From an optimization exercise on the open Yosys and OpenROAD flow, aimed at small area, a short achievable clock period and few clock cycles; shortcuts taken in it are not production practice. Where RTL was checked, it was by simulation tests only, not by an equivalence proof against the original. The series may have gaps, and a smaller design here may also do less where the tests do not look. No functional check of the RTL was part of runs 2 to 6.

<file path="flow/design.v">
`default_nettype none                
`timescale 1ns/1ps                   
/*verilator lint_off UNUSED*/
typedef enum logic [3:0] {
    NOP     = 4'b0000,       
    LDA     = 4'b0001,       
    ADD     = 4'b0010,       
    SUB     = 4'b0011,       
    STA     = 4'b0100,       
    LDI     = 4'b0101,       
    JMP     = 4'b0110,       
    JC      = 4'b0111,       
    JZ      = 4'b1000,       
    NOP_9   = 4'b1001,       
    NOP_A   = 4'b1010,       
    NOP_B   = 4'b1011,       
    NOP_C   = 4'b1100,       
    NOP_D   = 4'b1101,       
    OUT     = 4'b1110,       
    HLT     = 4'b1111        
} op_t;
typedef logic [3:0] addr_t;
typedef logic [7:0] byte_t;
/*verilator lint_on UNUSED*/
`default_nettype none                
`timescale 1ns/1ps                   
module cpu_core(
    output      logic       hlt_o,               
    output      logic       mem_write_o,         
    output      addr_t      mem_addr_o,          
    input wire  byte_t      mem_data_i,          
    output      byte_t      mem_data_o,          
    output      logic       out_strobe_o,        
    output      byte_t      out_value_o,         
    input wire  logic       reset_i,             
    input wire  logic       clk_en_i,            
    input wire  logic       clk                  
);
typedef enum logic [2:0] {
    TC0 = 3'b000,
    TC1 = 3'b001,
    TC2 = 3'b010,
    TC3 = 3'b011,
    TC4 = 3'b100,
    TC5 = 3'b101,
    TC6 = 3'b110,
    TC7 = 3'b111
} tcyc_t;
tcyc_t      t_cyc;                               
logic       clk_en;                              
op_t        opcode;                              
logic       o_rdy;                               
addr_t      pc;                                  
addr_t      mar;                                 
byte_t      ir;                                  
byte_t      a;                                   
byte_t      b;                                   
byte_t      o;                                   
logic       cf;                                  
logic       zf;                                  
byte_t      cpu_bus;                             
logic       ce;                                  
logic       id;                                  
logic       h;                                   
logic       co;                                  
logic       j;                                   
logic       jc;                                  
logic       jz;                                  
logic       mi;                                  
logic       ri;                                  
logic       ro;                                  
logic       ii;                                  
logic       io;                                  
logic       ai;                                  
logic       ao;                                  
logic       bi;                                  
logic       bo;                                  
byte_t      e;                                   
logic       su;                                  
logic       ec;                                  
logic       eo;                                  
logic       oi;                                  
always_comb clk_en      = clk_en_i && !h;        
always_comb zf          = (a == 0);              
always_comb out_strobe_o    = o_rdy;             
always_comb out_value_o     = o;                 
always_comb mem_addr_o      = mar;               
always_comb mem_data_o      = cpu_bus;           
always_comb mem_write_o     = (ri && clk_en);    
always_ff @(posedge clk) begin : bus_in_block
    if (reset_i) begin
        cf      <= 1'b0;
        pc      <= '0;
        mar     <= '0;
        ir      <= '0;
        a       <= '0;
        b       <= '0;
        o       <= '0;
        o_rdy   <= 1'b0;
    end else begin
        o_rdy   <= 1'b0;                         
    if (clk_en) begin
        if (ce) begin
            pc  <= pc + 1'b1;
        end;
        if (j || (jc && cf) || (jz && zf)) begin
            pc      <= cpu_bus[3:0];
        end
        if (mi) begin
            mar     <= cpu_bus[3:0];
        end
        if (ii) begin
            ir      <= cpu_bus;
        end
        if (ai) begin
            a       <= cpu_bus;
        end
        if (bi) begin
            b       <= cpu_bus;
        end
        if (oi) begin
            o       <= cpu_bus;
            o_rdy   <= 1'b1;
        end
        if (eo) begin
            cf      <= ec;   
        end
    end
    end
end
always_comb begin : bus_out_block
    cpu_bus     = '0;
    if (co) begin
        cpu_bus     = { 4'h0, pc };
    end
    if (ro) begin
        cpu_bus     = mem_data_i;
    end
    if (io) begin
        cpu_bus     = { 4'h0, 4'(ir) };
    end
    if (ao) begin
        cpu_bus     = a;
    end
    if (eo) begin
        cpu_bus     = e;
    end
    if (bo) begin
        cpu_bus     = b;
    end
end
always_comb begin : ALU_block
    if (su) begin
        {ec, e} = {1'b0, a} - {1'b0, b};    
    end else begin
        {ec, e} = {1'b0, a} + {1'b0, b};    
    end
end
always_ff @(posedge clk) begin
    if (reset_i) begin
        opcode  <= NOP;
        t_cyc   <= TC0;
        hlt_o   <= 1'b0;
    end else begin
        if (id) begin
            t_cyc   <= TC0;
            hlt_o   <= h;
        end else if (clk_en) begin
            t_cyc   <= tcyc_t'(t_cyc + 1'b1);
        end
    end
end
always_ff @(negedge clk) begin : control_block
    if (reset_i) begin
        ii <= 1'b0; io <= 1'b0;
        ce <= 1'b0; co <= 1'b0;
        mi <= 1'b0; id <= 1'b0;
        ri <= 1'b0; ro <= 1'b0;
        ai <= 1'b0; ao <= 1'b0;
        bi <= 1'b0; bo <= 1'b0;
        oi <= 1'b0; h  <= 1'b0;
        su <= 1'b0; eo <= 1'b0;
        j  <= 1'b0; jc <= 1'b0; jz <= 1'b0;
    end else if (clk_en) begin
        ii <= 1'b0; io <= 1'b0;
        ce <= 1'b0; co <= 1'b0;
        mi <= 1'b0; id <= 1'b0;
        ri <= 1'b0; ro <= 1'b0;
        ai <= 1'b0; ao <= 1'b0;
        bi <= 1'b0; bo <= 1'b0;
        oi <= 1'b0; h  <= 1'b0;
        su <= 1'b0; eo <= 1'b0;
        j  <= 1'b0; jc <= 1'b0; jz <= 1'b0;
        case (t_cyc)
            TC0: begin  co <= 1'b1; mi <= 1'b1;                         end      
            TC1: begin  ro <= 1'b1; ii <= 1'b1; ce <= 1'b1;             end      
            default:    begin
            case (4'(ir >> 4))
                NOP:         
                    case (t_cyc)
                        TC2: begin  id <= 1'b1;                                     end      
                        default:    ;
                    endcase
                LDA:         
                    case (t_cyc)
                        TC2: begin  io <= 1'b1; mi <= 1'b1;                         end      
                        TC3: begin  ro <= 1'b1; ai <= 1'b1; id <= 1'b1;             end      
                        default:    ;
                    endcase
                ADD:         
                    case (t_cyc)
                        TC2: begin  io <= 1'b1; mi <= 1'b1;                         end      
                        TC3: begin  ro <= 1'b1; bi <= 1'b1;                         end      
                        TC4: begin  eo <= 1'b1; ai <= 1'b1; su <= 1'b0; id <= 1'b1; end      
                        default:    ;
                    endcase
                SUB:         
                    case (t_cyc)
                        TC2: begin  io <= 1'b1; mi <= 1'b1;                         end      
                        TC3: begin  ro <= 1'b1; bi <= 1'b1;                         end      
                        TC4: begin  eo <= 1'b1; ai <= 1'b1; su <= 1'b1; id <= 1'b1; end      
                        default:    ;
                    endcase
                STA:         
                    case (t_cyc)
                        TC2: begin  io <= 1'b1; mi <= 1'b1;                         end      
                        TC3: begin  ao <= 1'b1; ri <= 1'b1; id <= 1'b1;             end      
                        default:    ;
                    endcase
                LDI:         
                    case (t_cyc)
                        TC2: begin  io <= 1'b1; ai <= 1'b1; id <= 1'b1;             end      
                        default:    ;
                    endcase
                JMP:         
                    case (t_cyc)
                        TC2: begin  io <= 1'b1; j  <= 1'b1; id <= 1'b1;             end      
                        default:    ;
                    endcase
                JC:          
                    case (t_cyc)
                        TC2: begin  io <= 1'b1; jc <= 1'b1; id <= 1'b1;             end      
                        default:    ;
                    endcase
                JZ:          
                    case (t_cyc)
                        TC2: begin  io <= 1'b1; jz <= 1'b1; id <= 1'b1;             end      
                        default:    ;
                    endcase
                NOP_9:       
                    case (t_cyc)
                        TC2: begin  id <= 1'b1;                                     end      
                        default:    ;
                    endcase
                NOP_A:       
                    case (t_cyc)
                        TC2: begin  id <= 1'b1;                                     end      
                        default:    ;
                    endcase
                NOP_B:       
                    case (t_cyc)
                        TC2: begin  id <= 1'b1;                                     end      
                        default:    ;
                    endcase
                NOP_C:       
                    case (t_cyc)
                        TC2: begin  id <= 1'b1;                                     end      
                        default:    ;
                    endcase
                NOP_D:       
                    case (t_cyc)
                        TC2: begin  id <= 1'b1;                                     end      
                        default:    ;
                    endcase
                OUT:         
                    case (t_cyc)
                        TC2: begin  ao <= 1'b1; oi <= 1'b1; id <= 1'b1;             end      
                        default:    ;
                    endcase
                HLT:         
                    case (t_cyc)
                        TC2: begin  h  <= 1'b1; id <= 1'b1;                         end      
                        default:    ;
                    endcase
                default:        ;
            endcase
        end
        endcase
    end
end
logic unused_signals = &{ 1'b0, opcode };            
endmodule
`default_nettype wire                
`default_nettype none                
`timescale 1ns/1ps                   
module cpu_mem #(
    parameter   ADDR_W      =   4,
    parameter	DATA_W      =   8
) (
    input wire  logic                   we_i,
    input wire  logic [ADDR_W-1:0]      addr_i,
    input wire  logic [DATA_W-1:0]      data_in_i,
    output      logic [DATA_W-1:0]      data_out_o,
    input wire  logic                   clk
);
byte_t memory[0:2**ADDR_W-1];
always_ff @(negedge clk) begin
    if (we_i) begin
        memory[addr_i] <= data_in_i;
    end
end
always_ff @(negedge clk) begin
    data_out_o <= memory[addr_i];
end
endmodule
`default_nettype wire                
`default_nettype none                
`timescale 1ns/1ps                   
module cpu_main (
    input wire  logic       clk_en_i,
    input wire  logic       reset_i,
    output      logic       out_strobe_o,
    output      byte_t      out_value_o,
    output      logic       halt_o,
    input wire  logic       prog_we_i,           
    input wire  addr_t      prog_addr_i,         
    input wire  byte_t      prog_data_i,         
    input wire  logic       clk
);
logic       mem_we;
addr_t      mem_addr;
byte_t      data_mem_to_cpu;
byte_t      data_cpu_to_ram;
cpu_core core (
    .hlt_o(halt_o),
    .mem_write_o(mem_we),
    .mem_addr_o(mem_addr),
    .mem_data_i(data_mem_to_cpu),
    .mem_data_o(data_cpu_to_ram),
    .out_strobe_o(out_strobe_o),
    .out_value_o(out_value_o),
    .reset_i(reset_i),
    .clk_en_i(clk_en_i),
    .clk(clk)
);
cpu_mem #(
    .ADDR_W(4),
    .DATA_W(8)
    ) mem (
    .we_i(reset_i ? prog_we_i : mem_we),
    .addr_i(reset_i ? prog_addr_i : mem_addr),
    .data_in_i(reset_i ? prog_data_i : data_cpu_to_ram),
    .data_out_o(data_mem_to_cpu),
    .clk(clk)
);
endmodule
`default_nettype wire                
</file>
<file path="flow/constraint.sdc">
create_clock -name core_clock -period 7.0 [get_ports {clk}]
set_input_delay 1.4000 -clock core_clock [delete_from_list [all_inputs] [get_ports {clk}]]
set_output_delay 1.4000 -clock core_clock [all_outputs]
set_load 0.01 [all_outputs]
</file>
<file path="flow/run.sh">
#!/bin/bash
# synth_recipe.tcl (not shown) runs the flow's synth.tcl, then flattens the netlist and writes it again
# the make line also repeats each setting of config.mk as NAME=value (left out here)
make -C /OpenROAD-flow-scripts/flow DESIGN_CONFIG=/design/flow/config.mk WORK_HOME=/design/flow/orfs CLKGATE_MAP_FILE= SYNTH_SCRIPT=/design/flow/synth_recipe.tcl finish
</file>
<file path="flow/config.mk">
export PLATFORM = sky130hd
export DESIGN_NAME = cpu_main
export DESIGN_NICKNAME = cpu_main
export VERILOG_FILES = /design/flow/design.v
export SDC_FILE = /design/flow/constraint.sdc
export NUM_CORES = 4
export LEC_CHECK = 0
export CAP_MARGIN = 20
export CORE_MARGIN = 2
export CORE_UTILIZATION = 40
export SLEW_MARGIN = 20
</file>
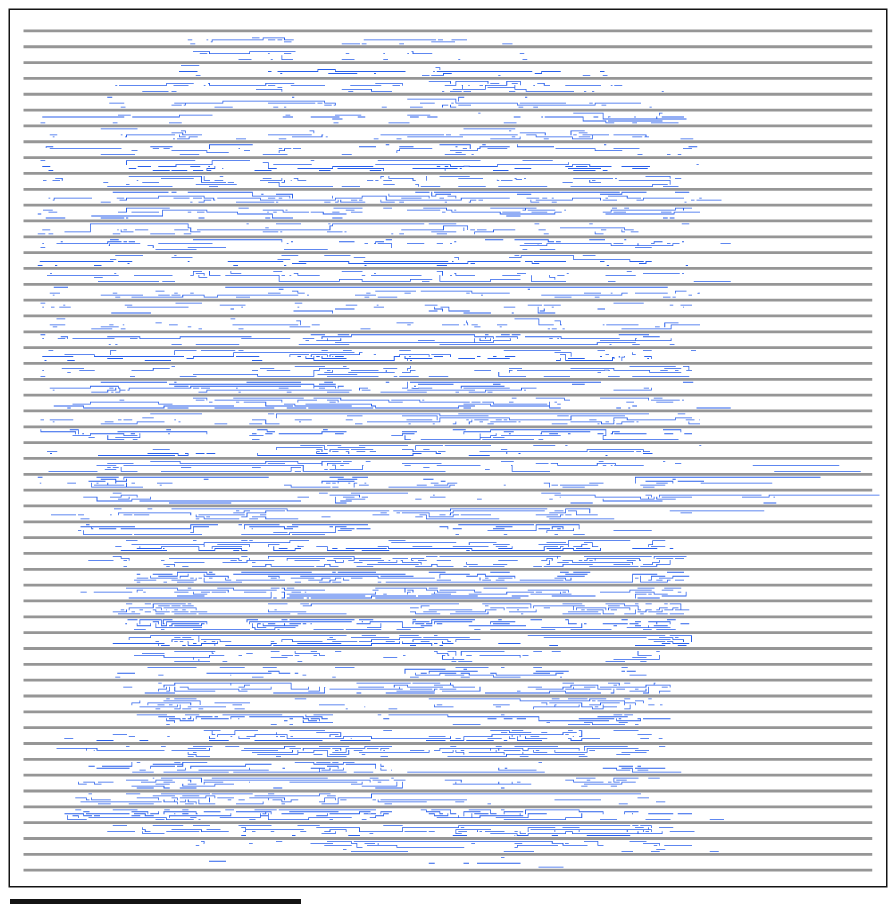
Fig. 1. The metal 1 layer (run 1).
Bar = 50 um. Supply wires on this layer in gray.
nets with wire on the layer	906
wire length on this layer	9340 um
longest straight run	75.9 um

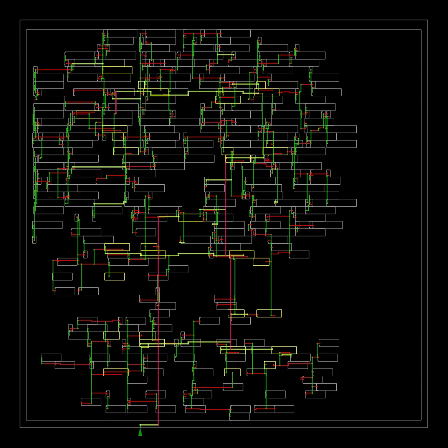
Fig. 2. The clock network (run 1).
Clock buffer cells: 17
CTS sink cnt: 199
Num CTS Buffers: 17

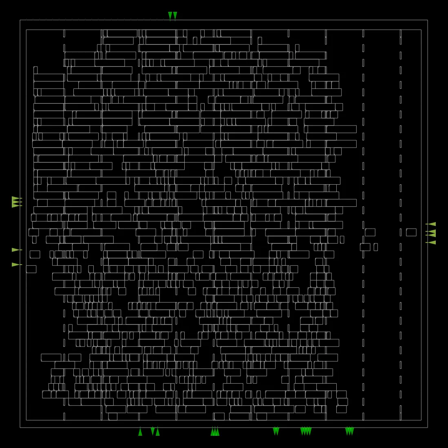
Fig. 3. Cell placement (run 1).
# fillers: 1831
post-layout util: 50.4%
Seq/total area: 49.7%
Core Area: 21000 sq um

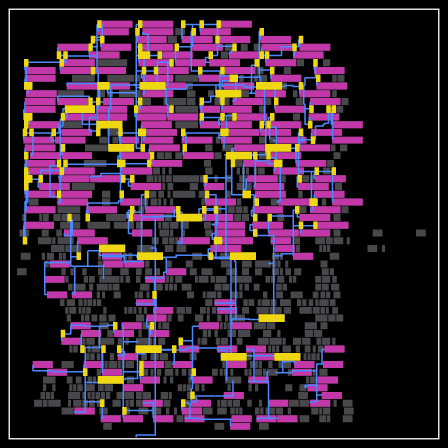
Fig. 4. Clock distribution (run 1).
[magenta] flip-flops | count: 199
[yellow] cells driving clock nets | count: 170
[blue] clock wires | length: 2710 um
routed clock nets	171

run 1: Yosys cell counts (6+ instances only):
| library cell | count |
|---|---|
| buf_1 | 6 |
| mux4_2 | 13 |
| xnor2_1 | 10 |
| a22o_1 | 9 |
| inv_1 | 21 |
| a211oi_1 | 21 |
| nand2_1 | 62 |
| a31oi_1 | 6 |
| nand3_1 | 7 |
| o21ai_0 | 17 |
| dfxtp_1 | 71 |
| clkbuf_1 | 28 |
| nor2_1 | 68 |
| or3_1 | 13 |
| nand3b_1 | 10 |
| edfxtp_1 | 128 |
| nor2b_1 | 7 |
| ha_1 | 15 |
| mux2i_1 | 6 |
| nor3_1 | 8 |
| a21oi_1 | 64 |
| a22oi_1 | 36 |
| nand2b_1 | 8 |
run 1: sequential cells by signal (all words and copies together) (netlist names), 3 cells and up:
register,flops
core.mar,4
core.o,8
core.a,8
mem.data_out_o,8
mem.memory,128
core.b,8
core.pc,4
core.ir,8
core.t_cyc,3
run 1: critical path: stages:
cell             delay (ps)
clkdlybuf4s50_1         410
nand2_1                  90
and2_4                  360
mux4_1                  610
a22o_1                  200
or3_1                   310
run 1: cell families (layout without fill, tap and decap cells):
group	Yosys count	in the layout	synth area share [%]
AOI/OAI and AO/OA	188	188	14.6
xor gates and xnor gates	11	11	1.12
adders and majority gates	16	16	2.42
buffers and inverters	60	276	3.02
DFF	199	199	61.4
muxes	27	27	5.72
and+or+nand+nor	208	208	11.8
run 1: stage by stage:
stage               TNS (ps)  worst slack (ps)  util (%)  std cells
floorplan                  0               153         -        709
global placement           0              24.6      44.7       1016
detailed placement      -110             -36.9      44.7       1016
CTS                        0               455      50.4       1200
global route               0               295      50.4       1200
finish                     0               463      50.4       1200
run 1: final cells by class:
type	instances	share of cell area (%)
clock buffers	17	4.02
multi-input cells	450	29.0
clock inverters	168	7.38
well taps	275	3.25
repair buffers	71	5.93
inverters	20	0.709
flip-flops and latches	199	49.7
run 1: layer usage:
metal | GRT usage (%) | share of wire [%]
met1 | 25.8 | 44
met2 | 30.2 | 47
met3 | 5.24 | 6.1
met4 | 9.34 | 2.5
met5 | 0 | 0
==> reports/results.ini, run 1 <==
[grt]
grt_max_degree=38
track_usage_pct=19.6
antenna_found_initial=0
overflow=0
grt_pass1_vias=6547
grt_pass1_wl_um=33500

[sta]
rsz0062_at_grt=no
tightestPinTransition_ps=953
slew_headroom_pct=36.4
final_max_slew_viol_count=0
final_hold_viol_count=0
final-setup-viol-count=0
clock_skew_ps=43.0
hold_ws_ps=460

[critical_path]
endpoint=mem.data_out_o[4]$_DFF_N_
cp.required_ps=3840
reg2reg_setup_slack_ps=490
reg2regPathDepth=11
worstSetupPathType=in -> reg
crit-reg2reg-launch=core.b[2]$_SDFFE_PP0P_
crit_start=prog_addr_i[0]
cp_max_fo=20
cp-start-kind=input pin
cp_data_arrival_time_ps=3380
cp-end-kind=flip-flop
rr_endpoint=mem.memory[2][6]$_DFFE_NP_

[clock_network]
cts.repair.resized=0
htreeDepth=4
cts_root_buf=clkbuf_16
cts_buffer_depth=2
clock_latency_ps=480
post_cts_buffers=0
ctsHoldBuffers=0
path_clk_slew_ps=40
cts_tree=built

[routing]
via_per_inst=5.43
drt-pass1-iter-count=5
ant_nets=0
drt_drc_violations_left=0
dr.first_iter.drc_count=585
avgRoutedWirePerCell_um=17.5
routed_wl_um=21000
vias=6515

[yosys]
synth_ff_type=edfxtp_1
yosysWarnings=2
synth_nets=741
synth-edff-count=128
syn_inst=709
synth_top_area_share_pct=44.8
synth_seq_cells=199
synth_area_sq_um=8580
ys_top_cells_by_area=edfxtp_1 45%, dfxtp_1 17%, a21oi_1 3.7%
yosysSeqAreaShare_pct=61.4
yosysTopAreaCell=edfxtp_1
synth_cell_types=60
syn_avg_cell_area_sq_um=12.1
synthArstFlopShare_pct=0

[placement]
placed_area_sq_um=9390
place_congestion=0.842
dp_hpwl_um=14500
port_buffers=25

[worst_hold_path]
min_path_type=reg -> reg
hp-start=core.j$_SDFFE_NP0P_
hold_end=core.j$_SDFFE_NP0P_
worstHoldPathCells=2

[floorplanning]
initial_core_util_pct=40.8
ios=26
die_h_um=150
die_x_um=150
rows=53
die_area_sq_um=22600

[run_status]
run_status=no timing/DRC/antenna violations

[finish]
fin_area_sq_um=10600
final_common_cell=inv_1
drive_above_1_share_pct=11.2
final_nets=944
multi_input_area_sq_um=3080
mostFrequentLayoutCells=173 x inv_1, 128 x edfxtp_1, 71 x dfxtp_1
antennaDiodeCount=0
area_growth_syn_to_layout_pct=23.5
layout.area.seq_sq_um=5270

[flow_run]
cap_violations=0

Testbench counts for the RTL of run 1, summed over its fixed seeds: cycles 63,435.
--- run 2 (changed files replaced; the others as in run 1) ---
==> flow/design.v <==
`default_nettype none                
`timescale 1ns/1ps                   
/*verilator lint_off UNUSED*/
typedef enum logic [3:0] {
    NOP     = 4'b0000,       
    LDA     = 4'b0001,       
    ADD     = 4'b0010,       
    SUB     = 4'b0011,       
    STA     = 4'b0100,       
    LDI     = 4'b0101,       
    JMP     = 4'b0110,       
    JC      = 4'b0111,       
    JZ      = 4'b1000,       
    NOP_9   = 4'b1001,       
    NOP_A   = 4'b1010,       
    NOP_B   = 4'b1011,       
    NOP_C   = 4'b1100,       
    NOP_D   = 4'b1101,       
    OUT     = 4'b1110,       
    HLT     = 4'b1111        
} op_t;
typedef logic [3:0] addr_t;
typedef logic [7:0] byte_t;
/*verilator lint_on UNUSED*/
`default_nettype none
`timescale 1ns/1ps
module cpu_core (
    output      logic   hlt_o,           
    output      logic   mem_write_o,     
    output      addr_t  mem_waddr_o,     
    output      byte_t  mem_wdata_o,     
    output      addr_t  mem_faddr_o,     
    input  wire byte_t  mem_fdata_i,     
    output      addr_t  mem_eaddr_o,     
    input  wire byte_t  mem_edata_i,     
    input  wire byte_t  mem_word0_i,     
    input  wire logic   prog_we_i,       
    input  wire addr_t  prog_addr_i,
    input  wire byte_t  prog_data_i,
    output      logic   out_strobe_o,    
    output      byte_t  out_value_o,     
    input  wire logic   reset_i,
    input  wire logic   clk_en_i,
    input  wire logic   clk
);
addr_t      pc;                          
byte_t      ir;                          
byte_t      a;                           
logic       cf;                          
logic       o_rdy;                       
op_t        op;
addr_t      arg;
logic       run;
logic       taken;
addr_t      faddr;
byte_t      fetched;
logic [8:0] sum;
logic [8:0] dif;
always_comb op      = op_t'(ir[7:4]);
always_comb arg     = ir[3:0];
always_comb run     = clk_en_i && !hlt_o;
always_comb taken   = (op == JMP) || (op == JC && cf) || (op == JZ && a == 8'h00);
always_comb faddr   = taken ? arg : pc;
always_comb fetched = (op == STA && arg == pc) ? a : mem_fdata_i;
always_comb sum     = {1'b0, a} + {1'b0, mem_edata_i};
always_comb dif     = {1'b0, a} - {1'b0, mem_edata_i};
always_comb mem_faddr_o  = faddr;
always_comb mem_eaddr_o  = arg;
always_comb mem_write_o  = run && (op == STA);
always_comb mem_waddr_o  = arg;
always_comb mem_wdata_o  = a;
always_comb out_strobe_o = o_rdy;
always_comb out_value_o  = a;            
always_ff @(posedge clk) begin
    if (reset_i) begin
        pc      <= 4'h1;
        ir      <= (prog_we_i && prog_addr_i == 4'h0) ? prog_data_i : mem_word0_i;
        a       <= '0;
        cf      <= 1'b0;
        o_rdy   <= 1'b0;
        hlt_o   <= 1'b0;
    end else begin
        o_rdy   <= 1'b0;
        if (run) begin
            ir      <= fetched;
            pc      <= faddr + 4'h1;
            case (op)
                LDA:    a        <= mem_edata_i;
                ADD:    {cf, a}  <= sum;
                SUB:    {cf, a}  <= dif;
                LDI:    a        <= {4'h0, arg};
                OUT:    o_rdy    <= 1'b1;
                HLT:    hlt_o    <= 1'b1;
                default: ;
            endcase
            if (fetched[7:4] == HLT) begin
                hlt_o   <= 1'b1;
            end
        end
    end
end
endmodule
`default_nettype wire
`default_nettype none
`timescale 1ns/1ps
module cpu_mem (
    input  wire logic   we_i,            
    input  wire addr_t  waddr_i,         
    input  wire byte_t  wdata_i,         
    input  wire addr_t  raddr_f_i,       
    output      byte_t  rdata_f_o,       
    input  wire addr_t  raddr_e_i,       
    output      byte_t  rdata_e_o,       
    output      byte_t  word0_o,         
    input  wire logic   clk
);
byte_t memory [0:15];
always_ff @(posedge clk) begin
    if (we_i) begin
        memory[waddr_i] <= wdata_i;
    end
end
always_comb rdata_f_o = memory[raddr_f_i];
always_comb rdata_e_o = memory[raddr_e_i];
always_comb word0_o   = memory[0];
endmodule
`default_nettype wire
`default_nettype none
`timescale 1ns/1ps
module cpu_main (
    input wire  logic       clk_en_i,
    input wire  logic       reset_i,
    output      logic       out_strobe_o,
    output      byte_t      out_value_o,
    output      logic       halt_o,
    input wire  logic       prog_we_i,           
    input wire  addr_t      prog_addr_i,         
    input wire  byte_t      prog_data_i,         
    input wire  logic       clk
);
logic       cpu_we;
addr_t      cpu_waddr;
byte_t      cpu_wdata;
addr_t      faddr;
byte_t      fdata;
addr_t      eaddr;
byte_t      edata;
byte_t      word0;
cpu_core core (
    .hlt_o(halt_o),
    .mem_write_o(cpu_we),
    .mem_waddr_o(cpu_waddr),
    .mem_wdata_o(cpu_wdata),
    .mem_faddr_o(faddr),
    .mem_fdata_i(fdata),
    .mem_eaddr_o(eaddr),
    .mem_edata_i(edata),
    .mem_word0_i(word0),
    .prog_we_i(prog_we_i),
    .prog_addr_i(prog_addr_i),
    .prog_data_i(prog_data_i),
    .out_strobe_o(out_strobe_o),
    .out_value_o(out_value_o),
    .reset_i(reset_i),
    .clk_en_i(clk_en_i),
    .clk(clk)
);
cpu_mem mem (
    .we_i(reset_i ? prog_we_i : cpu_we),
    .waddr_i(reset_i ? prog_addr_i : cpu_waddr),
    .wdata_i(reset_i ? prog_data_i : cpu_wdata),
    .raddr_f_i(faddr),
    .rdata_f_o(fdata),
    .raddr_e_i(eaddr),
    .rdata_e_o(edata),
    .word0_o(word0),
    .clk(clk)
);
endmodule
`default_nettype wire
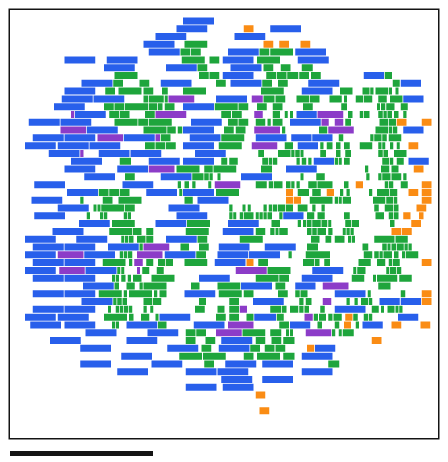
Fig. 5. Placement by cell class (run 2).
Bar = 50 um.
color	class	cells
green	all other logic	450
blue	flip-flops	155
purple	clock drivers and dummy loads	31
orange	other buffers and delay cells	35
post-layout util: 45.5%
Row Count: 53
Seq/total area: 47.0%

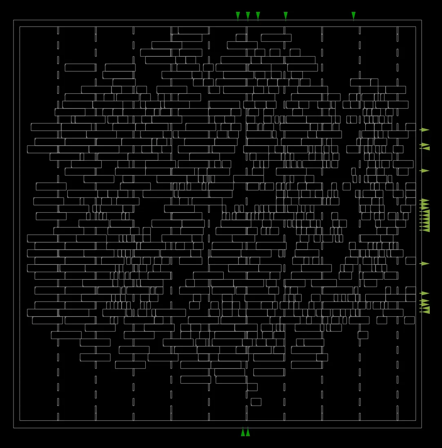
Fig. 6. Cell placement (run 2).
num sequential: 155
# fillers: 1878

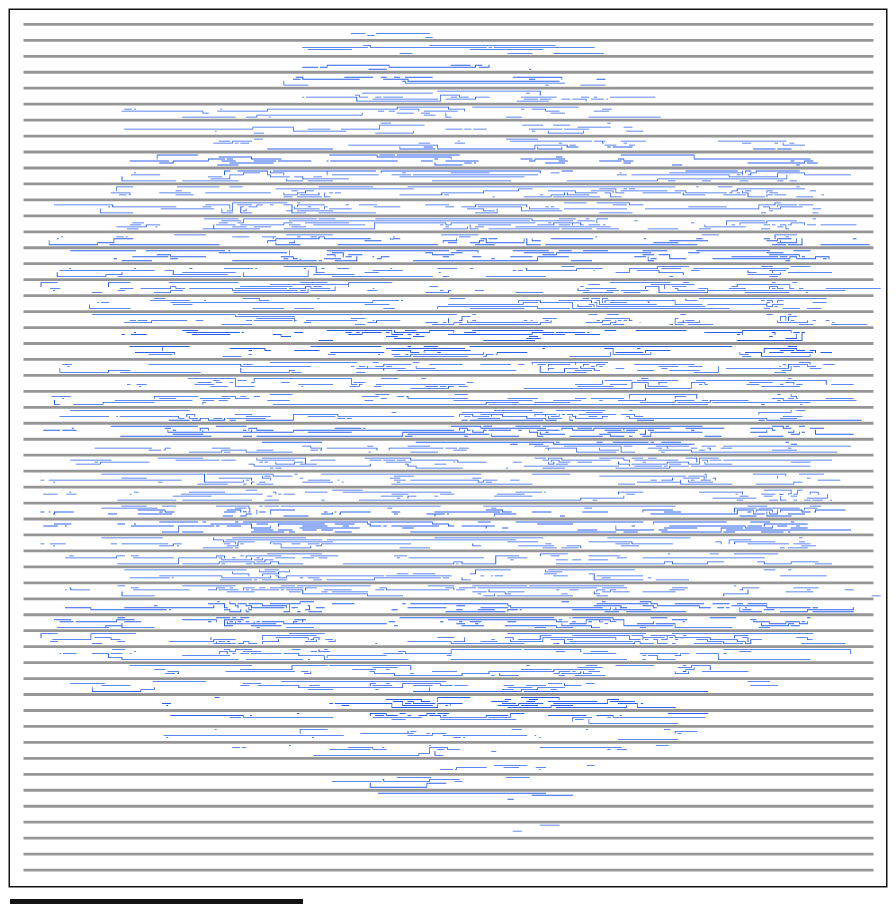
Fig. 7. The metal 1 layer (run 2).
Bar = 50 um. Supply wires on this layer in gray.
nets with wire on the layer	639
longest straight run	45.5 um
wire length on this layer	9820 um
final wirelength: 22100 um
DR vias: 5641
met1 Track Usage GR: 29.6%

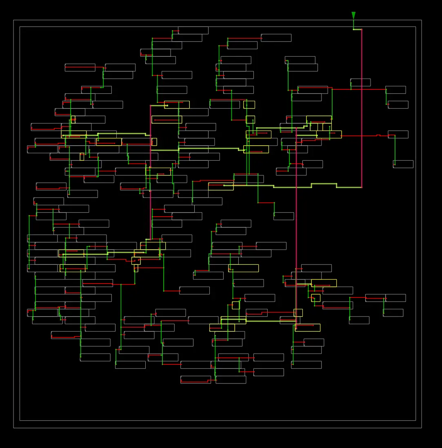
Fig. 8. The clock network (run 2).
CTS sink cnt: 155
clock latency on the worst-skew pair: 430 ps
clock skew: 11.7 ps
Clock buffer cells: 18

==> run 2 against run 1 <==
Wire length increased by 5.2%; design area decreased by 10%; first-iteration DRC count down 15%; core utilization fell by 4.9 points; via count fell by 13%; clock skew shrank 31 ps; sequential cell count down 44; sequential share of layout area fell by 2.7 points; final cell count down 21%; worst setup slack improved by 2300 ps; global-route usage grew 1.1 points; clock-buffer cell count increased by 1; critical path type is now reg -> reg.
==> reports/results.ini, run 2 <==
[run_status]
run_status=no timing/DRC/antenna violations  ; unchanged

[routing]
avgRoutedWirePerCell_um=23.4  ; was 17.5 um
drt-pass1-iter-count=5  ; unchanged
wl_met3_um=1660  ; was 1290 um
wl_met2_um=10400  ; was 9870 um
via_per_inst=5.96  ; was 5.43
dr.first_iter.drc_count=498  ; was 585
drt_drc_violations_left=0  ; unchanged
topRoutingLayerUsed=met4  ; unchanged
met1_length_um=9820  ; was 9340 um
ant_nets=0  ; unchanged

[yosys]
syn_inst=646  ; was 709
synthArstFlopShare_pct=0  ; unchanged
synth_area_sq_um=8450  ; was 8580 sq um
synth_seq_cells=155  ; was 199
synth_nets=681  ; was 741
synth-edff-count=136  ; was 128
synth_ff_type=edfxtp_1  ; unchanged
ys_top_cells_by_area=edfxtp_1 48%, mux4_2 11%, mux2i_1 9.4%  ; was edfxtp_1 45%, dfxtp_1 17%, a21oi_1 3.7%
yosysSeqAreaShare_pct=52.8  ; was 61.4%
synth_cell_types=65  ; was 60
synth_most_common_cell=edfxtp_1  ; unchanged
synth_top_area_share_pct=48.3  ; was 44.8%
yosysTopAreaCell=edfxtp_1  ; unchanged
syn_avg_cell_area_sq_um=13.1  ; was 12.1 sq um
ys_top_cells_by_count=136 x edfxtp_1, 79 x mux2i_1, 61 x nand2_1  ; was 128 x edfxtp_1, 71 x dfxtp_1, 68 x nor2_1
yosysWarnings=2  ; unchanged

[finish]
final_nets=694  ; was 944
antennaDiodeCount=0  ; unchanged
largest_reg_flops=128  ; unchanged
final_common_cell=edfxtp_1  ; was inv_1
mostFrequentLayoutCells=136 x edfxtp_1, 78 x mux2i_1, 61 x nand2_1  ; was 173 x inv_1, 128 x edfxtp_1, 71 x dfxtp_1
top_regs=mem.memory: 128 flops, core.a: 8 flops, core.ir: 8 flops
area_growth_syn_to_layout_pct=12.5  ; was 23.5%
drive_above_1_share_pct=15.6  ; was 11.2%
largest-register=mem.memory  ; unchanged

[flow_run]
cap_violations=0  ; unchanged

[critical_path]
cp_max_fo=19  ; was 20
cp_common_cell=a21o_1
reg2regPathDepth=13  ; was 11
worstSetupPathType=reg -> reg  ; was in -> reg
cp.required_ps=7350  ; was 3840 ps
cp_data_arrival_time_ps=4620  ; was 3380 ps
crit_family=multiplexers  ; was simple AND/OR/NAND/NOR gates
slowest_stage=dfxtp_2  ; was mux4_1
cp-start-kind=flip-flop  ; was input pin
cp_num_buf_inv=1  ; unchanged
reg2reg_setup_slack_ps=2730  ; was 490 ps
rr_endpoint=core.a[6]$_SDFFE_PP0P_  ; was mem.memory[2][6]$_DFFE_NP_
crit_path_max_incr_delay_ps=770  ; was 610 ps
cp-end-kind=flip-flop  ; unchanged
path_cells=buf_4 -> mux4_2 -> mux4_2 -> ha_1 -> fa_1 -> o21ai_0 -> a21o_1 -> a21o_1 -> a21o_1 -> a21oi_1 -> xnor2_1 -> a22oi_1 -> a211oi_1  ; was clkdlybuf4s50_1 -> nand2_1 -> and2_4 -> mux4_1 -> a22o_1 -> or3_1

[worst_hold_path]
hold_end=core.pc[2]$_SDFFE_PP0P_  ; was core.j$_SDFFE_NP0P_
min_path_type=reg -> reg  ; unchanged
hp-start=core.pc[2]$_SDFFE_PP0P_  ; was core.j$_SDFFE_NP0P_
worstHoldPathCells=2  ; unchanged

[sta]
final_max_slew_viol_count=0  ; unchanged
fmax_ghz=0.234
fin_crit_ps=4270
tightestPinTransition_ps=1060  ; was 953 ps
worst_slack_ps=2730  ; was 463 ps
rsz0062_at_grt=no  ; unchanged
final_hold_viol_count=0  ; unchanged
final-setup-viol-count=0  ; unchanged
period_share_pct=61.0
hold_ws_ps=496  ; was 460 ps
slew_headroom_pct=28.7  ; was 36.4%
setup_tns_ps=0  ; unchanged

[clock_network]
cts_made_buffers=17  ; unchanged
cts_root_buf=clkbuf_16  ; unchanged
cts.repair.resized=0  ; unchanged
path_clk_slew_ps=60  ; was 40 ps
cts_buffer_depth=2  ; unchanged
post_cts_buffers=0  ; unchanged
cts_tree=built  ; unchanged
ctsHoldBuffers=0  ; unchanged
htreeDepth=4  ; unchanged

[floorplanning]
die_area_sq_um=22300  ; was 22600 sq um
die_h_um=149  ; was 150 um
ios=26  ; unchanged
initial_core_util_pct=40.4  ; was 40.8%
die_x_um=149  ; was 150 um
core_sq_um=20900  ; was 21000 sq um

[placement]
port_buffers=25  ; unchanged
place_congestion=0.869  ; was 0.842
preCtsSetupSlack_ps=2500  ; was -36.9 ps
dp_hpwl_um=15500  ; was 14500 um

[grt]
grt_max_degree=63  ; was 38
overflow=0  ; unchanged
use_met3_pct=4.50  ; was 5.24%
grt.met2_usage_pct=32.4  ; was 30.2%
grt_pass1_wl_um=34100  ; was 33500 um
antenna_found_initial=0  ; unchanged
grt_pass1_vias=5609  ; was 6547
gr-max-usage-layer=met2  ; unchanged
track_usage_pct=20.7  ; was 19.6%

==> run 2: changes by cell type in the layout (fill, tap and decap cells not counted), sizes merged, moves of 8 or more <==
cell    change
a21oi      -42
a22o        -9
a22oi      -33
buf        -36
dfxtp      -52
edfxtp      +8
inv       -156
mux2       +10
mux2i      +72
mux4       +24
nand3b      -8
nor2       -24
or3        -12
==> run 2: cells by family (layout without fill, tap and decap cells) <==
kind of cell               count (synthesis)  count (layout)  synth area share (%)
DFF                                      155             155                  52.8
and+or+nand+nor                          152             152                  8.40
muxes                                    133             133                  21.9
AOI/OAI and AO/OA                        112             112                  9.21
buffers and inverters                     63              88                  3.42
adders and majority gates                 19              19                  2.99
xor gates and xnor gates                  12              12                  1.24
==> run 2: worst register-to-register path, stage by stage, from the launching register on <==
cell	delay, ps
dfxtp_2	770
buf_4	430
mux4_2	540
mux4_2	520
ha_1	250
fa_1	420
o21ai_0	220
a21o_1	170
a21o_1	120
a21o_1	120
a21oi_1	70
xnor2_1	190
a22oi_1	110
a211oi_1	250
==> run 2: layout make-up <==
class                   instances  area (sq um)  area share (%)
repair buffers                 35           320            3.37
clock inverters                13           143            1.50
flip-flops and latches        155          4470            47.0
clock buffers                  18           429            4.52
well taps                     275           344            3.62
inverters                      22          87.6           0.922
multi-input cells             428          3710            39.1
==> run 2: worst max path at each step <==
stage                                             to  depth (start not counted)  slack [ps]
after floorplan               core.a[7]$_SDFFE_PP0P_                         15        2990
after global placement    mem.memory[6][7]$_DFFE_PP_                          5        2590
after detailed placement  mem.memory[7][4]$_DFFE_PP_                          5        2500
after CTS                     core.a[6]$_SDFFE_PP0P_                         13        2670
after global routing          core.a[6]$_SDFFE_PP0P_                         13        2410
final                         core.a[6]$_SDFFE_PP0P_                         13        2730
==> run 2: stage by stage <==
stage	util, %	cell area [sq um]	std cells
4_1_cts	45.5	9500	946
6_report	45.5	9500	946
3_3_place_gp	42.8	8930	915
5_1_grt	45.5	9500	946
3_5_place_dp	42.8	8930	915
2_1_floorplan	-	8450	646
## Run 3: what changed since run 2
--- a/flow/config.mk
+++ b/flow/config.mk
@@ -6,4 +6,5 @@
 export NUM_CORES = 4
 export LEC_CHECK = 0
+export ABC_AREA = 1
 export CAP_MARGIN = 20
 export CORE_MARGIN = 2
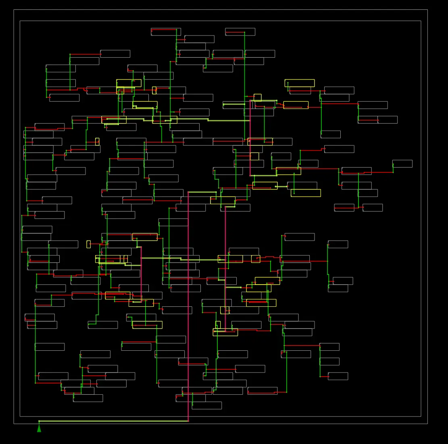
Fig. 9. The clock network (run 3).
clock latency on the worst-skew pair: 420 ps
clock skew: 10.1 ps
Clock buffer cells: 21

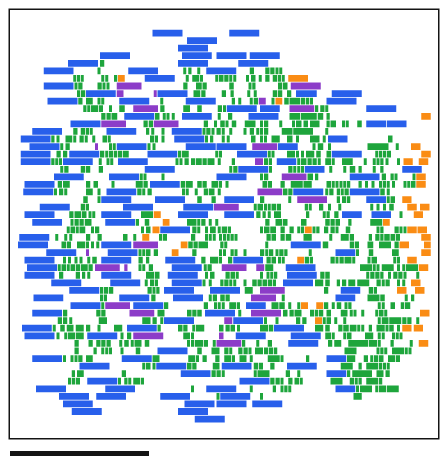
Fig. 10. Placement by cell class (run 3).
Bar = 50 um.
color	class	cells
green	all other logic	853
orange	other buffers and delay cells	41
purple	clock drivers and dummy loads	31
blue	flip-flops	155

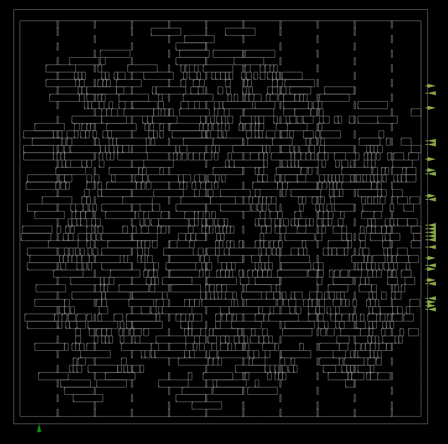
Fig. 11. Cell placement (run 3).
Final Non-Filler Cells: 1360
Seq/total area: 44.4%
post-layout util: 46.0%
Row Count: 54

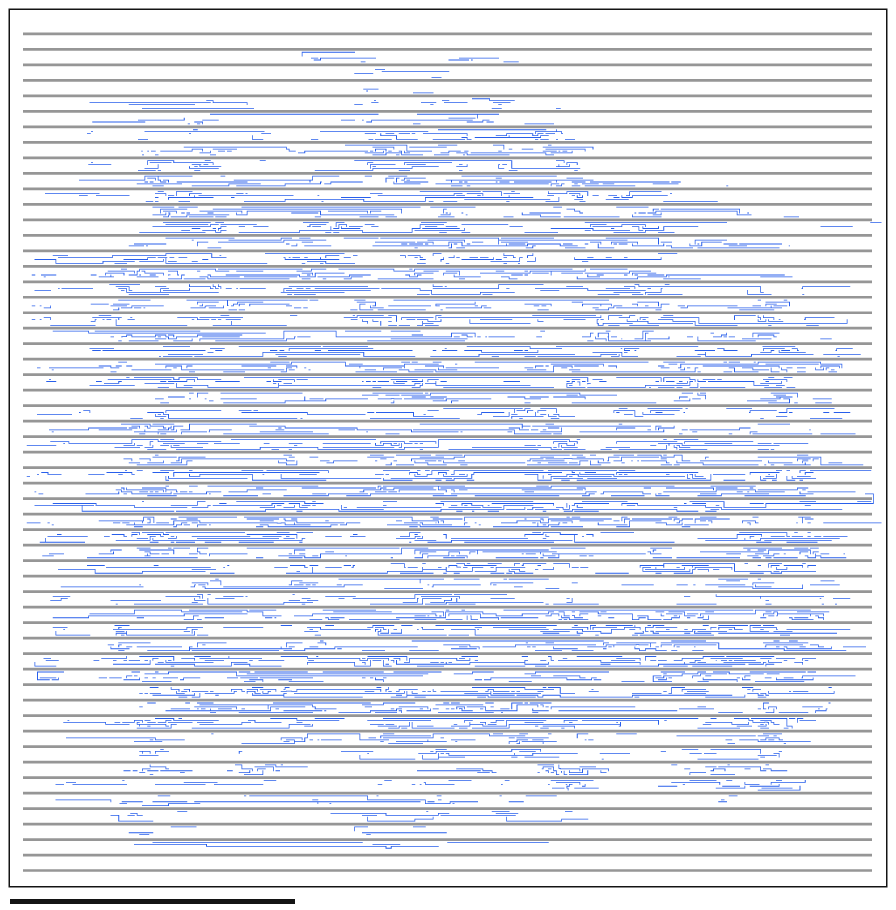
Fig. 12. The metal 1 layer (run 3).
Bar = 50 um. Supply wires on this layer in gray.
main direction	horizontal
longest straight run	60.3 um
nets with wire on the layer	1017
share of all routed wire	43%
DR vias: 7675
met1 Track Usage GR: 34.1%

==> run 3 against run 2 <==
Still clean; clock skew decreased by 1.7 ps; via count increased by 36%; non-clock buffer count increased by 6; sequential share of layout area decreased by 2.6 points; maximum frequency increased by 4.4%; core utilization increased by 0.48 points; design area increased by 5.9%; synthesized cell count increased by 64%; wire length increased by 29%; largest cell class unchanged; highest routed layer unchanged.
==> reports/results.ini, run 3 <==
[clock_network]
cts_buffer_depth=2  ; unchanged
htreeDepth=4  ; unchanged
clkSinkCount=155  ; unchanged
cts_root_buf=clkbuf_16  ; unchanged
ctsHoldBuffers=0  ; unchanged
cts_made_buffers=17  ; unchanged
post_cts_buffers=0  ; unchanged
path_clk_slew_ps=60  ; about the same
cts.repair.resized=0  ; unchanged
cts_tree=built  ; unchanged

[critical_path]
rr_endpoint=core.cf$_SDFFE_PP0P_  ; was core.a[6]$_SDFFE_PP0P_
worstSetupPathType=reg -> reg  ; unchanged
reg2regPathDepth=18  ; was 13
reg2reg_setup_slack_ps=2910  ; was 2730 ps
cp_max_fo=42  ; was 19
path_cells=inv_1 -> buf_4 -> o21ai_0 -> o22ai_1 -> o221ai_1 -> nand2_1 -> ha_1 -> fa_1 -> o31ai_1 -> inv_1 -> nor2_1 -> o21ai_0 -> nand2_1 -> nand2_1 -> a21boi_0 -> o21ai_0 -> nand4_1 -> a21oi_1  ; was buf_4 -> mux4_2 -> mux4_2 -> ha_1 -> fa_1 -> o21ai_0 -> a21o_1 -> a21o_1 -> a21o_1 -> a21oi_1 -> xnor2_1 -> a22oi_1 -> a211oi_1
cp-start-kind=flip-flop  ; unchanged
slowest_stage=dfxtp_2  ; unchanged
crit_path_max_incr_delay_ps=850  ; was 770 ps
cp_data_arrival_time_ps=4400  ; was 4620 ps
cp-end-kind=flip-flop  ; unchanged
cp.required_ps=7310  ; was 7350 ps

[yosys]
synth_nets=1095  ; was 681
synth_seq_cells=155  ; unchanged
ys_top_cells_by_area=edfxtp_1 46%, nand2_1 7.8%, o21ai_0 7.3%  ; was edfxtp_1 48%, mux4_2 11%, mux2i_1 9.4%
yosysTopAreaCell=edfxtp_1  ; unchanged
synthArstFlopShare_pct=0  ; unchanged
synth-edff-count=136  ; unchanged
synth_most_common_cell=nand2_1  ; was edfxtp_1
synth_top_area_share_pct=45.5  ; was 48.3%
ys_top_cells_by_count=187 x nand2_1, 152 x inv_1, 136 x edfxtp_1  ; was 136 x edfxtp_1, 79 x mux2i_1, 61 x nand2_1
syn_avg_cell_area_sq_um=8.47  ; was 13.1 sq um
synth_ff_type=edfxtp_1  ; unchanged
yosysSeqAreaShare_pct=49.7  ; was 52.8%
synth_area_sq_um=8970  ; was 8450 sq um
syn_inst=1060  ; was 646
yosysWarnings=2  ; unchanged
synth_cell_types=48  ; was 65

[floorplanning]
ios=26  ; unchanged
die_h_um=154  ; was 149 um
initial_core_util_pct=41.0  ; was 40.4%
die_x_um=154  ; was 149 um
core_sq_um=21900  ; was 20900 sq um
die_area_sq_um=23700  ; was 22300 sq um

[sta]
fin_crit_ps=4090  ; was 4270 ps
slew_headroom_pct=28.9  ; was 28.7%
rsz0062_at_grt=no  ; unchanged
final_max_slew_viol_count=0  ; unchanged
period_share_pct=58.5  ; was 61.0%
final-setup-viol-count=0  ; unchanged
setup_tns_ps=0  ; unchanged
fmax_ghz=0.244  ; was 0.234 GHz
final_hold_viol_count=0  ; unchanged
tightestPinTransition_ps=1070  ; was 1060 ps

[placement]
dp_cells=1329  ; was 915
dp_hpwl_um=19000  ; was 15500 um
port_buffers=25  ; unchanged
place_congestion=0.923  ; was 0.869

[grt]
grt_max_degree=62  ; was 63
track_usage_pct=24.3  ; was 20.7%
antenna_found_initial=0  ; unchanged
grt_pass1_vias=6903  ; was 5609
overflow=0  ; unchanged
grt_pass1_wl_um=42800  ; was 34100 um

[routing]
avgRoutedWirePerCell_um=21.0  ; was 23.4 um
drt_drc_violations_left=0  ; unchanged
via_per_inst=5.64  ; was 5.96
routed_wl_um=28500  ; was 22100 um
ant_nets=0  ; unchanged
drt-pass1-iter-count=8  ; was 5
dr.first_iter.drc_count=800  ; was 498

[finish]
largest_reg_flops=128  ; unchanged
final_nets=1103  ; was 694
final_common_cell=nand2_1  ; was edfxtp_1
multi_input_area_sq_um=3680  ; was 3710 sq um
largest-register=mem.memory  ; unchanged
top_regs=mem.memory: 128 flops, core.a: 8 flops, core.ir: 8 flops  ; unchanged
nFillCells=2123  ; was 1878
drive_above_1_share_pct=7.22  ; was 15.6%
layout.area.seq_sq_um=4470  ; unchanged
area_growth_syn_to_layout_pct=12.1  ; was 12.5%
antennaDiodeCount=0  ; unchanged
mostFrequentLayoutCells=187 x nand2_1, 152 x inv_1, 136 x edfxtp_1  ; was 136 x edfxtp_1, 78 x mux2i_1, 61 x nand2_1

[worst_hold_path]
hp-start=core.hlt_o$_SDFFE_PP0P_  ; was core.pc[2]$_SDFFE_PP0P_
hold_end=core.hlt_o$_SDFFE_PP0P_  ; was core.pc[2]$_SDFFE_PP0P_
min_path_type=reg -> reg  ; unchanged
worstHoldPathCells=2  ; unchanged

[run_status]
run_status=no timing/DRC/antenna violations  ; unchanged

[flow_run]
cap_violations=0  ; unchanged

[run 3: cell count changes after synthesis, sizes merged, moves of 37 or more]
cell,change
a21oi,+37
mux2i,-79
o211ai,+38
nand3,+74
nor2,+47
o21ai,+114
inv,+133
mux4,-40
nand2,+136
[run 3: worst max-delay path: cells and delay by family (launching register included)]
kind	cells	cell delay, ps
simple gates	5	570
fa+ha+maj	2	710
buf+inv	3	430
flops	1	850
compound gates	8	1390
[run 3: routing by layer]
| layer | GRT usage (%) | routed length [um] |
|---|---|---|
| met3 | 4.45 | 2500 |
| met4 | 11.3 | 1240 |
| met2 | 36.5 | 12500 |
| met5 | 0 | 0 |
| met1 | 34.1 | 12200 |
[run 3: worst max-delay path by stage]
stage | end | depth (start not counted)
global route | core.cf$_SDFFE_PP0P_ | 18
floorplan | core.a[7]$_SDFFE_PP0P_ | 22
CTS | core.cf$_SDFFE_PP0P_ | 18
detailed placement | mem.memory[6][6]$_DFFE_PP_ | 8
global placement | mem.memory[10][5]$_DFFE_PP_ | 7
finish | core.cf$_SDFFE_PP0P_ | 18
[run 3: kinds of logic (layout without fill, tap and decap cells)]
kind of cell             Yosys count  count (layout)  share of synthesized area (%)
AO/OA/AOI/OAI                    276             276                           18.2
XOR/XNOR                           5               5                          0.488
adder cells (fa/ha/maj)           19              19                           2.82
buffers and inverters            207             227                           9.54
flip-flops                       155             155                           49.7
AND/OR/NAND/NOR                  398             398                           19.2
[run 3: cell type report]
cell class                 instances  share of cell area (%)
sequential                       155                    44.4
multi-input combinational        698                    36.5
inverter                         155                    5.78
clock buffer                      21                    4.38
timing repair buffer              41                    3.80
tap                              280                    3.48
clock inverter                    10                    1.65
[run 3: metrics by stage]
stage	setup slack, ps	cell area, sq um	hold WS (ps)
floorplan	3770	8970	491
global placement	2380	9440	471
CTS	2940	10100	487
detailed placement	2620	9460	479
finish	2910	10100	479
global route	2540	10100	513
## Run 4: what changed since run 3
--- a/flow/config.mk
+++ b/flow/config.mk
@@ -6,7 +6,8 @@
 export NUM_CORES = 4
 export LEC_CHECK = 0
-export ABC_AREA = 1
+export ABC_CLOCK_PERIOD_IN_PS = 2500
 export CAP_MARGIN = 20
 export CORE_MARGIN = 2
 export CORE_UTILIZATION = 40
+export SETUP_SLACK_MARGIN = 4.5
 export SLEW_MARGIN = 20
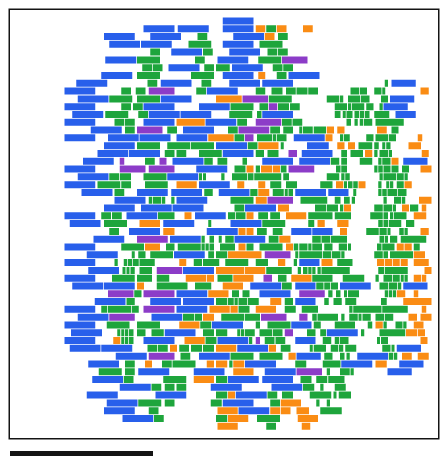
Fig. 13. Placement by cell class (run 4).
Bar = 50 um.
color	class	cells
purple	clock drivers and dummy loads	30
blue	flip-flops	155
orange	other buffers and delay cells	120
green	all other logic	455

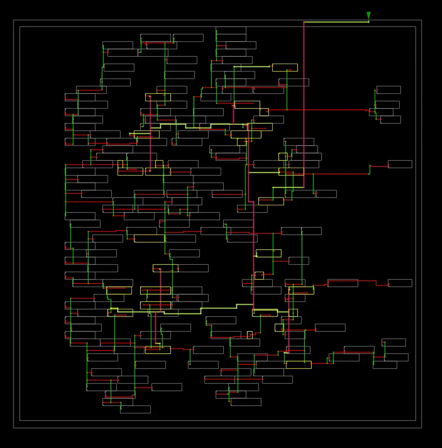
Fig. 14. The clock network (run 4).
Clock buffer cells: 17
clock latency on the worst-skew pair: 440 ps
clock skew: 6.63 ps

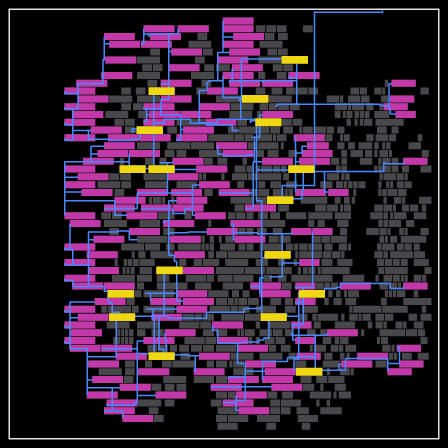
Fig. 15. Clock distribution (run 4).
[blue] clock wires | length: 1990 um
[yellow] cells driving clock nets | count: 17
[magenta] flip-flops | count: 155
routed clock nets	18

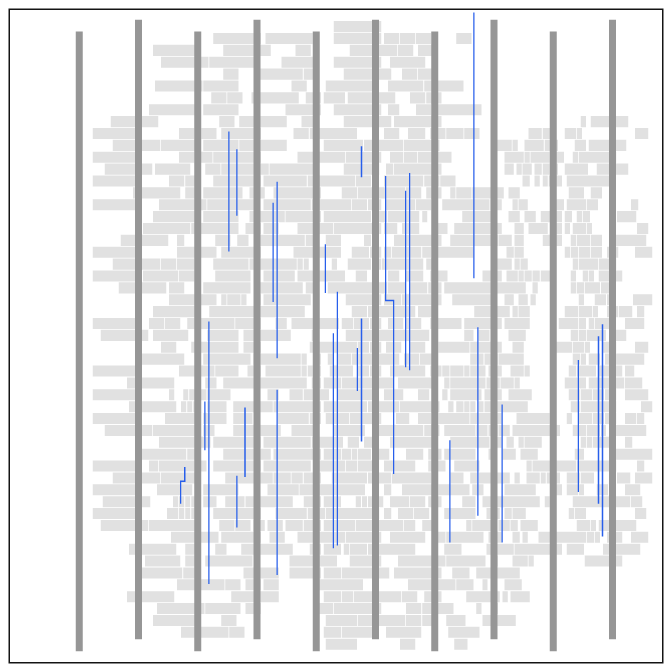
Fig. 16. Metal 4 (run 4).
Supply wires on this layer in gray.
main direction	vertical
share of all routed wire	3.2%
nets with wire on the layer	19
longest straight run	60.5 um
final wirelength: 26500 um
DR vias: 6234

==> run 4 against run 3 <==
Final cell count decreased by 24%; synthesized cell count decreased by 39%; global-route usage decreased by 1.0 points; sequential share of layout area decreased by 4.9 points; sequential cell count unchanged; first-iteration DRC count decreased by 38%; still clean on timing, DRC and antenna; critical path type unchanged.
==> reports/results.ini, run 4 <==
[yosys]
syn_inst=646  ; was 1060
yosysTopAreaCell=edfxtp_1  ; unchanged
ys_top_cells_by_area=edfxtp_1 48%, mux4_2 11%, mux2i_1 9.4%  ; was edfxtp_1 46%, nand2_1 7.8%, o21ai_0 7.3%
synth_area_sq_um=8450  ; was 8970 sq um
yosysSeqAreaShare_pct=52.8  ; was 49.7%
yosysWarnings=2  ; unchanged
synthArstFlopShare_pct=0  ; unchanged
synth_most_common_cell=edfxtp_1  ; was nand2_1
synth_seq_cells=155  ; unchanged
syn_avg_cell_area_sq_um=13.1  ; was 8.47 sq um
synth_nets=681  ; was 1095
ys_top_cells_by_count=136 x edfxtp_1, 79 x mux2i_1, 61 x nand2_1  ; was 187 x nand2_1, 152 x inv_1, 136 x edfxtp_1
synth_ff_type=edfxtp_1  ; unchanged
synth_top_area_share_pct=48.3  ; was 45.5%
synth-edff-count=136  ; unchanged
synth_cell_types=65  ; was 48

[floorplanning]
initial_core_util_pct=40.4  ; was 41.0%
core_sq_um=20900  ; was 21900 sq um
die_x_um=149  ; was 154 um
die_area_sq_um=22300  ; was 23700 sq um
rows=53  ; was 54
ios=26  ; unchanged
die_h_um=149  ; was 154 um

[clock_network]
cts_root_buf=clkbuf_16  ; unchanged
cts_buffer_depth=2  ; unchanged
path_clk_slew_ps=60  ; about the same
cts_made_buffers=17  ; unchanged
htreeDepth=4  ; unchanged
clkSinkCount=155  ; unchanged
ctsHoldBuffers=0  ; unchanged
cts_tree=built  ; unchanged

[routing]
dr.first_iter.drc_count=500  ; was 800
drt_drc_violations_left=0  ; unchanged
avgRoutedWirePerCell_um=25.6  ; was 21.0 um
via_per_inst=6.02  ; was 5.64
drt-pass1-iter-count=6  ; was 8
ant_nets=0  ; unchanged

[critical_path]
path_cells=buf_12 -> mux4_2 -> mux4_2 -> inv_1 -> ha_1 -> inv_2 -> o21ai_1 -> a21o_1 -> a21o_1 -> a2111oi_4 -> a221oi_2 -> xor2_1 -> a22oi_1 -> a211oi_1  ; was inv_1 -> buf_4 -> o21ai_0 -> o22ai_1 -> o221ai_1 -> nand2_1 -> ha_1 -> fa_1 -> o31ai_1 -> inv_1 -> nor2_1 -> o21ai_0 -> nand2_1 -> nand2_1 -> a21boi_0 -> o21ai_0 -> nand4_1 -> a21oi_1
cp.required_ps=7350  ; was 7310 ps
rr_endpoint=core.a[7]$_SDFFE_PP0P_  ; was core.cf$_SDFFE_PP0P_
cp-start-kind=flip-flop  ; unchanged
reg2regPathDepth=14  ; was 18
slowest_stage=mux4_2  ; was dfxtp_2
cp-end-kind=flip-flop  ; unchanged
endpoint=core.a[7]$_SDFFE_PP0P_  ; was core.cf$_SDFFE_PP0P_
worstSetupPathType=reg -> reg  ; unchanged
cp_max_fo=8  ; was 42
crit_path_max_incr_delay_ps=580  ; was 850 ps
reg2reg_setup_slack_ps=3470  ; was 2910 ps
cp_data_arrival_time_ps=3880  ; was 4400 ps

[sta]
period_share_pct=50.4  ; was 58.5%
final_hold_viol_count=0  ; unchanged
tightestPinTransition_ps=864  ; was 1070 ps
setup_tns_ps=0  ; unchanged
final-setup-viol-count=0  ; unchanged
fmax_ghz=0.283  ; was 0.244 GHz
fin_crit_ps=3530  ; was 4090 ps
rsz0062_at_grt=yes  ; was no
final_max_slew_viol_count=0  ; unchanged
slew_headroom_pct=42.3  ; was 28.9%

[finish]
top_regs=mem.memory: 128 flops, core.a: 8 flops, core.ir: 8 flops  ; unchanged
nFillCells=1647  ; was 2123
final_common_cell=edfxtp_1  ; was nand2_1
fin_area_sq_um=11400  ; was 10100 sq um
mostFrequentLayoutCells=136 x edfxtp_1, 77 x mux2i_1, 53 x nand2_1  ; was 187 x nand2_1, 152 x inv_1, 136 x edfxtp_1
largest-register=mem.memory  ; unchanged
final_nets=784  ; was 1103
largest_reg_flops=128  ; unchanged
area_growth_syn_to_layout_pct=34.9  ; was 12.1%
antennaDiodeCount=0  ; unchanged
drive_above_1_share_pct=39.6  ; was 7.22%

[grt]
antenna_found_initial=0  ; unchanged
track_usage_pct=23.3  ; was 24.3%
overflow=0  ; unchanged
grt_max_degree=51  ; was 62
grt_pass1_vias=6131  ; was 6903
grt_pass1_wl_um=37400  ; was 42800 um

[worst_hold_path]
min_path_type=reg -> reg  ; unchanged
hold_end=core.cf$_SDFFE_PP0P_  ; was core.hlt_o$_SDFFE_PP0P_
hp-start=core.cf$_SDFFE_PP0P_  ; was core.hlt_o$_SDFFE_PP0P_
worstHoldPathCells=2  ; unchanged

[placement]
port_buffers=25  ; unchanged
placed_area_sq_um=9180  ; was 9460 sq um
dp_hpwl_um=15500  ; was 19000 um
place_congestion=0.847  ; was 0.923

[flow_run]
cap_violations=0  ; unchanged

[run_status]
run_status=no timing/DRC/antenna violations  ; unchanged

[run 4: layout make-up]
class / instances / area, sq um / share of cell area (%)
inverter: 22 / 113 / 0.988
sequential: 155 / 4500 / 39.5
multi-input combinational: 430 / 4370 / 38.3
clock inverter: 13 / 190 / 1.67
clock buffer: 17 / 425 / 3.73
timing repair buffer: 120 / 1420 / 12.4
timing repair inverter: 3 / 41.3 / 0.362
tap: 275 / 344 / 3.02
[run 4: stage by stage]
stage | setup slack [ps] | instances | hold slack [ps] | utilization, %
6_report | 3470 | 1035 | 486 | 54.6
5_1_grt | 3340 | 1035 | 521 | 54.6
4_1_cts | 3530 | 1003 | 492 | 51.6
3_5_place_dp | 2950 | 912 | 477 | 43.9
3_3_place_gp | 3050 | 912 | 478 | 43.9
2_1_floorplan | 3720 | 646 | 450 | -
[run 4: cells by family after synthesis]
| family | Yosys count | share of synthesized area [%] |
|---|---|---|
| mux | 133 | 21.9 |
| compound gates | 112 | 9.21 |
| simple gates | 152 | 8.40 |
| flops | 155 | 52.8 |
| fa+ha+maj | 19 | 2.99 |
| xor+xnor | 12 | 1.24 |
| buf+inv | 63 | 3.42 |
[run 4: timing repair]
action                     4_1_cts  5_1_grt
setup endpoints to repair      236      130
gates cloned                     4        6
pin swaps                       39       40
resized for setup              102       64
hold endpoints to repair         0        0
buffers inserted                57       26
[run 4: worst max-delay path, delay by kind of cell, from the launching register on]
family                   cells  cell delay [ps]
AO/OA/AOI/OAI                7             1140
XOR/XNOR                     1              160
adder cells (fa/ha/maj)      1              240
buffers and inverters        3              360
flip-flops                   1              420
multiplexers                 2             1100
[run 4: metal layers]
| layer | wire length (um) | GRT usage, % |
|---|---|---|
| met2 | 13000 | 38.2 |
| met1 | 10800 | 30.7 |
| met4 | 844 | 9.10 |
| met5 | 0 | 0 |
| met3 | 1900 | 4.31 |
## Run 5: what changed since run 4
--- a/flow/design.v
+++ b/flow/design.v
@@ -55,6 +55,6 @@
 addr_t      faddr;
 byte_t      fetched;
-logic [8:0] sum;
-logic [8:0] dif;
+logic       sub;
+logic [8:0] alu;
 always_comb op      = op_t'(ir[7:4]);
 always_comb arg     = ir[3:0];
@@ -63,6 +63,6 @@
 always_comb faddr   = taken ? arg : pc;
 always_comb fetched = (op == STA && arg == pc) ? a : mem_fdata_i;
-always_comb sum     = {1'b0, a} + {1'b0, mem_edata_i};
-always_comb dif     = {1'b0, a} - {1'b0, mem_edata_i};
+always_comb sub     = (op == SUB);
+always_comb alu     = {1'b0, a} + {1'b0, mem_edata_i ^ {8{sub}}} + {8'h00, sub};
 always_comb mem_faddr_o  = faddr;
 always_comb mem_eaddr_o  = arg;
@@ -87,6 +87,8 @@
             case (op)
                 LDA:    a        <= mem_edata_i;
-                ADD:    {cf, a}  <= sum;
-                SUB:    {cf, a}  <= dif;
+                ADD, SUB: begin
+                    a       <= alu[7:0];
+                    cf      <= alu[8] ^ sub;
+                end
                 LDI:    a        <= {4'h0, arg};
                 OUT:    o_rdy    <= 1'b1;
@@ -121,6 +123,12 @@
     end
 end
-always_comb rdata_f_o = memory[raddr_f_i];
-always_comb rdata_e_o = memory[raddr_e_i];
+always_comb begin
+    rdata_f_o = '0;
+    rdata_e_o = '0;
+    for (int i = 0; i < 16; i++) begin
+        rdata_f_o = rdata_f_o | (memory[i] & {8{raddr_f_i == 4'(i)}});
+        rdata_e_o = rdata_e_o | (memory[i] & {8{raddr_e_i == 4'(i)}});
+    end
+end
 always_comb word0_o   = memory[0];
 endmodule
--- a/flow/config.mk
+++ b/flow/config.mk
@@ -6,8 +6,7 @@
 export NUM_CORES = 4
 export LEC_CHECK = 0
-export ABC_CLOCK_PERIOD_IN_PS = 2500
+export ABC_AREA = 1
 export CAP_MARGIN = 20
 export CORE_MARGIN = 2
 export CORE_UTILIZATION = 40
-export SETUP_SLACK_MARGIN = 4.5
 export SLEW_MARGIN = 20
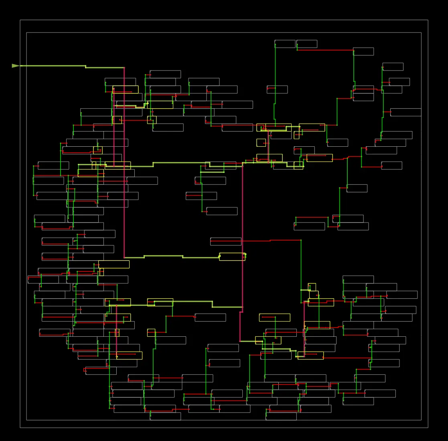
Fig. 17. The clock network (run 5).
clock skew: 9.69 ps

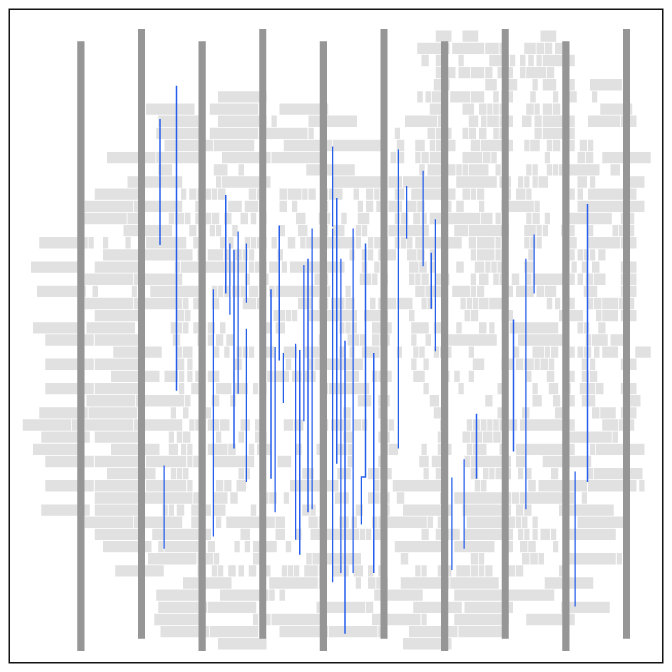
Fig. 18. Metal 4 (run 5).
Supply wires on this layer in gray.
longest straight run	78.9 um
wire length on this layer	1560 um
main direction	vertical
share of all routed wire	5.3%
nets with wire on the layer	34
final wirelength: 29500 um
DR vias: 7150

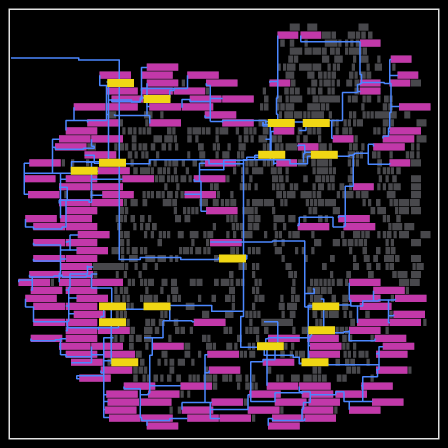
Fig. 19. Clock distribution (run 5).
[magenta] flip-flops | count: 151
[yellow] cells driving clock nets | count: 17
[blue] clock wires | length: 2040 um
routed clock nets	18
flops lie	spread over the die
clock latency on the worst-skew pair: 430 ps

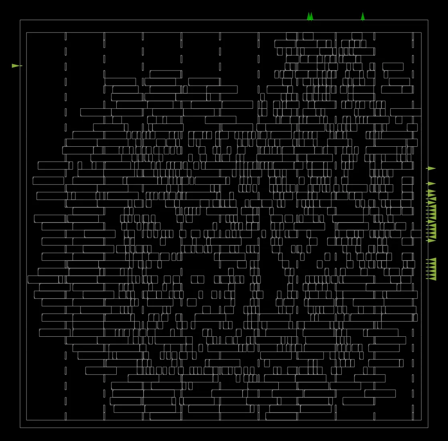
Fig. 20. Cell placement (run 5).
post-layout util: 47.0%
# fillers: 1889
Tapcells: 265
Core Area: 19600 sq um
Seq/total area: 47.6%

==> run 5 against run 4 <==
Core utilization decreased by 7.6 points; sequential share of layout area grew 8.2 points; sequential cell count down 4; critical path depth increased by 9; maximum frequency shrank 18%; global-route usage rose by 4.6 points; still clean on timing, DRC and antenna; synthesized cell count up 40%; final cell count up 18%; non-clock buffer count down 86; largest cell class unchanged; register-to-register slack got worse by 800 ps.
==> reports/results.ini, run 5 <==
[run_status]
run_status=no timing/DRC/antenna violations  ; unchanged

[critical_path]
cp-start-kind=flip-flop  ; unchanged
crit_start=core.ir[3]$_DFFE_PP_
cp_data_arrival_time_ps=4660  ; was 3880 ps
crit-reg2reg-launch=core.ir[3]$_DFFE_PP_
worstSetupPathType=reg -> reg  ; unchanged
reg2regPathDepth=23  ; was 14
cp_max_fo=7  ; was 8
cp-end-kind=flip-flop  ; unchanged
cp.required_ps=7330  ; was 7350 ps

[finish]
largest_reg_flops=128  ; unchanged
mostFrequentLayoutCells=213 x nand2_1, 136 x edfxtp_1, 111 x inv_1  ; was 136 x edfxtp_1, 77 x mux2i_1, 53 x nand2_1
antennaDiodeCount=0  ; unchanged
top_regs=mem.memory: 128 flops, core.a: 8 flops, core.ir: 8 flops  ; unchanged
final_nets=963  ; was 784
area_growth_syn_to_layout_pct=14.2  ; was 34.9%
drive_above_1_share_pct=8.40  ; was 39.6%
largest-register=mem.memory  ; unchanged
final_common_cell=nand2_1  ; was edfxtp_1

[yosys]
synth_top_family_by_area=simple AND/OR/NAND/NOR gates  ; was multiplexers
ys_top_cells_by_count=213 x nand2_1, 136 x edfxtp_1, 111 x inv_1  ; was 136 x edfxtp_1, 79 x mux2i_1, 61 x nand2_1
synthArstFlopShare_pct=0  ; unchanged
synth-xor-area-share_pct=0.978  ; was 1.24%
synth_cell_types=48  ; was 65
ys_top_cells_by_area=edfxtp_1 51%, nand2_1 9.9%, inv_1 5.2%  ; was edfxtp_1 48%, mux4_2 11%, mux2i_1 9.4%
synth_seq_cells=151  ; was 155
synth_compound_area_share_pct=12.4  ; was 9.21%
syn_inst=903  ; was 646
synth_nets=927  ; was 681
synth_top_area_share_pct=50.7  ; was 48.3%
yosysTopAreaCell=edfxtp_1  ; unchanged
yosysSeqAreaShare_pct=54.4  ; was 52.8%
syn_avg_cell_area_sq_um=8.92  ; was 13.1 sq um
yosysWarnings=2  ; unchanged
synth-edff-count=136  ; unchanged
synth_area_sq_um=8060  ; was 8450 sq um
synth_ff_type=edfxtp_1  ; unchanged
synth_most_common_cell=nand2_1  ; was edfxtp_1
synth_simple_gate_area_share_pct=24.0  ; was 8.40%
synthAdderAreaFrac_pct=1.34  ; was 2.99%
synth.area.mux_share_pct=0  ; was 21.9%

[clock_network]
post_cts_buffers=0  ; was 57
cts_root_buf=clkbuf_16  ; unchanged
ctsHoldBuffers=0  ; unchanged
htreeDepth=4  ; unchanged
cts_buffer_depth=2  ; unchanged
cts.repair.resized=0  ; was 102
cts_tree=built  ; unchanged
path_clk_slew_ps=70  ; was 60 ps
clkSinkCount=151  ; was 155
cts_made_buffers=17  ; unchanged

[flow_run]
cap_violations=0  ; unchanged

[floorplanning]
die_h_um=146  ; was 149 um
die_area_sq_um=21300  ; was 22300 sq um
initial_core_util_pct=41.1  ; was 40.4%
ios=26  ; unchanged
die_x_um=146  ; was 149 um
rows=51  ; was 53

[routing]
via_per_inst=5.88  ; was 6.02
drt_drc_violations_left=0  ; unchanged
dr.first_iter.drc_count=1089  ; was 500
drt-pass1-iter-count=7  ; was 6
ant_nets=0  ; unchanged
avgRoutedWirePerCell_um=24.2  ; was 25.6 um

[sta]
slew_headroom_pct=19.3  ; was 42.3%
period_share_pct=61.8  ; was 50.4%
final_hold_viol_count=0  ; unchanged
final_max_slew_viol_count=0  ; unchanged
setup_tns_ps=0  ; unchanged
final-setup-viol-count=0  ; unchanged
fmax_ghz=0.231  ; was 0.283 GHz
fin_crit_ps=4330  ; was 3530 ps
tightestPinTransition_ps=1210  ; was 864 ps
rsz0062_at_grt=no  ; was yes

[grt]
overflow=0  ; unchanged
track_usage_pct=27.9  ; was 23.3%
antenna_found_initial=0  ; unchanged
grt_pass1_wl_um=43400  ; was 37400 um
grt_pass1_vias=6615  ; was 6131
grt_max_degree=31  ; was 51

[placement]
dp_hpwl_um=21800  ; was 15500 um
port_buffers=25  ; unchanged
place_congestion=1.06  ; was 0.847

[worst_hold_path]
min_path_type=reg -> reg  ; unchanged
hp-start=core.hlt_o$_SDFFE_PP0P_  ; was core.cf$_SDFFE_PP0P_
worstHoldPathCells=2  ; unchanged

[run 5: changes by cell type after synthesis, sizes merged, moves of 11 or more]
cell    change
nor2       +54
mux2       -14
nand3      +63
clkbuf     -11
buf        -13
o22ai      +26
mux2i      -79
inv        +96
o21ai      +36
mux4       -40
nand2     +163
nand4      +15
[run 5: kinds of logic (layout without fill, tap and decap cells)]
group | after synthesis | after routing
fa+ha+maj | 8 | 8
compound gates | 162 | 162
buf+inv | 136 | 185
simple gates | 437 | 437
flops | 151 | 151
xor+xnor | 9 | 9
[run 5: worst max-delay path: stages (launching register included)]
cell and delay, ps:
edfxtp_1 510, inv_1 180, nor2_1 140, nand2_1 150, inv_1 130, nand2_1 80
nand3_1 100, a221oi_1 340, nand4_1 150, nor4_1 590, xor2_1 150, ha_1 370
a21oi_1 150, o31ai_1 100, inv_1 60, nor2_1 40, o21a_1 170, o21ai_0 210
nand2_1 90, a21oi_1 160, xnor2_1 130, nand2_1 70, o211ai_1 80, inv_1 50
[run 5: metal layers]
metal / wire length, um / GRT usage (%) / vias to the layer above / part of all wire [%]
met5: 0 / 0 / - / 0
met4: 1560 / 14.2 / 0 / 5.3
met3: 3220 / 7.21 / 86 / 11
met2: 12300 / 39.3 / 479 / 42
met1: 12400 / 39.6 / 3373 / 42
li1: - / - / 3212 / -
[run 5: path summary, 6_finish.rpt]
path / endpoint / slack, ps
setup / recovery: core.cf$_SDFFE_PP0P_ / 2670
hold / removal: core.hlt_o$_SDFFE_PP0P_ / 490
hold reg to reg: core.hlt_o$_SDFFE_PP0P_ / 490
setup reg to reg: core.cf$_SDFFE_PP0P_ / 2670
[run 5: final cells by class]
class                      count  area (sq um)
clock buffer                  19           433
clock inverter                13           145
fill                        1889         10400
tap                          265           332
sequential                   151          4380
timing repair buffer          34           319
inverter                     119           448
multi-input combinational    616          3140
[run 5: through the flow]
stage	util [%]	hold slack [ps]	instance area, sq um	setup WS (ps)	cells
floorplan	-	491	8060	3730	903
global placement	43.9	462	8600	2640	1183
detailed placement	43.9	475	8600	2520	1183
CTS	46.8	483	9180	2780	1215
global route	47.0	546	9200	2410	1217
finish	47.0	486	9200	2670	1217
## Run 6: files that changed since run 5, shown whole
==> flow/design.v <==
`default_nettype none                
`timescale 1ns/1ps                   
/*verilator lint_off UNUSED*/
typedef enum logic [3:0] {
    NOP     = 4'b0000,       
    LDA     = 4'b0001,       
    ADD     = 4'b0010,       
    SUB     = 4'b0011,       
    STA     = 4'b0100,       
    LDI     = 4'b0101,       
    JMP     = 4'b0110,       
    JC      = 4'b0111,       
    JZ      = 4'b1000,       
    NOP_9   = 4'b1001,       
    NOP_A   = 4'b1010,       
    NOP_B   = 4'b1011,       
    NOP_C   = 4'b1100,       
    NOP_D   = 4'b1101,       
    OUT     = 4'b1110,       
    HLT     = 4'b1111        
} op_t;
typedef logic [3:0] addr_t;
typedef logic [7:0] byte_t;
/*verilator lint_on UNUSED*/
`default_nettype none
`timescale 1ns/1ps
module cpu_core (
    output      logic   hlt_o,           
    output      logic   mem_write_o,     
    output      addr_t  mem_waddr_o,     
    output      byte_t  mem_wdata_o,     
    input  wire logic   wr_en_i,         
    input  wire addr_t  wr_addr_i,       
    input  wire byte_t  wr_data_i,       
    output      addr_t  mem_addr0_o,     
    input  wire byte_t  mem_data0_i,
    output      addr_t  mem_addr1_o,     
    input  wire byte_t  mem_data1_i,
    output      addr_t  mem_eaddr_o,     
    input  wire byte_t  mem_edata_i,
    output      logic   out_strobe_o,    
    output      byte_t  out_value_o,     
    input  wire logic   reset_i,
    input  wire logic   clk_en_i,
    input  wire logic   clk
);
addr_t      q;                           
byte_t      ir0;                         
byte_t      ir1;                         
logic       ctl0;                        
byte_t      a;                           
logic       cf;                          
logic       o_rdy;                       
function automatic logic is_ctl(input logic [3:0] op);
    is_ctl = (op == NOP) || (op == JMP) || (op == JC) || (op == JZ) ||
           (op == NOP_9) || (op == NOP_A) || (op == NOP_B) || (op == NOP_C) || (op == NOP_D);
endfunction
function automatic logic is_nop(input logic [3:0] op);
    is_nop = (op == NOP) || (op == NOP_9) || (op == NOP_A) || (op == NOP_B) || (op == NOP_C) || (op == NOP_D);
endfunction
op_t        op0, op1, dop;
addr_t      arg0, arg1, darg;
logic       run;
logic       zf;
logic       tk0, tk1;
logic       fold1;
logic       dval;
logic       halt_e;
addr_t      nq, nq1;
logic       fwd0, fwd1;
byte_t      f0, f1;
logic       sub;
logic [8:0] alu;
always_comb op0     = op_t'(ir0[7:4]);
always_comb op1     = op_t'(ir1[7:4]);
always_comb arg0    = ir0[3:0];
always_comb arg1    = ir1[3:0];
always_comb run     = clk_en_i && !hlt_o;
always_comb zf      = (a == 8'h00);
always_comb dop     = ctl0 ? op1 : op0;
always_comb darg    = ctl0 ? arg1 : arg0;
always_comb tk0     = (op0 == JMP) || (op0 == JC && cf) || (op0 == JZ && zf);
always_comb tk1     = (op1 == JMP) || (op1 == JC && cf) ||
                      (op1 == JZ && ((op0 == LDI) ? (arg0 == 4'h0) : zf));
always_comb fold1   = (is_nop(op1) || op1 == JMP || op1 == HLT ||
                       (op1 == JC && op0 != ADD && op0 != SUB) ||
                       (op1 == JZ && (op0 == STA || op0 == OUT || op0 == LDI))) &&
                      !(op0 == STA && arg0 == q + 4'h1);
always_comb begin
    dval    = 1'b0;
    halt_e  = 1'b0;
    nq      = q + 4'h1;
    nq1     = q + 4'h2;
    if (ctl0) begin
        if (tk0) begin
            nq      = arg0;
            nq1     = arg0 + 4'h1;
        end else begin
            dval    = 1'b1;
            halt_e  = (op1 == HLT);
            if (is_ctl(op1) && tk1) begin
                nq      = arg1;
                nq1     = arg1 + 4'h1;
            end else begin
                nq      = q + 4'h2;
                nq1     = q + 4'h3;
            end
        end
    end else if (op0 == HLT) begin
        halt_e  = 1'b1;
    end else begin
        dval    = 1'b1;
        if (fold1) begin
            halt_e  = (op1 == HLT);
            if (tk1) begin
                nq      = arg1;
                nq1     = arg1 + 4'h1;
            end else begin
                nq      = q + 4'h2;
                nq1     = q + 4'h3;
            end
        end
    end
    if (reset_i) begin
        nq      = 4'h0;
        nq1     = 4'h1;
    end
end
always_comb fwd0    = wr_en_i && wr_addr_i == nq;
always_comb fwd1    = wr_en_i && wr_addr_i == nq1;
always_comb f0      = fwd0 ? wr_data_i : mem_data0_i;
always_comb f1      = fwd1 ? wr_data_i : mem_data1_i;
always_comb sub     = (dop == SUB);
always_comb alu     = {1'b0, a} + {1'b0, mem_edata_i ^ {8{sub}}} + {8'h00, sub};
always_comb mem_addr0_o  = nq;
always_comb mem_addr1_o  = nq1;
always_comb mem_eaddr_o  = darg;
always_comb mem_write_o  = run && dval && (dop == STA);
always_comb mem_waddr_o  = darg;
always_comb mem_wdata_o  = a;
always_comb out_strobe_o = o_rdy;
always_comb out_value_o  = a;            
always_ff @(posedge clk) begin
    if (reset_i) begin
        q       <= 4'h0;
        ir0     <= f0;
        ir1     <= f1;
        ctl0    <= is_ctl(f0[7:4]);
        a       <= '0;
        cf      <= 1'b0;
        o_rdy   <= 1'b0;
        hlt_o   <= 1'b0;
    end else begin
        o_rdy   <= 1'b0;
        if (run) begin
            q       <= nq;
            ir0     <= f0;
            ir1     <= f1;
            ctl0    <= is_ctl(f0[7:4]);
            if (dval) begin
                case (dop)
                    LDA:    a        <= mem_edata_i;
                    ADD, SUB: begin
                        a       <= alu[7:0];
                        cf      <= alu[8] ^ sub;
                    end
                    LDI:    a        <= {4'h0, darg};
                    OUT:    o_rdy    <= 1'b1;
                    default: ;
                endcase
            end
            if (halt_e || f0[7:4] == HLT || (is_nop(f0[7:4]) && f1[7:4] == HLT)) begin
                hlt_o   <= 1'b1;
            end
        end
    end
end
endmodule
`default_nettype wire
`default_nettype none
`timescale 1ns/1ps
module cpu_mem (
    input  wire logic   we_i,            
    input  wire addr_t  waddr_i,         
    input  wire byte_t  wdata_i,         
    input  wire addr_t  raddr_0_i,       
    output      byte_t  rdata_0_o,
    input  wire addr_t  raddr_1_i,       
    output      byte_t  rdata_1_o,
    input  wire addr_t  raddr_e_i,       
    output      byte_t  rdata_e_o,
    input  wire logic   clk
);
byte_t memory [0:15];
always_ff @(posedge clk) begin
    if (we_i) begin
        memory[waddr_i] <= wdata_i;
    end
end
always_comb rdata_0_o = memory[raddr_0_i];
always_comb rdata_1_o = memory[raddr_1_i];
always_comb rdata_e_o = memory[raddr_e_i];
endmodule
`default_nettype wire
`default_nettype none
`timescale 1ns/1ps
module cpu_main (
    input wire  logic       clk_en_i,
    input wire  logic       reset_i,
    output      logic       out_strobe_o,
    output      byte_t      out_value_o,
    output      logic       halt_o,
    input wire  logic       prog_we_i,           
    input wire  addr_t      prog_addr_i,         
    input wire  byte_t      prog_data_i,         
    input wire  logic       clk
);
logic       cpu_we;
addr_t      cpu_waddr;
byte_t      cpu_wdata;
logic       we;
addr_t      waddr;
byte_t      wdata;
addr_t      addr0, addr1, eaddr;
byte_t      data0, data1, edata;
always_comb we      = reset_i ? prog_we_i   : cpu_we;
always_comb waddr   = reset_i ? prog_addr_i : cpu_waddr;
always_comb wdata   = reset_i ? prog_data_i : cpu_wdata;
cpu_core core (
    .hlt_o(halt_o),
    .mem_write_o(cpu_we),
    .mem_waddr_o(cpu_waddr),
    .mem_wdata_o(cpu_wdata),
    .wr_en_i(we),
    .wr_addr_i(waddr),
    .wr_data_i(wdata),
    .mem_addr0_o(addr0),
    .mem_data0_i(data0),
    .mem_addr1_o(addr1),
    .mem_data1_i(data1),
    .mem_eaddr_o(eaddr),
    .mem_edata_i(edata),
    .out_strobe_o(out_strobe_o),
    .out_value_o(out_value_o),
    .reset_i(reset_i),
    .clk_en_i(clk_en_i),
    .clk(clk)
);
cpu_mem mem (
    .we_i(we),
    .waddr_i(waddr),
    .wdata_i(wdata),
    .raddr_0_i(addr0),
    .rdata_0_o(data0),
    .raddr_1_i(addr1),
    .rdata_1_o(data1),
    .raddr_e_i(eaddr),
    .rdata_e_o(edata),
    .clk(clk)
);
endmodule
`default_nettype wire
==> flow/config.mk <==
export PLATFORM = sky130hd
export DESIGN_NAME = cpu_main
export DESIGN_NICKNAME = cpu_main
export VERILOG_FILES = /design/flow/design.v
export SDC_FILE = /design/flow/constraint.sdc
export NUM_CORES = 4
export LEC_CHECK = 0
export CAP_MARGIN = 20
export CORE_MARGIN = 2
export CORE_UTILIZATION = 40
export SLEW_MARGIN = 20
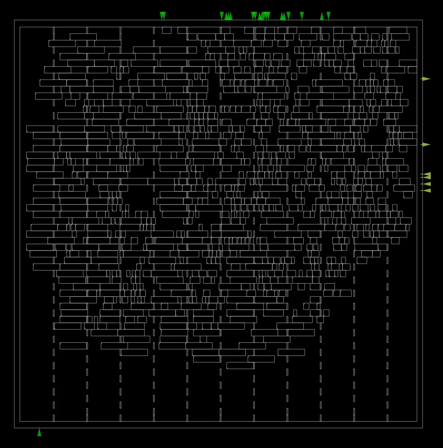
Fig. 21. Cell placement (run 6).
num sequential: 160
post-layout util: 44.9%

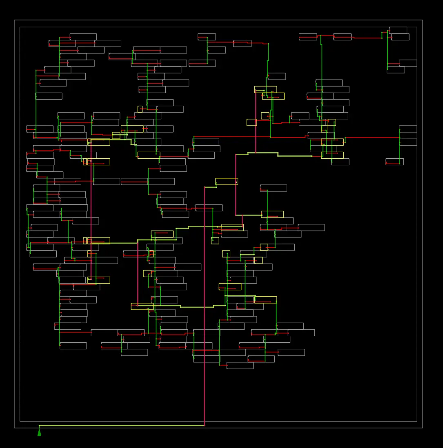
Fig. 22. The clock network (run 6).
clock latency on the worst-skew pair: 440 ps

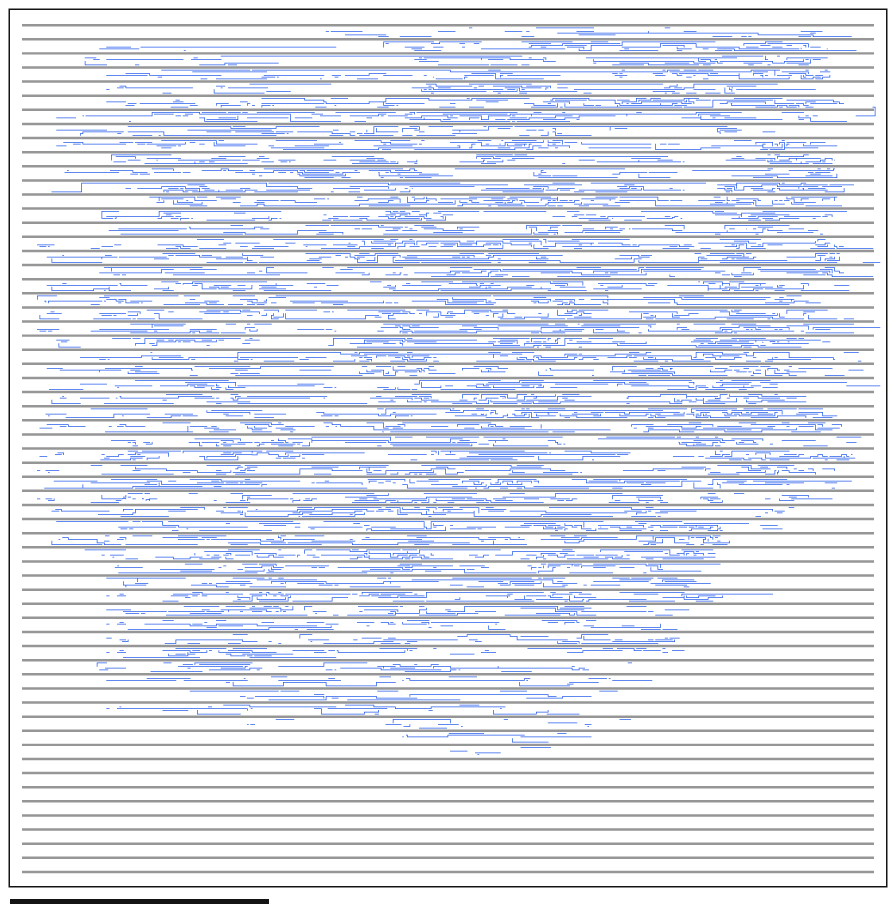
Fig. 23. The metal 1 layer (run 6).
Bar = 50 um. Supply wires on this layer in gray.
main direction	horizontal
longest straight run	58.0 um
wire length on this layer	14800 um
share of all routed wire	43%
nets with wire on the layer	948

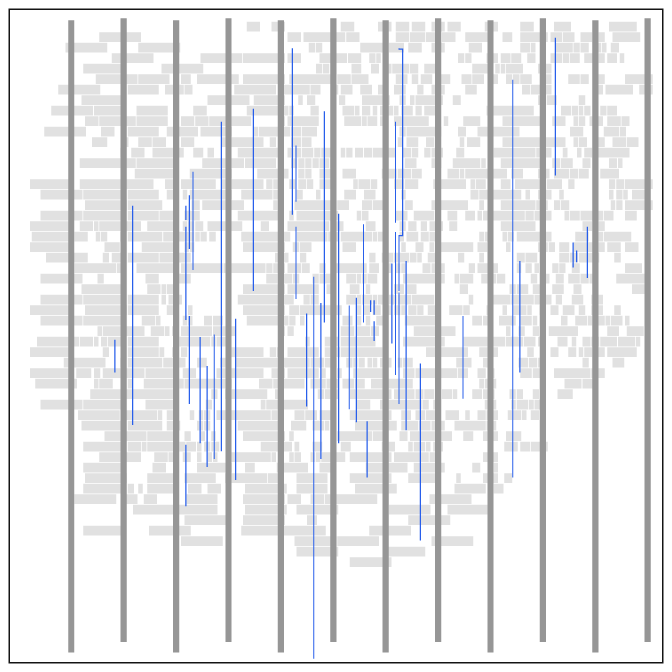
Fig. 24. Metal 4 (run 6).
Supply wires on this layer in gray.
wire length on this layer	1360 um
longest straight run	103 um
main direction	vertical
nets with wire on the layer	33
share of all routed wire	4.0%
DR vias: 8489
final wirelength: 34100 um

==> run 6 against run 5 <==
Critical path depth decreased by 11; wire length increased by 16%; die area increased by 34%; worst setup slack got worse by 720 ps; design area increased by 31%; non-clock buffer count increased by 24; via count increased by 19%; worst hold slack improved by 76 ps; critical endpoint is now core.ctl0$_DFFE_PP_; highest routed layer unchanged.
==> reports/results.ini, run 6 <==
[floorplanning]
die_area_sq_um=28500  ; was 21300 sq um
die_h_um=169  ; was 146 um
initial_core_util_pct=40.6  ; was 41.1%
core_sq_um=26800  ; was 19600 sq um
rows=60  ; was 51
ios=26  ; unchanged
die_x_um=169  ; was 146 um

[finish]
largest-register=mem.memory  ; unchanged
largest_reg_flops=128  ; unchanged
layout.area.seq_sq_um=4650  ; was 4380 sq um
nFillCells=2415  ; was 1889
antennaDiodeCount=0  ; unchanged
multi_input_area_sq_um=5810  ; was 3140 sq um
final_nets=1000  ; was 963
area_growth_syn_to_layout_pct=10.7  ; was 14.2%
final_common_cell=edfxtp_1  ; was nand2_1

[sta]
slew_headroom_pct=27.8  ; was 19.3%
period_share_pct=72.1  ; was 61.8%
fmax_ghz=0.198  ; was 0.231 GHz
final-setup-viol-count=0  ; unchanged
rsz0062_at_grt=no  ; unchanged
tightestPinTransition_ps=1060  ; was 1210 ps
final_hold_viol_count=0  ; unchanged
fin_crit_ps=5040  ; was 4330 ps
setup_tns_ps=0  ; unchanged
hold_ws_ps=562  ; was 486 ps
clock_skew_ps=9.48  ; was 9.69 ps

[yosys]
synth_cell_types=94  ; was 48
synth_area_sq_um=10900  ; was 8060 sq um
synth-xor-area-share_pct=2.87  ; was 0.978%
synth_simple_gate_area_share_pct=13.3  ; was 24.0%
ys_top_cells_by_count=145 x edfxtp_1, 100 x nand2_1, 69 x mux2i_1  ; was 213 x nand2_1, 136 x edfxtp_1, 111 x inv_1
synth_top_area_share_pct=40.1  ; was 50.7%
synth.area.mux_share_pct=20.2  ; was 0%
synth_most_common_cell=edfxtp_1  ; was nand2_1
synthAdderAreaFrac_pct=1.80  ; was 1.34%
ys_top_cells_by_area=edfxtp_1 40%, mux4_2 12%, mux2i_1 6.4%  ; was edfxtp_1 51%, nand2_1 9.9%, inv_1 5.2%
synth_ff_type=edfxtp_1  ; unchanged
synth_seq_cells=160  ; was 151
synth_compound_area_share_pct=14.9  ; was 12.4%
syn_avg_cell_area_sq_um=11.3  ; was 8.92 sq um
yosysWarnings=3  ; was 2
synth-edff-count=145  ; was 136
synth_top_family_by_area=multiplexers  ; was simple AND/OR/NAND/NOR gates
yosysTopAreaCell=edfxtp_1  ; unchanged
syn_inst=962  ; was 903
yosysSeqAreaShare_pct=42.8  ; was 54.4%
synth_nets=993  ; was 927

[clock_network]
post_cts_buffers=0  ; unchanged
ctsHoldBuffers=0  ; unchanged
path_clk_slew_ps=70  ; about the same
cts_tree=built  ; unchanged
cts_buffer_depth=2  ; unchanged
cts_made_buffers=17  ; unchanged
htreeDepth=4  ; unchanged
cts_root_buf=clkbuf_16  ; unchanged
cts.repair.resized=0  ; unchanged
clkSinkCount=160  ; was 151

[critical_path]
cp-start-kind=flip-flop  ; unchanged
cp_data_arrival_time_ps=5240  ; was 4660 ps
cp-end-kind=flip-flop  ; unchanged
cp_max_fo=19  ; was 7
worstSetupPathType=reg -> reg  ; unchanged
cp.required_ps=7190  ; was 7330 ps

[routing]
ant_nets=0  ; unchanged
via_per_inst=6.42  ; was 5.88
dr.first_iter.drc_count=1140  ; was 1089
drt_drc_violations_left=0  ; unchanged
avgRoutedWirePerCell_um=25.8  ; was 24.2 um

[placement]
dp_hpwl_um=23700  ; was 21800 um
place_congestion=0.981  ; was 1.06
port_buffers=25  ; unchanged

[run_status]
run_status=no timing/DRC/antenna violations  ; unchanged

[grt]
track_usage_pct=24.4  ; was 27.9%
grt_pass1_vias=8052  ; was 6615
overflow=0  ; unchanged
grt_max_degree=51  ; was 31
grt_pass1_wl_um=51600  ; was 43400 um
antenna_found_initial=0  ; unchanged

[worst_hold_path]
min_path_type=reg -> reg  ; unchanged

[flow_run]
cap_violations=0  ; unchanged

==> run 6: cell types whose count changed in the layout (fill, tap and decap cells not counted), sizes merged, moves of 26 or more <==
cell and delta:
inv -89, mux2i +70, nand2 -123, nand3 -26, nor2 -48, mux4 +58, buf +26
==> run 6: critical path, stage by stage (launching register included) <==
cell and delay, ps:
dfxtp_1 370, nor4_1 780, nand4_1 410, and4_1 340, nor4_1 420, o311a_1 600
buf_4 370, xnor2_1 150, nand4_1 150, or2_1 480, o21ai_1 440, and2_1 200
o22ai_2 70
==> run 6: final timing paths <==
path	start	to	slack (ps)	depth (start not counted)
max reg2reg	core.a[0]$_SDFFE_PP0P_	core.ctl0$_DFFE_PP_	1960	12
max	core.a[0]$_SDFFE_PP0P_	core.ctl0$_DFFE_PP_	1960	12
min reg2reg	core.a[0]$_SDFFE_PP0P_	core.a[0]$_SDFFE_PP0P_	560	2
min	core.a[0]$_SDFFE_PP0P_	core.a[0]$_SDFFE_PP0P_	560	2
==> run 6: metal layers <==
metal	vias up	track usage, %	share of wire [%]
li1	3787	-	-
met1	4183	34.0	43
met2	425	37.8	45
met3	94	4.28	7.9
met4	0	10.2	4.0
met5	-	0	0
==> run 6: final cells by class <==
type	count	area share, %
Clock buffer	17	3.54
Clock inverter	15	0.905
Inverter	28	0.874
Multi-Input combinational cell	704	48.3
Sequential cell	160	38.7
Tap cell	341	3.55
Timing Repair Buffer	58	4.10
==> run 6: cells by family after synthesis <==
kind of cell	Yosys count
adders and majority gates	15
muxes	144
and+or+nand+nor	288
AOI/OAI and AO/OA	224
buffers and inverters	98
xor gates and xnor gates	33
DFF	160
==> run 6: through the flow <==
| stage | util [%] | cell area (sq um) | worst slack, ps | std cells |
|---|---|---|---|---|
| after floorplan | - | 10900 | 2330 | 962 |
| after global placement | 42.9 | 11500 | 1750 | 1291 |
| after detailed placement | 42.9 | 11500 | 1670 | 1291 |
| after CTS | 44.9 | 12000 | 1980 | 1323 |
| after global routing | 44.9 | 12000 | 1530 | 1323 |
| final | 44.9 | 12000 | 1960 | 1323 |
## Run 7: what changed since run 6
--- a/flow/design.v
+++ b/flow/design.v
@@ -33,8 +33,8 @@
     input  wire addr_t  wr_addr_i,       
     input  wire byte_t  wr_data_i,       
-    output      addr_t  mem_addr0_o,     
-    input  wire byte_t  mem_data0_i,
-    output      addr_t  mem_addr1_o,     
-    input  wire byte_t  mem_data1_i,
+    output      logic [2:0] mem_addr_ev_o,   
+    input  wire byte_t  mem_data_ev_i,
+    output      logic [2:0] mem_addr_od_o,   
+    input  wire byte_t  mem_data_od_i,
     output      addr_t  mem_eaddr_o,     
     input  wire byte_t  mem_edata_i,
@@ -129,10 +129,10 @@
 always_comb fwd0    = wr_en_i && wr_addr_i == nq;
 always_comb fwd1    = wr_en_i && wr_addr_i == nq1;
-always_comb f0      = fwd0 ? wr_data_i : mem_data0_i;
-always_comb f1      = fwd1 ? wr_data_i : mem_data1_i;
+always_comb f0      = fwd0 ? wr_data_i : (nq[0] ? mem_data_od_i : mem_data_ev_i);
+always_comb f1      = fwd1 ? wr_data_i : (nq[0] ? mem_data_ev_i : mem_data_od_i);
 always_comb sub     = (dop == SUB);
 always_comb alu     = {1'b0, a} + {1'b0, mem_edata_i ^ {8{sub}}} + {8'h00, sub};
-always_comb mem_addr0_o  = nq;
-always_comb mem_addr1_o  = nq1;
+always_comb mem_addr_ev_o = nq1[3:1];
+always_comb mem_addr_od_o = nq[3:1];
 always_comb mem_eaddr_o  = darg;
 always_comb mem_write_o  = run && dval && (dop == STA);
@@ -181,14 +181,14 @@
 `timescale 1ns/1ps
 module cpu_mem (
-    input  wire logic   we_i,            
-    input  wire addr_t  waddr_i,         
-    input  wire byte_t  wdata_i,         
-    input  wire addr_t  raddr_0_i,       
-    output      byte_t  rdata_0_o,
-    input  wire addr_t  raddr_1_i,       
-    output      byte_t  rdata_1_o,
-    input  wire addr_t  raddr_e_i,       
-    output      byte_t  rdata_e_o,
-    input  wire logic   clk
+    input  wire logic       we_i,        
+    input  wire addr_t      waddr_i,     
+    input  wire byte_t      wdata_i,     
+    input  wire logic [2:0] raddr_ev_i,  
+    output      byte_t      rdata_ev_o,
+    input  wire logic [2:0] raddr_od_i,  
+    output      byte_t      rdata_od_o,
+    input  wire addr_t      raddr_e_i,   
+    output      byte_t      rdata_e_o,
+    input  wire logic       clk
 );
 byte_t memory [0:15];
@@ -198,7 +198,18 @@
     end
 end
-always_comb rdata_0_o = memory[raddr_0_i];
-always_comb rdata_1_o = memory[raddr_1_i];
-always_comb rdata_e_o = memory[raddr_e_i];
+always_comb begin
+    rdata_ev_o = '0;
+    rdata_od_o = '0;
+    for (int i = 0; i < 8; i++) begin
+        rdata_ev_o = rdata_ev_o | (memory[2*i]   & {8{raddr_ev_i == 3'(i)}});
+        rdata_od_o = rdata_od_o | (memory[2*i+1] & {8{raddr_od_i == 3'(i)}});
+    end
+end
+always_comb begin
+    rdata_e_o = '0;
+    for (int i = 0; i < 16; i++) begin
+        rdata_e_o = rdata_e_o | (memory[i] & {8{raddr_e_i == 4'(i)}});
+    end
+end
 endmodule
 `default_nettype wire
@@ -222,6 +233,7 @@
 addr_t      waddr;
 byte_t      wdata;
-addr_t      addr0, addr1, eaddr;
-byte_t      data0, data1, edata;
+logic [2:0] addr_ev, addr_od;
+addr_t      eaddr;
+byte_t      data_ev, data_od, edata;
 always_comb we      = reset_i ? prog_we_i   : cpu_we;
 always_comb waddr   = reset_i ? prog_addr_i : cpu_waddr;
@@ -235,8 +247,8 @@
     .wr_addr_i(waddr),
     .wr_data_i(wdata),
-    .mem_addr0_o(addr0),
-    .mem_data0_i(data0),
-    .mem_addr1_o(addr1),
-    .mem_data1_i(data1),
+    .mem_addr_ev_o(addr_ev),
+    .mem_data_ev_i(data_ev),
+    .mem_addr_od_o(addr_od),
+    .mem_data_od_i(data_od),
     .mem_eaddr_o(eaddr),
     .mem_edata_i(edata),
@@ -251,8 +263,8 @@
     .waddr_i(waddr),
     .wdata_i(wdata),
-    .raddr_0_i(addr0),
-    .rdata_0_o(data0),
-    .raddr_1_i(addr1),
-    .rdata_1_o(data1),
+    .raddr_ev_i(addr_ev),
+    .rdata_ev_o(data_ev),
+    .raddr_od_i(addr_od),
+    .rdata_od_o(data_od),
     .raddr_e_i(eaddr),
     .rdata_e_o(edata),
--- a/flow/config.mk
+++ b/flow/config.mk
@@ -6,6 +6,8 @@
 export NUM_CORES = 4
 export LEC_CHECK = 0
+export ABC_AREA = 1
 export CAP_MARGIN = 20
 export CORE_MARGIN = 2
 export CORE_UTILIZATION = 40
+export SETUP_SLACK_MARGIN = 3.5
 export SLEW_MARGIN = 20
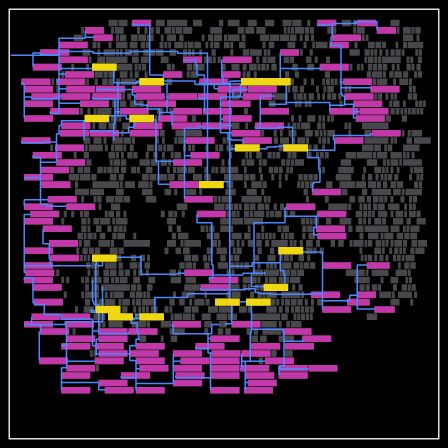
Fig. 25. Clock distribution (run 7).
[yellow] cells driving clock nets | count: 17
[magenta] flip-flops | count: 160
[blue] clock wires | length: 2190 um
flops lie	spread over the die
clock skew: 10.4 ps

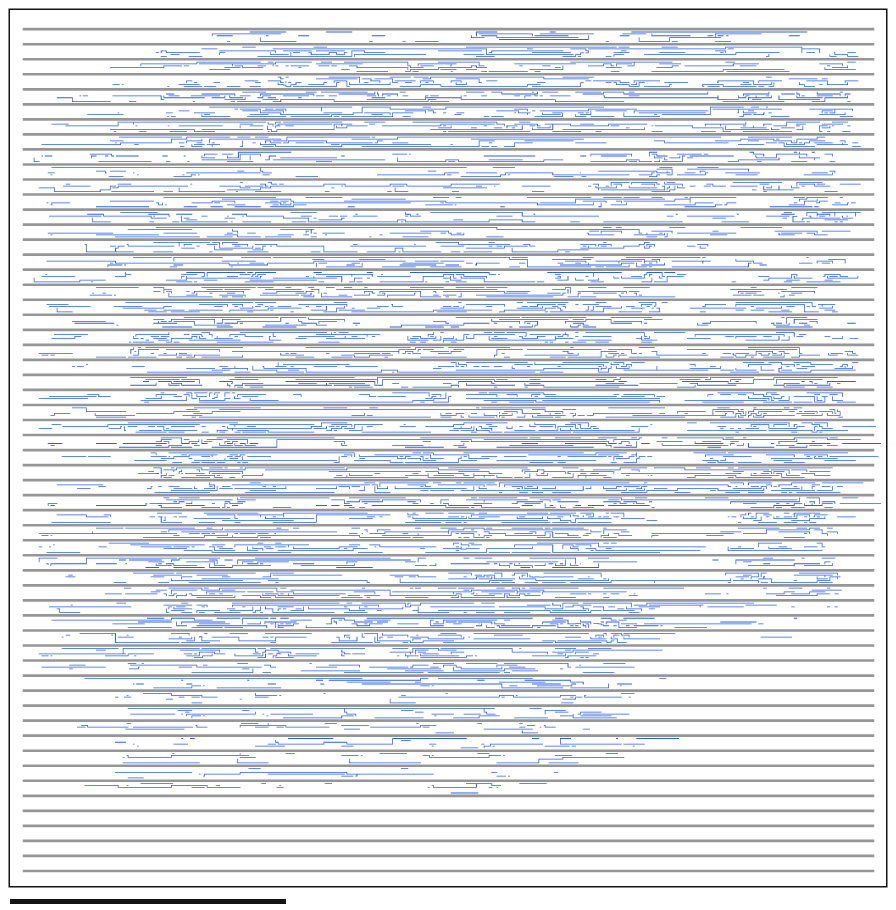
Fig. 26. The metal 1 layer (run 7).
Bar = 50 um. Supply wires on this layer in gray.
share of all routed wire	40%
main direction	horizontal
nets with wire on the layer	1186
longest straight run	75.0 um
wire length on this layer	14600 um

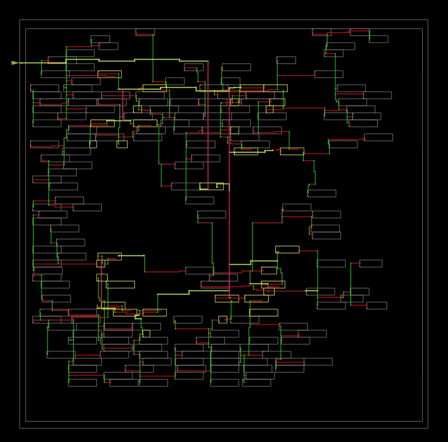
Fig. 27. The clock network (run 7).
CTS sink cnt: 160

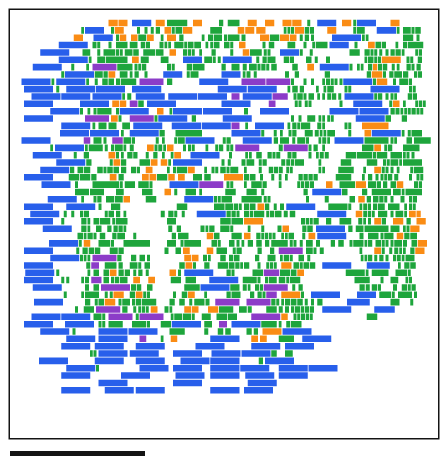
Fig. 28. Placement by cell class (run 7).
Bar = 50 um.
color	class	cells
green	all other logic	935
blue	flip-flops	160
orange	other buffers and delay cells	110
purple	clock drivers and dummy loads	32
Row Count: 56
Seq/total area: 38.0%
Core Area: 23500 sq um
post-layout util: 52.3%

==> run 7 against run 6 <==
Die area down 12%; synthesized cell count up 16%; via count up 7.9%; first-iteration DRC count up 16%; worst hold slack worse by 60 ps; wire length up 5.8%; non-clock buffer count up 52; global-route usage up 4.3 points; critical path depth up 11; sequential share of layout area down 0.70 points; register-to-register slack better by 990 ps; critical path type unchanged; largest cell class unchanged.
==> reports/results.ini, run 7 <==
[sta]
final_hold_viol_count=0  ; unchanged
rsz0062_at_grt=yes  ; was no
slew_headroom_pct=34.0  ; was 27.8%
worst_slack_ps=2950  ; was 1960 ps
fmax_ghz=0.247  ; was 0.198 GHz
fin_crit_ps=4050  ; was 5040 ps
setup_tns_ps=0  ; unchanged
hold_ws_ps=502  ; was 562 ps
final_max_slew_viol_count=0  ; unchanged
period_share_pct=57.9  ; was 72.1%
tightestPinTransition_ps=989  ; was 1060 ps
final-setup-viol-count=0  ; unchanged

[critical_path]
rr_endpoint=core.cf$_SDFFE_PP0P_  ; was core.ctl0$_DFFE_PP_
cp_max_fo=6  ; was 19
reg2reg_setup_slack_ps=2950  ; was 1960 ps
crit_path_max_incr_delay_ps=420  ; was 780 ps
cp-end-kind=flip-flop  ; unchanged
slowest_stage=edfxtp_1  ; was nor4_1
path_cells=buf_6 -> buf_12 -> o21ai_4 -> nor2_4 -> nand2_1 -> inv_2 -> a2111oi_4 -> o2111a_2 -> xor2_1 -> ha_1 -> a21oi_2 -> o31ai_4 -> inv_1 -> nor2_2 -> nor2_1 -> inv_1 -> a21oi_2 -> nor2_2 -> o21ai_1 -> nand2_1 -> xor2_1 -> nor2_1 -> a211oi_2  ; was nor4_1 -> nand4_1 -> and4_1 -> nor4_1 -> o311a_1 -> buf_4 -> xnor2_1 -> nand4_1 -> or2_1 -> o21ai_1 -> and2_1 -> o22ai_2
cp_num_buf_inv=5  ; was 1
worstSetupPathType=reg -> reg  ; unchanged
cp-start-kind=flip-flop  ; unchanged
cp_data_arrival_time_ps=4370  ; was 5240 ps
crit_family=compound AO/OA/AOI/OAI gates  ; was simple AND/OR/NAND/NOR gates
cp.required_ps=7320  ; was 7190 ps
reg2regPathDepth=23  ; was 12
crit-reg2reg-launch=core.ctl0$_DFFE_PP_  ; was core.a[0]$_SDFFE_PP0P_

[yosys]
synthAdderAreaFrac_pct=2.04  ; was 1.80%
ys_top_cells_by_area=edfxtp_1 46%, nand2_1 9.8%, nand3_1 5.7%  ; was edfxtp_1 40%, mux4_2 12%, mux2i_1 6.4%
synth_compound_area_share_pct=13.1  ; was 14.9%
synth_seq_cells=160  ; unchanged
synth-edff-count=145  ; unchanged
synth_most_common_cell=nand2_1  ; was edfxtp_1
yosysTopAreaCell=edfxtp_1  ; unchanged
syn_inst=1115  ; was 962
ys_top_cells_by_count=249 x nand2_1, 145 x edfxtp_1, 133 x inv_1  ; was 145 x edfxtp_1, 100 x nand2_1, 69 x mux2i_1
synth_nets=1146  ; was 993
synth-xor-area-share_pct=1.47  ; was 2.87%
synth_ff_type=edfxtp_1  ; unchanged
yosysWarnings=3  ; unchanged
synth_simple_gate_area_share_pct=26.7  ; was 13.3%
synthArstFlopShare_pct=0  ; unchanged
syn_avg_cell_area_sq_um=8.56  ; was 11.3 sq um
yosysSeqAreaShare_pct=48.7  ; was 42.8%
synth_top_family_by_area=simple AND/OR/NAND/NOR gates  ; was multiplexers
synth_area_sq_um=9550  ; was 10900 sq um
synth.area.mux_share_pct=0  ; was 20.2%
synth_top_area_share_pct=45.6  ; was 40.1%
synth_cell_types=55  ; was 94

[finish]
fin_area_sq_um=12300  ; was 12000 sq um
largest_reg_flops=128  ; unchanged
final_common_cell=nand2_1  ; was edfxtp_1
layout.cells.non_filler=1556  ; was 1323
antennaDiodeCount=0  ; unchanged
drive_above_1_share_pct=27.5  ; was 17.0%
largest-register=mem.memory  ; unchanged
area_growth_syn_to_layout_pct=28.5  ; was 10.7%
mostFrequentLayoutCells=226 x nand2_1, 145 x edfxtp_1, 112 x inv_1  ; was 145 x edfxtp_1, 100 x nand2_1, 67 x mux2i_1
final_nets=1255  ; was 1000

[clock_network]
clock_latency_ps=440  ; about the same
cts_buffer_depth=2  ; unchanged
cts_root_buf=clkbuf_16  ; unchanged
cts_made_buffers=17  ; unchanged
path_clk_slew_ps=70  ; about the same
ctsHoldBuffers=0  ; unchanged
cts_tree=built  ; unchanged
htreeDepth=4  ; unchanged

[routing]
ant_nets=0  ; unchanged
drt_drc_violations_left=0  ; unchanged
vias=9159  ; was 8489
avgRoutedWirePerCell_um=23.2  ; was 25.8 um
dr.first_iter.drc_count=1327  ; was 1140
via_per_inst=5.89  ; was 6.42
drt-pass1-iter-count=5  ; unchanged
routed_wl_um=36100  ; was 34100 um

[worst_hold_path]
worstHoldPathCells=2  ; unchanged
hp-start=core.hlt_o$_SDFFE_PP0P_  ; was core.a[0]$_SDFFE_PP0P_
min_path_type=reg -> reg  ; unchanged
hold_end=core.hlt_o$_SDFFE_PP0P_  ; was core.a[0]$_SDFFE_PP0P_

[grt]
grt_pass1_wl_um=52100  ; was 51600 um
grt_pass1_vias=8470  ; was 8052
antenna_found_initial=0  ; unchanged
track_usage_pct=28.7  ; was 24.4%
grt_max_degree=26  ; was 51
overflow=0  ; unchanged

[floorplanning]
die_x_um=159  ; was 169 um
initial_core_util_pct=40.7  ; was 40.6%
die_area_sq_um=25100  ; was 28500 sq um
die_h_um=159  ; was 169 um
ios=26  ; unchanged

[run_status]
run_status=no timing/DRC/antenna violations  ; unchanged

[placement]
dp_cells=1440  ; was 1291
place_congestion=1.08  ; was 0.981
placed_area_sq_um=10100  ; was 11500 sq um
dp_hpwl_um=25400  ; was 23700 um
port_buffers=25  ; unchanged
preCtsSetupSlack_ps=1920  ; was 1670 ps

[flow_run]
cap_violations=0  ; unchanged

Testbench counts for the RTL of run 7, summed over its fixed seeds: cycles 12,008.
==> run 7: cell types whose count changed in the layout (fill, tap and decap cells not counted), moves of 25 or more <==
cell	before	now
mux4_2	57	0
nor2_4	1	26
buf_4	33	70
inv_1	27	112
o22ai_1	4	29
nand2_1	100	226
a31oi_1	28	2
mux2i_1	67	0
nand3_1	49	96
inv_2	0	30
==> run 7: cell families (layout without fill, tap and decap cells) <==
kind of cell,count (synthesis),in the layout
simple gates,553,556
compound gates,190,190
buf+inv,181,300
flops,160,160
xor+xnor,16,16
fa+ha+maj,15,15
==> run 7: layer usage <==
metal  wire length, um  global-route usage, %  vias to the layer above  share of wire, %
met1             14600                   36.9                     4337                40
met3              2940                   6.29                      133               8.1
met5                 0                      0                        -                 0
li1                  -                      -                     4120                 -
met2             16800                   46.8                      569                47
met4              1750                   12.5                        0               4.8
==> run 7: worst max path at each step <==
| stage | startpoint | to | slack, ps | depth (start not counted) |
|---|---|---|---|---|
| 6_report | core.ctl0$_DFFE_PP_ | core.cf$_SDFFE_PP0P_ | 2950 | 23 |
| 5_1_grt | core.ctl0$_DFFE_PP_ | core.cf$_SDFFE_PP0P_ | 2680 | 24 |
| 4_1_cts | core.ctl0$_DFFE_PP_ | core.cf$_SDFFE_PP0P_ | 2990 | 27 |
| 3_3_place_gp | reset_i | core.ir1[1]$_DFFE_PP_ | 2030 | 13 |
| 2_1_floorplan | core.ctl0$_DFFE_PP_ | core.cf$_SDFFE_PP0P_ | 3430 | 26 |
| 3_5_place_dp | reset_i | core.ir1[1]$_DFFE_PP_ | 1920 | 13 |
==> run 7: tightest hold or removal path: stages (launching register included) <==
cell and delay (ps):
dfxtp_1 320, inv_1 80, a21oi_2 50
==> run 7: repair_timing <==
action                                  4_1_cts  5_1_grt
setup buffers                                43       35
endpoints found under the setup margin      139      102
resized for setup                           126      100
cloned                                        5        1
pin swaps                                    29       51
==> run 7: cell type report <==
cell class / instances / area [sq um]
fillers: 2145 / 11200
multi-input cells: 777 / 4950
flip-flops and latches: 160 / 4660
repair buffers: 110 / 993
inverters: 156 / 633
clock buffers: 17 / 425
well taps: 319 / 399
clock inverters: 15 / 193
repair inverters: 2 / 12.5
## Run 8: what changed since run 7
--- a/flow/config.mk
+++ b/flow/config.mk
@@ -10,4 +10,4 @@
 export CORE_MARGIN = 2
 export CORE_UTILIZATION = 40
-export SETUP_SLACK_MARGIN = 3.5
+export SETUP_SLACK_MARGIN = 2.5
 export SLEW_MARGIN = 20
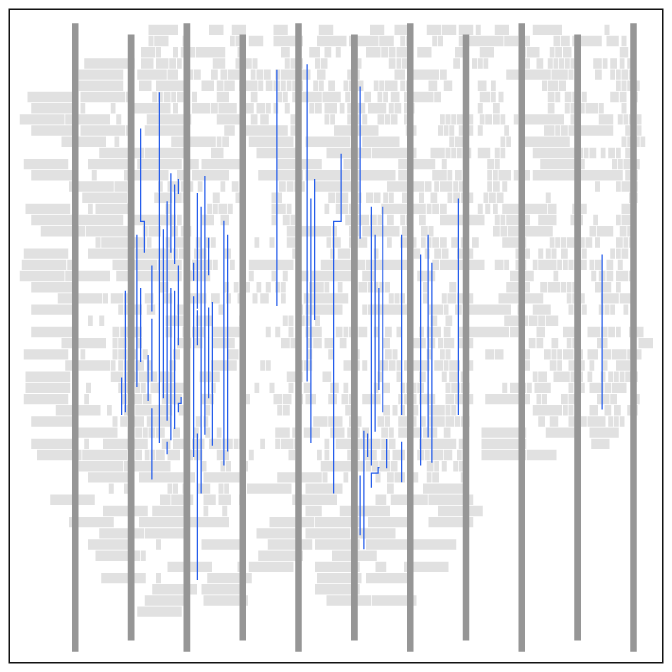
Fig. 29. Metal 4 (run 8).
Supply wires on this layer in gray.
wire length on this layer	1800 um
longest straight run	85.0 um
main direction	vertical
nets with wire on the layer	47
share of all routed wire	5.3%
DR vias: 8711
final wirelength: 34200 um

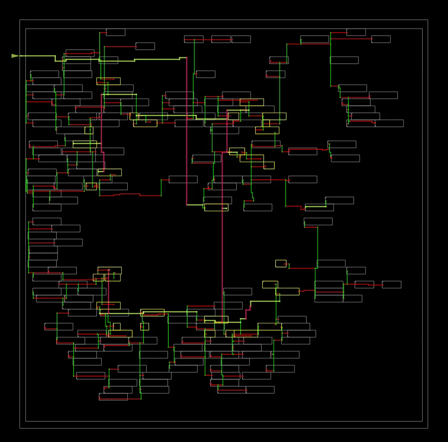
Fig. 30. The clock network (run 8).
clock latency on the worst-skew pair: 450 ps

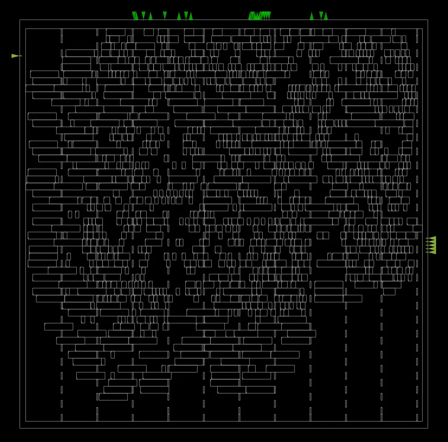
Fig. 31. Cell placement (run 8).
Tapcells: 319
Seq/total area: 42.8%
Final Non-Filler Cells: 1484

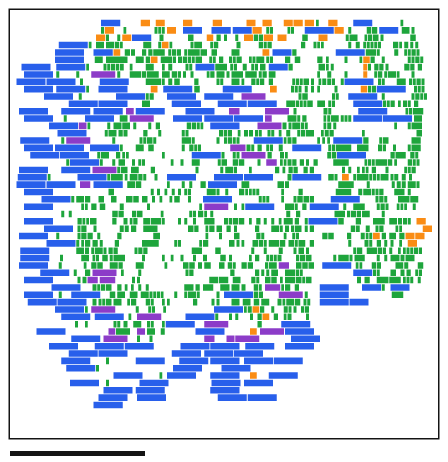
Fig. 32. Placement by cell class (run 8).
Bar = 50 um.
color	class	cells
green	all other logic	930
orange	other buffers and delay cells	42
purple	clock drivers and dummy loads	32
blue	flip-flops	160
fin area: 10900 sq um
post-layout util: 46.4%

==> run 8 against run 7 <==
Core utilization fell by 5.9 points; final cell count down 4.6%; register-to-register slack lost 190 ps; sequential cell count did not move; synthesized cell count did not move; worst setup slack got worse by 230 ps; first-iteration DRC count decreased by 13%; global-route usage down 1.2 points.
==> reports/results.ini, run 8 <==
[critical_path]
path_cells=clkdlybuf4s50_1 -> clkinvlp_4 -> o21ai_1 -> inv_1 -> nand2_1 -> inv_2 -> nand2_4 -> inv_2 -> nor2_2 -> nand3_1 -> nand2_1 -> nor2_1 -> nand3_1 -> nand3_1 -> nand2_2 -> nand2_1 -> nor3_1 -> nor2_1 -> nand2_1 -> nand2_1 -> a21oi_2  ; was buf_6 -> buf_12 -> o21ai_4 -> nor2_4 -> nand2_1 -> inv_2 -> a2111oi_4 -> o2111a_2 -> xor2_1 -> ha_1 -> a21oi_2 -> o31ai_4 -> inv_1 -> nor2_2 -> nor2_1 -> inv_1 -> a21oi_2 -> nor2_2 -> o21ai_1 -> nand2_1 -> xor2_1 -> nor2_1 -> a211oi_2
crit_family=simple AND/OR/NAND/NOR gates  ; was compound AO/OA/AOI/OAI gates
cp_data_arrival_time_ps=4670  ; was 4370 ps
cp.required_ps=7390  ; was 7320 ps
cp_max_fo=22  ; was 6
cp_num_buf_inv=5  ; unchanged
crit_path_max_incr_delay_ps=540  ; was 420 ps
crit_start=reset_i  ; was core.ctl0$_DFFE_PP_
cp-start-kind=input pin  ; was flip-flop
crit-reg2reg-launch=core.ir0[2]$_DFFE_PP_  ; was core.ctl0$_DFFE_PP_

[finish]
final_common_cell=nand2_1  ; unchanged
nFillCells=2304  ; was 2145
final_nets=1182  ; was 1255
multi_input_area_sq_um=4260  ; was 4950 sq um
drive_above_1_share_pct=13.5  ; was 27.5%
largest_reg_flops=128  ; unchanged
mostFrequentLayoutCells=248 x nand2_1, 145 x edfxtp_1, 126 x inv_1  ; was 226 x nand2_1, 145 x edfxtp_1, 112 x inv_1

[routing]
drt_drc_violations_left=0  ; unchanged
drt-pass1-iter-count=6  ; was 5
avgRoutedWirePerCell_um=23.0  ; was 23.2 um
dr.first_iter.drc_count=1148  ; was 1327
ant_nets=0  ; unchanged

[floorplanning]
rows=56  ; unchanged
die_area_sq_um=25100  ; unchanged
initial_core_util_pct=40.7  ; unchanged
core_sq_um=23500  ; unchanged
die_x_um=159  ; unchanged
die_h_um=159  ; unchanged

[grt]
overflow=0  ; unchanged
grt_pass1_vias=8019  ; was 8470
grt_max_degree=26  ; unchanged
track_usage_pct=27.5  ; was 28.7%
antenna_found_initial=0  ; unchanged

[placement]
placed_area_sq_um=10100  ; about the same
place_congestion=1.09  ; was 1.08
dp_cells=1441  ; was 1440
dp_hpwl_um=25900  ; was 25400 um

[sta]
slew_headroom_pct=31.0  ; was 34.0%
final_hold_viol_count=0  ; unchanged
fmax_ghz=0.233  ; was 0.247 GHz
period_share_pct=61.2  ; was 57.9%
final-setup-viol-count=0  ; unchanged
tightestPinTransition_ps=1030  ; was 989 ps
fin_crit_ps=4280  ; was 4050 ps
rsz0062_at_grt=yes  ; unchanged
final_max_slew_viol_count=0  ; unchanged
setup_tns_ps=0  ; unchanged

[yosys]
synthArstFlopShare_pct=0  ; unchanged
syn_avg_cell_area_sq_um=8.56  ; unchanged
synth_nets=1146  ; unchanged
yosysWarnings=3  ; unchanged
synth_seq_cells=160  ; unchanged
syn_inst=1115  ; unchanged
yosysSeqAreaShare_pct=48.7  ; unchanged
ys_top_cells_by_area=edfxtp_1 46%, nand2_1 9.8%, nand3_1 5.7%  ; unchanged
synth_ff_type=edfxtp_1  ; unchanged
synth_cell_types=55  ; unchanged

[flow_run]
cap_violations=0  ; unchanged

[clock_network]
clkSinkCount=160  ; unchanged
path_clk_slew_ps=80  ; was 70 ps
htreeDepth=4  ; unchanged
cts_tree=built  ; unchanged
cts_buffer_depth=2  ; unchanged
cts_made_buffers=17  ; unchanged
cts_root_buf=clkbuf_16  ; unchanged

[run_status]
run_status=no timing/DRC/antenna violations  ; unchanged

[worst_hold_path]
hp-start=core.hlt_o$_SDFFE_PP0P_  ; unchanged

[run 8: metal layers]
metal / vias up / global-route usage, % / wire length, um
met5: - / 0 / 0
met4: 0 / 13.0 / 1800
met3: 115 / 3.97 / 2800
met2: 493 / 43.5 / 15300
met1: 4139 / 37.4 / 14300
li1: 3964 / - / -
[run 8: through the flow]
step	hold slack, ps	setup slack, ps
2_1_floorplan	464	3290
3_3_place_gp	476	1800
3_5_place_dp	480	1810
4_1_cts	498	2450
5_1_grt	513	2370
6_report	496	2720
[run 8: path summary, 6_finish.rpt]
kind | to | slack [ps] | cells past startpoint
setup / recovery | core.hlt_o$_SDFFE_PP0P_ | 2720 | 21
hold / removal | core.hlt_o$_SDFFE_PP0P_ | 500 | 2
setup reg to reg | core.cf$_SDFFE_PP0P_ | 2760 | 25
hold reg to reg | core.hlt_o$_SDFFE_PP0P_ | 500 | 2
[run 8: cell type report]
type                       count  area share (%)
antenna                        1          0.0230
clock buffer                  17            3.91
clock inverter                15            1.53
inverter                     156            5.53
multi-input combinational    774            39.1
sequential                   160            42.8
tap                          319            3.67
timing repair buffer          42            3.43
[run 8: worst register-to-register path: stages, from the launching register on]
cell and delay [ps]:
edfxtp_1 510, inv_1 210, o21ai_4 120, inv_1 140
nor2_4 90, nand2_1 110, inv_2 100, nand2_1 60
o21ai_0 130, or4_1 590, nor2_4 190, xor2_2 170
inv_1 70, fa_2 370, o31ai_2 280, inv_1 70
nor2_1 120, nor2_1 60, inv_1 50, a21oi_1 70
nor2_1 120, o21ai_0 90, nand2_1 70, xor2_1 140
nor2_1 60, a211oi_1 160
[run 8: what timing repair did]
action                     in CTS  in global routing
hold buffers                    0                  0
buffers inserted                5                  5
resized for setup               7                 30
setup endpoints to repair       6                  7
pin swaps                       0                  3
[run 8: logic make-up (layout without fill, tap and decap cells)]
group / Yosys count / count (layout) / share of synthesized area (%)
XOR/XNOR: 16 / 16 / 1.47
flip-flops: 160 / 160 / 48.7
adder cells (fa/ha/maj): 15 / 15 / 2.04
AND/OR/NAND/NOR: 553 / 553 / 26.7
other: 0 / 1 / 0
buffers and inverters: 181 / 230 / 8.02
AO/OA/AOI/OAI: 190 / 190 / 13.1

==> screenshots <==
The metal 1 layer.
Bar = 50 um. Supply wires on this layer in gray.
Plate I
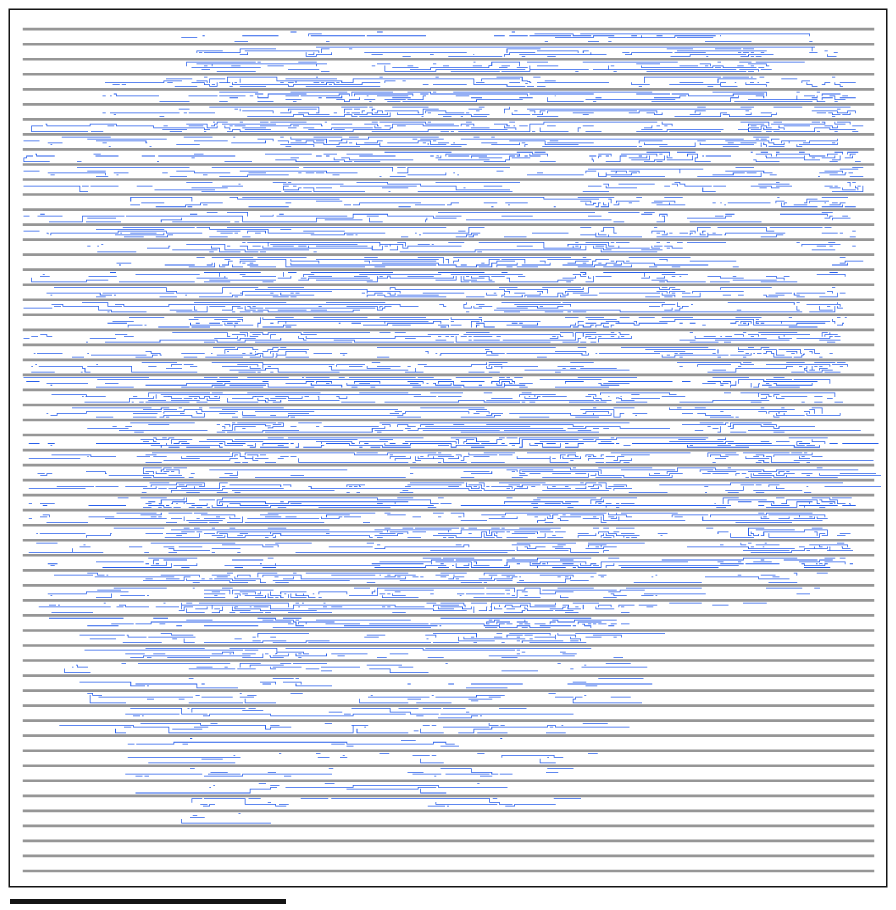
Plate II
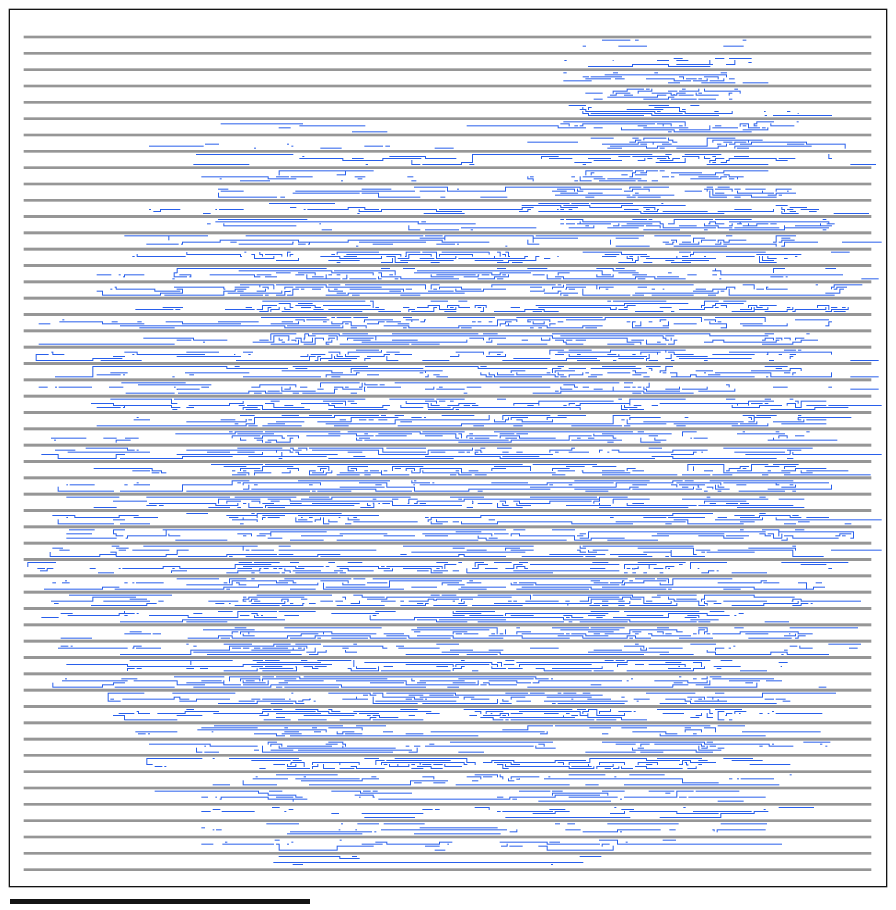
Plate III
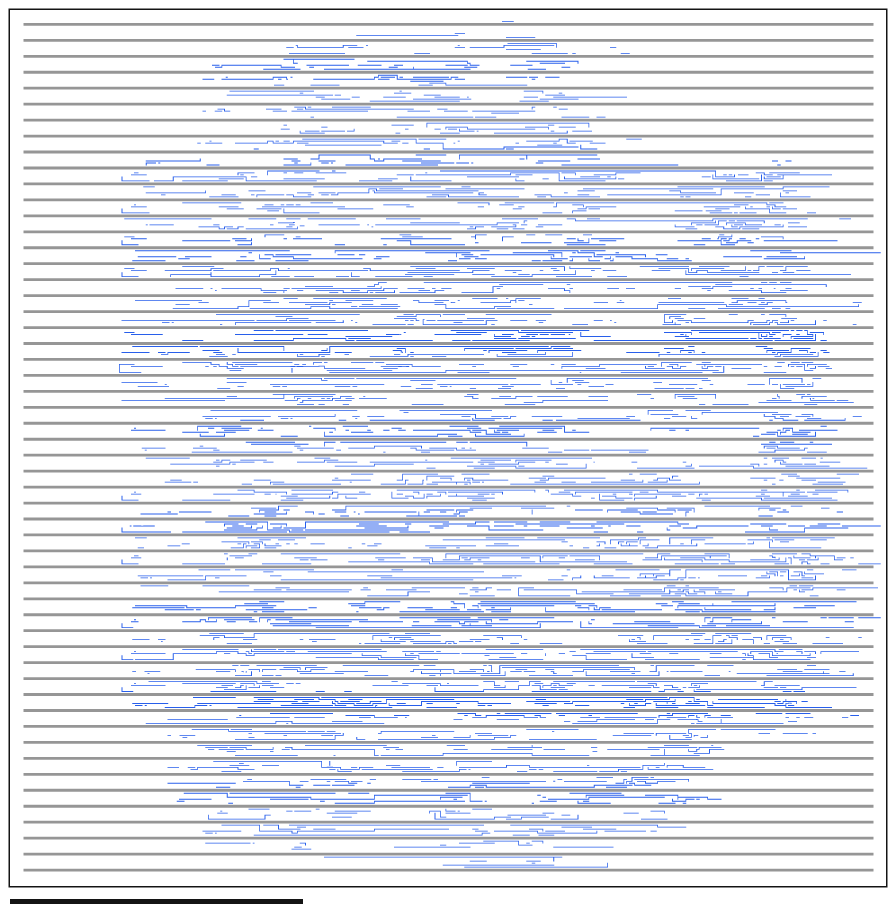
Plate III is run 4.
Plate II is run 5.
Plate I is run 8.

Key to Plate II:
longest straight run	57.0 um
share of all routed wire	42%
nets with wire on the layer	911
main direction	horizontal
wire length on this layer	12400 um


==> gallery <==
Clock distribution.
shot_01.png
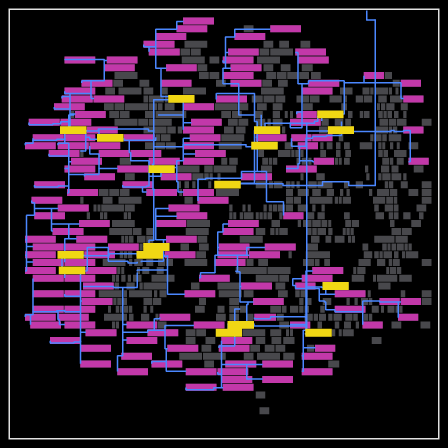
shot_02.png
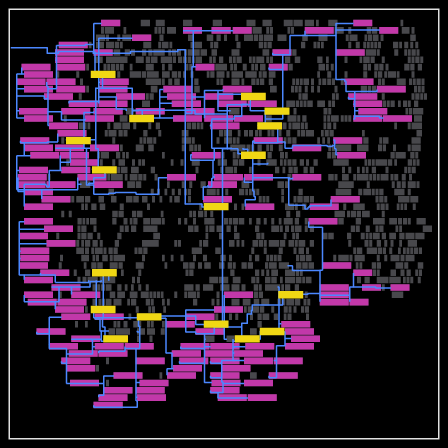
For run 8, see shot_02.png.
For run 2, see shot_01.png.

Key to shot_01.png:
[blue] clock wires | length: 1960 um
[yellow] cells driving clock nets | count: 17
[magenta] flip-flops | count: 155
routed clock nets	18
flops lie	spread over the die

-- separate check: timing with driven ports --
The flow's constraints put no driver on any port. The routed layouts listed below were extracted and timed again, unchanged, in two steps. Step 1 assumes that a clkbuf_16 drives the clock port and a buf_2 every other input. Step 2 moves the port delays by t, midway between the first and last clock arrival at a register: inputs arrive t later, outputs are due t later. That takes back most of the time a late clock gives input paths. Three values: ideal, step 1, step 2; two values: the first two.
run | shift t [ns] | setup WS [ns] | worst register clock-pin slew, ns | worst slew at a driven data input, ns
run 2 | 0.473 | 2.728 / 2.728 / 2.514 | 0.07 / 0.07 | 0.05
run 3 | 0.467 | 2.908 / 2.908 / 2.625 | 0.07 / 0.07 | 0.04
run 4 | 0.471 | 3.471 / 3.471 / 3.471 | 0.07 / 0.07 | 0.05
run 5 | 0.477 | 2.672 / 2.672 / 2.589 | 0.07 / 0.07 | 0.04
run 6 | 0.485 | 1.955 / 1.955 / 1.588 | 0.07 / 0.07 | 0.04
run 7 | 0.482 | 2.947 / 2.947 / 2.824 | 0.08 / 0.08 | 0.05
run 8 | 0.484 | 2.716 / 2.732 / 2.248 | 0.08 / 0.08 | 0.04
After both steps every run listed still meets setup and hold. The setup slack of run 8, which loses most, moves by +0.016 ns with the drivers and by -0.468 ns with both steps.
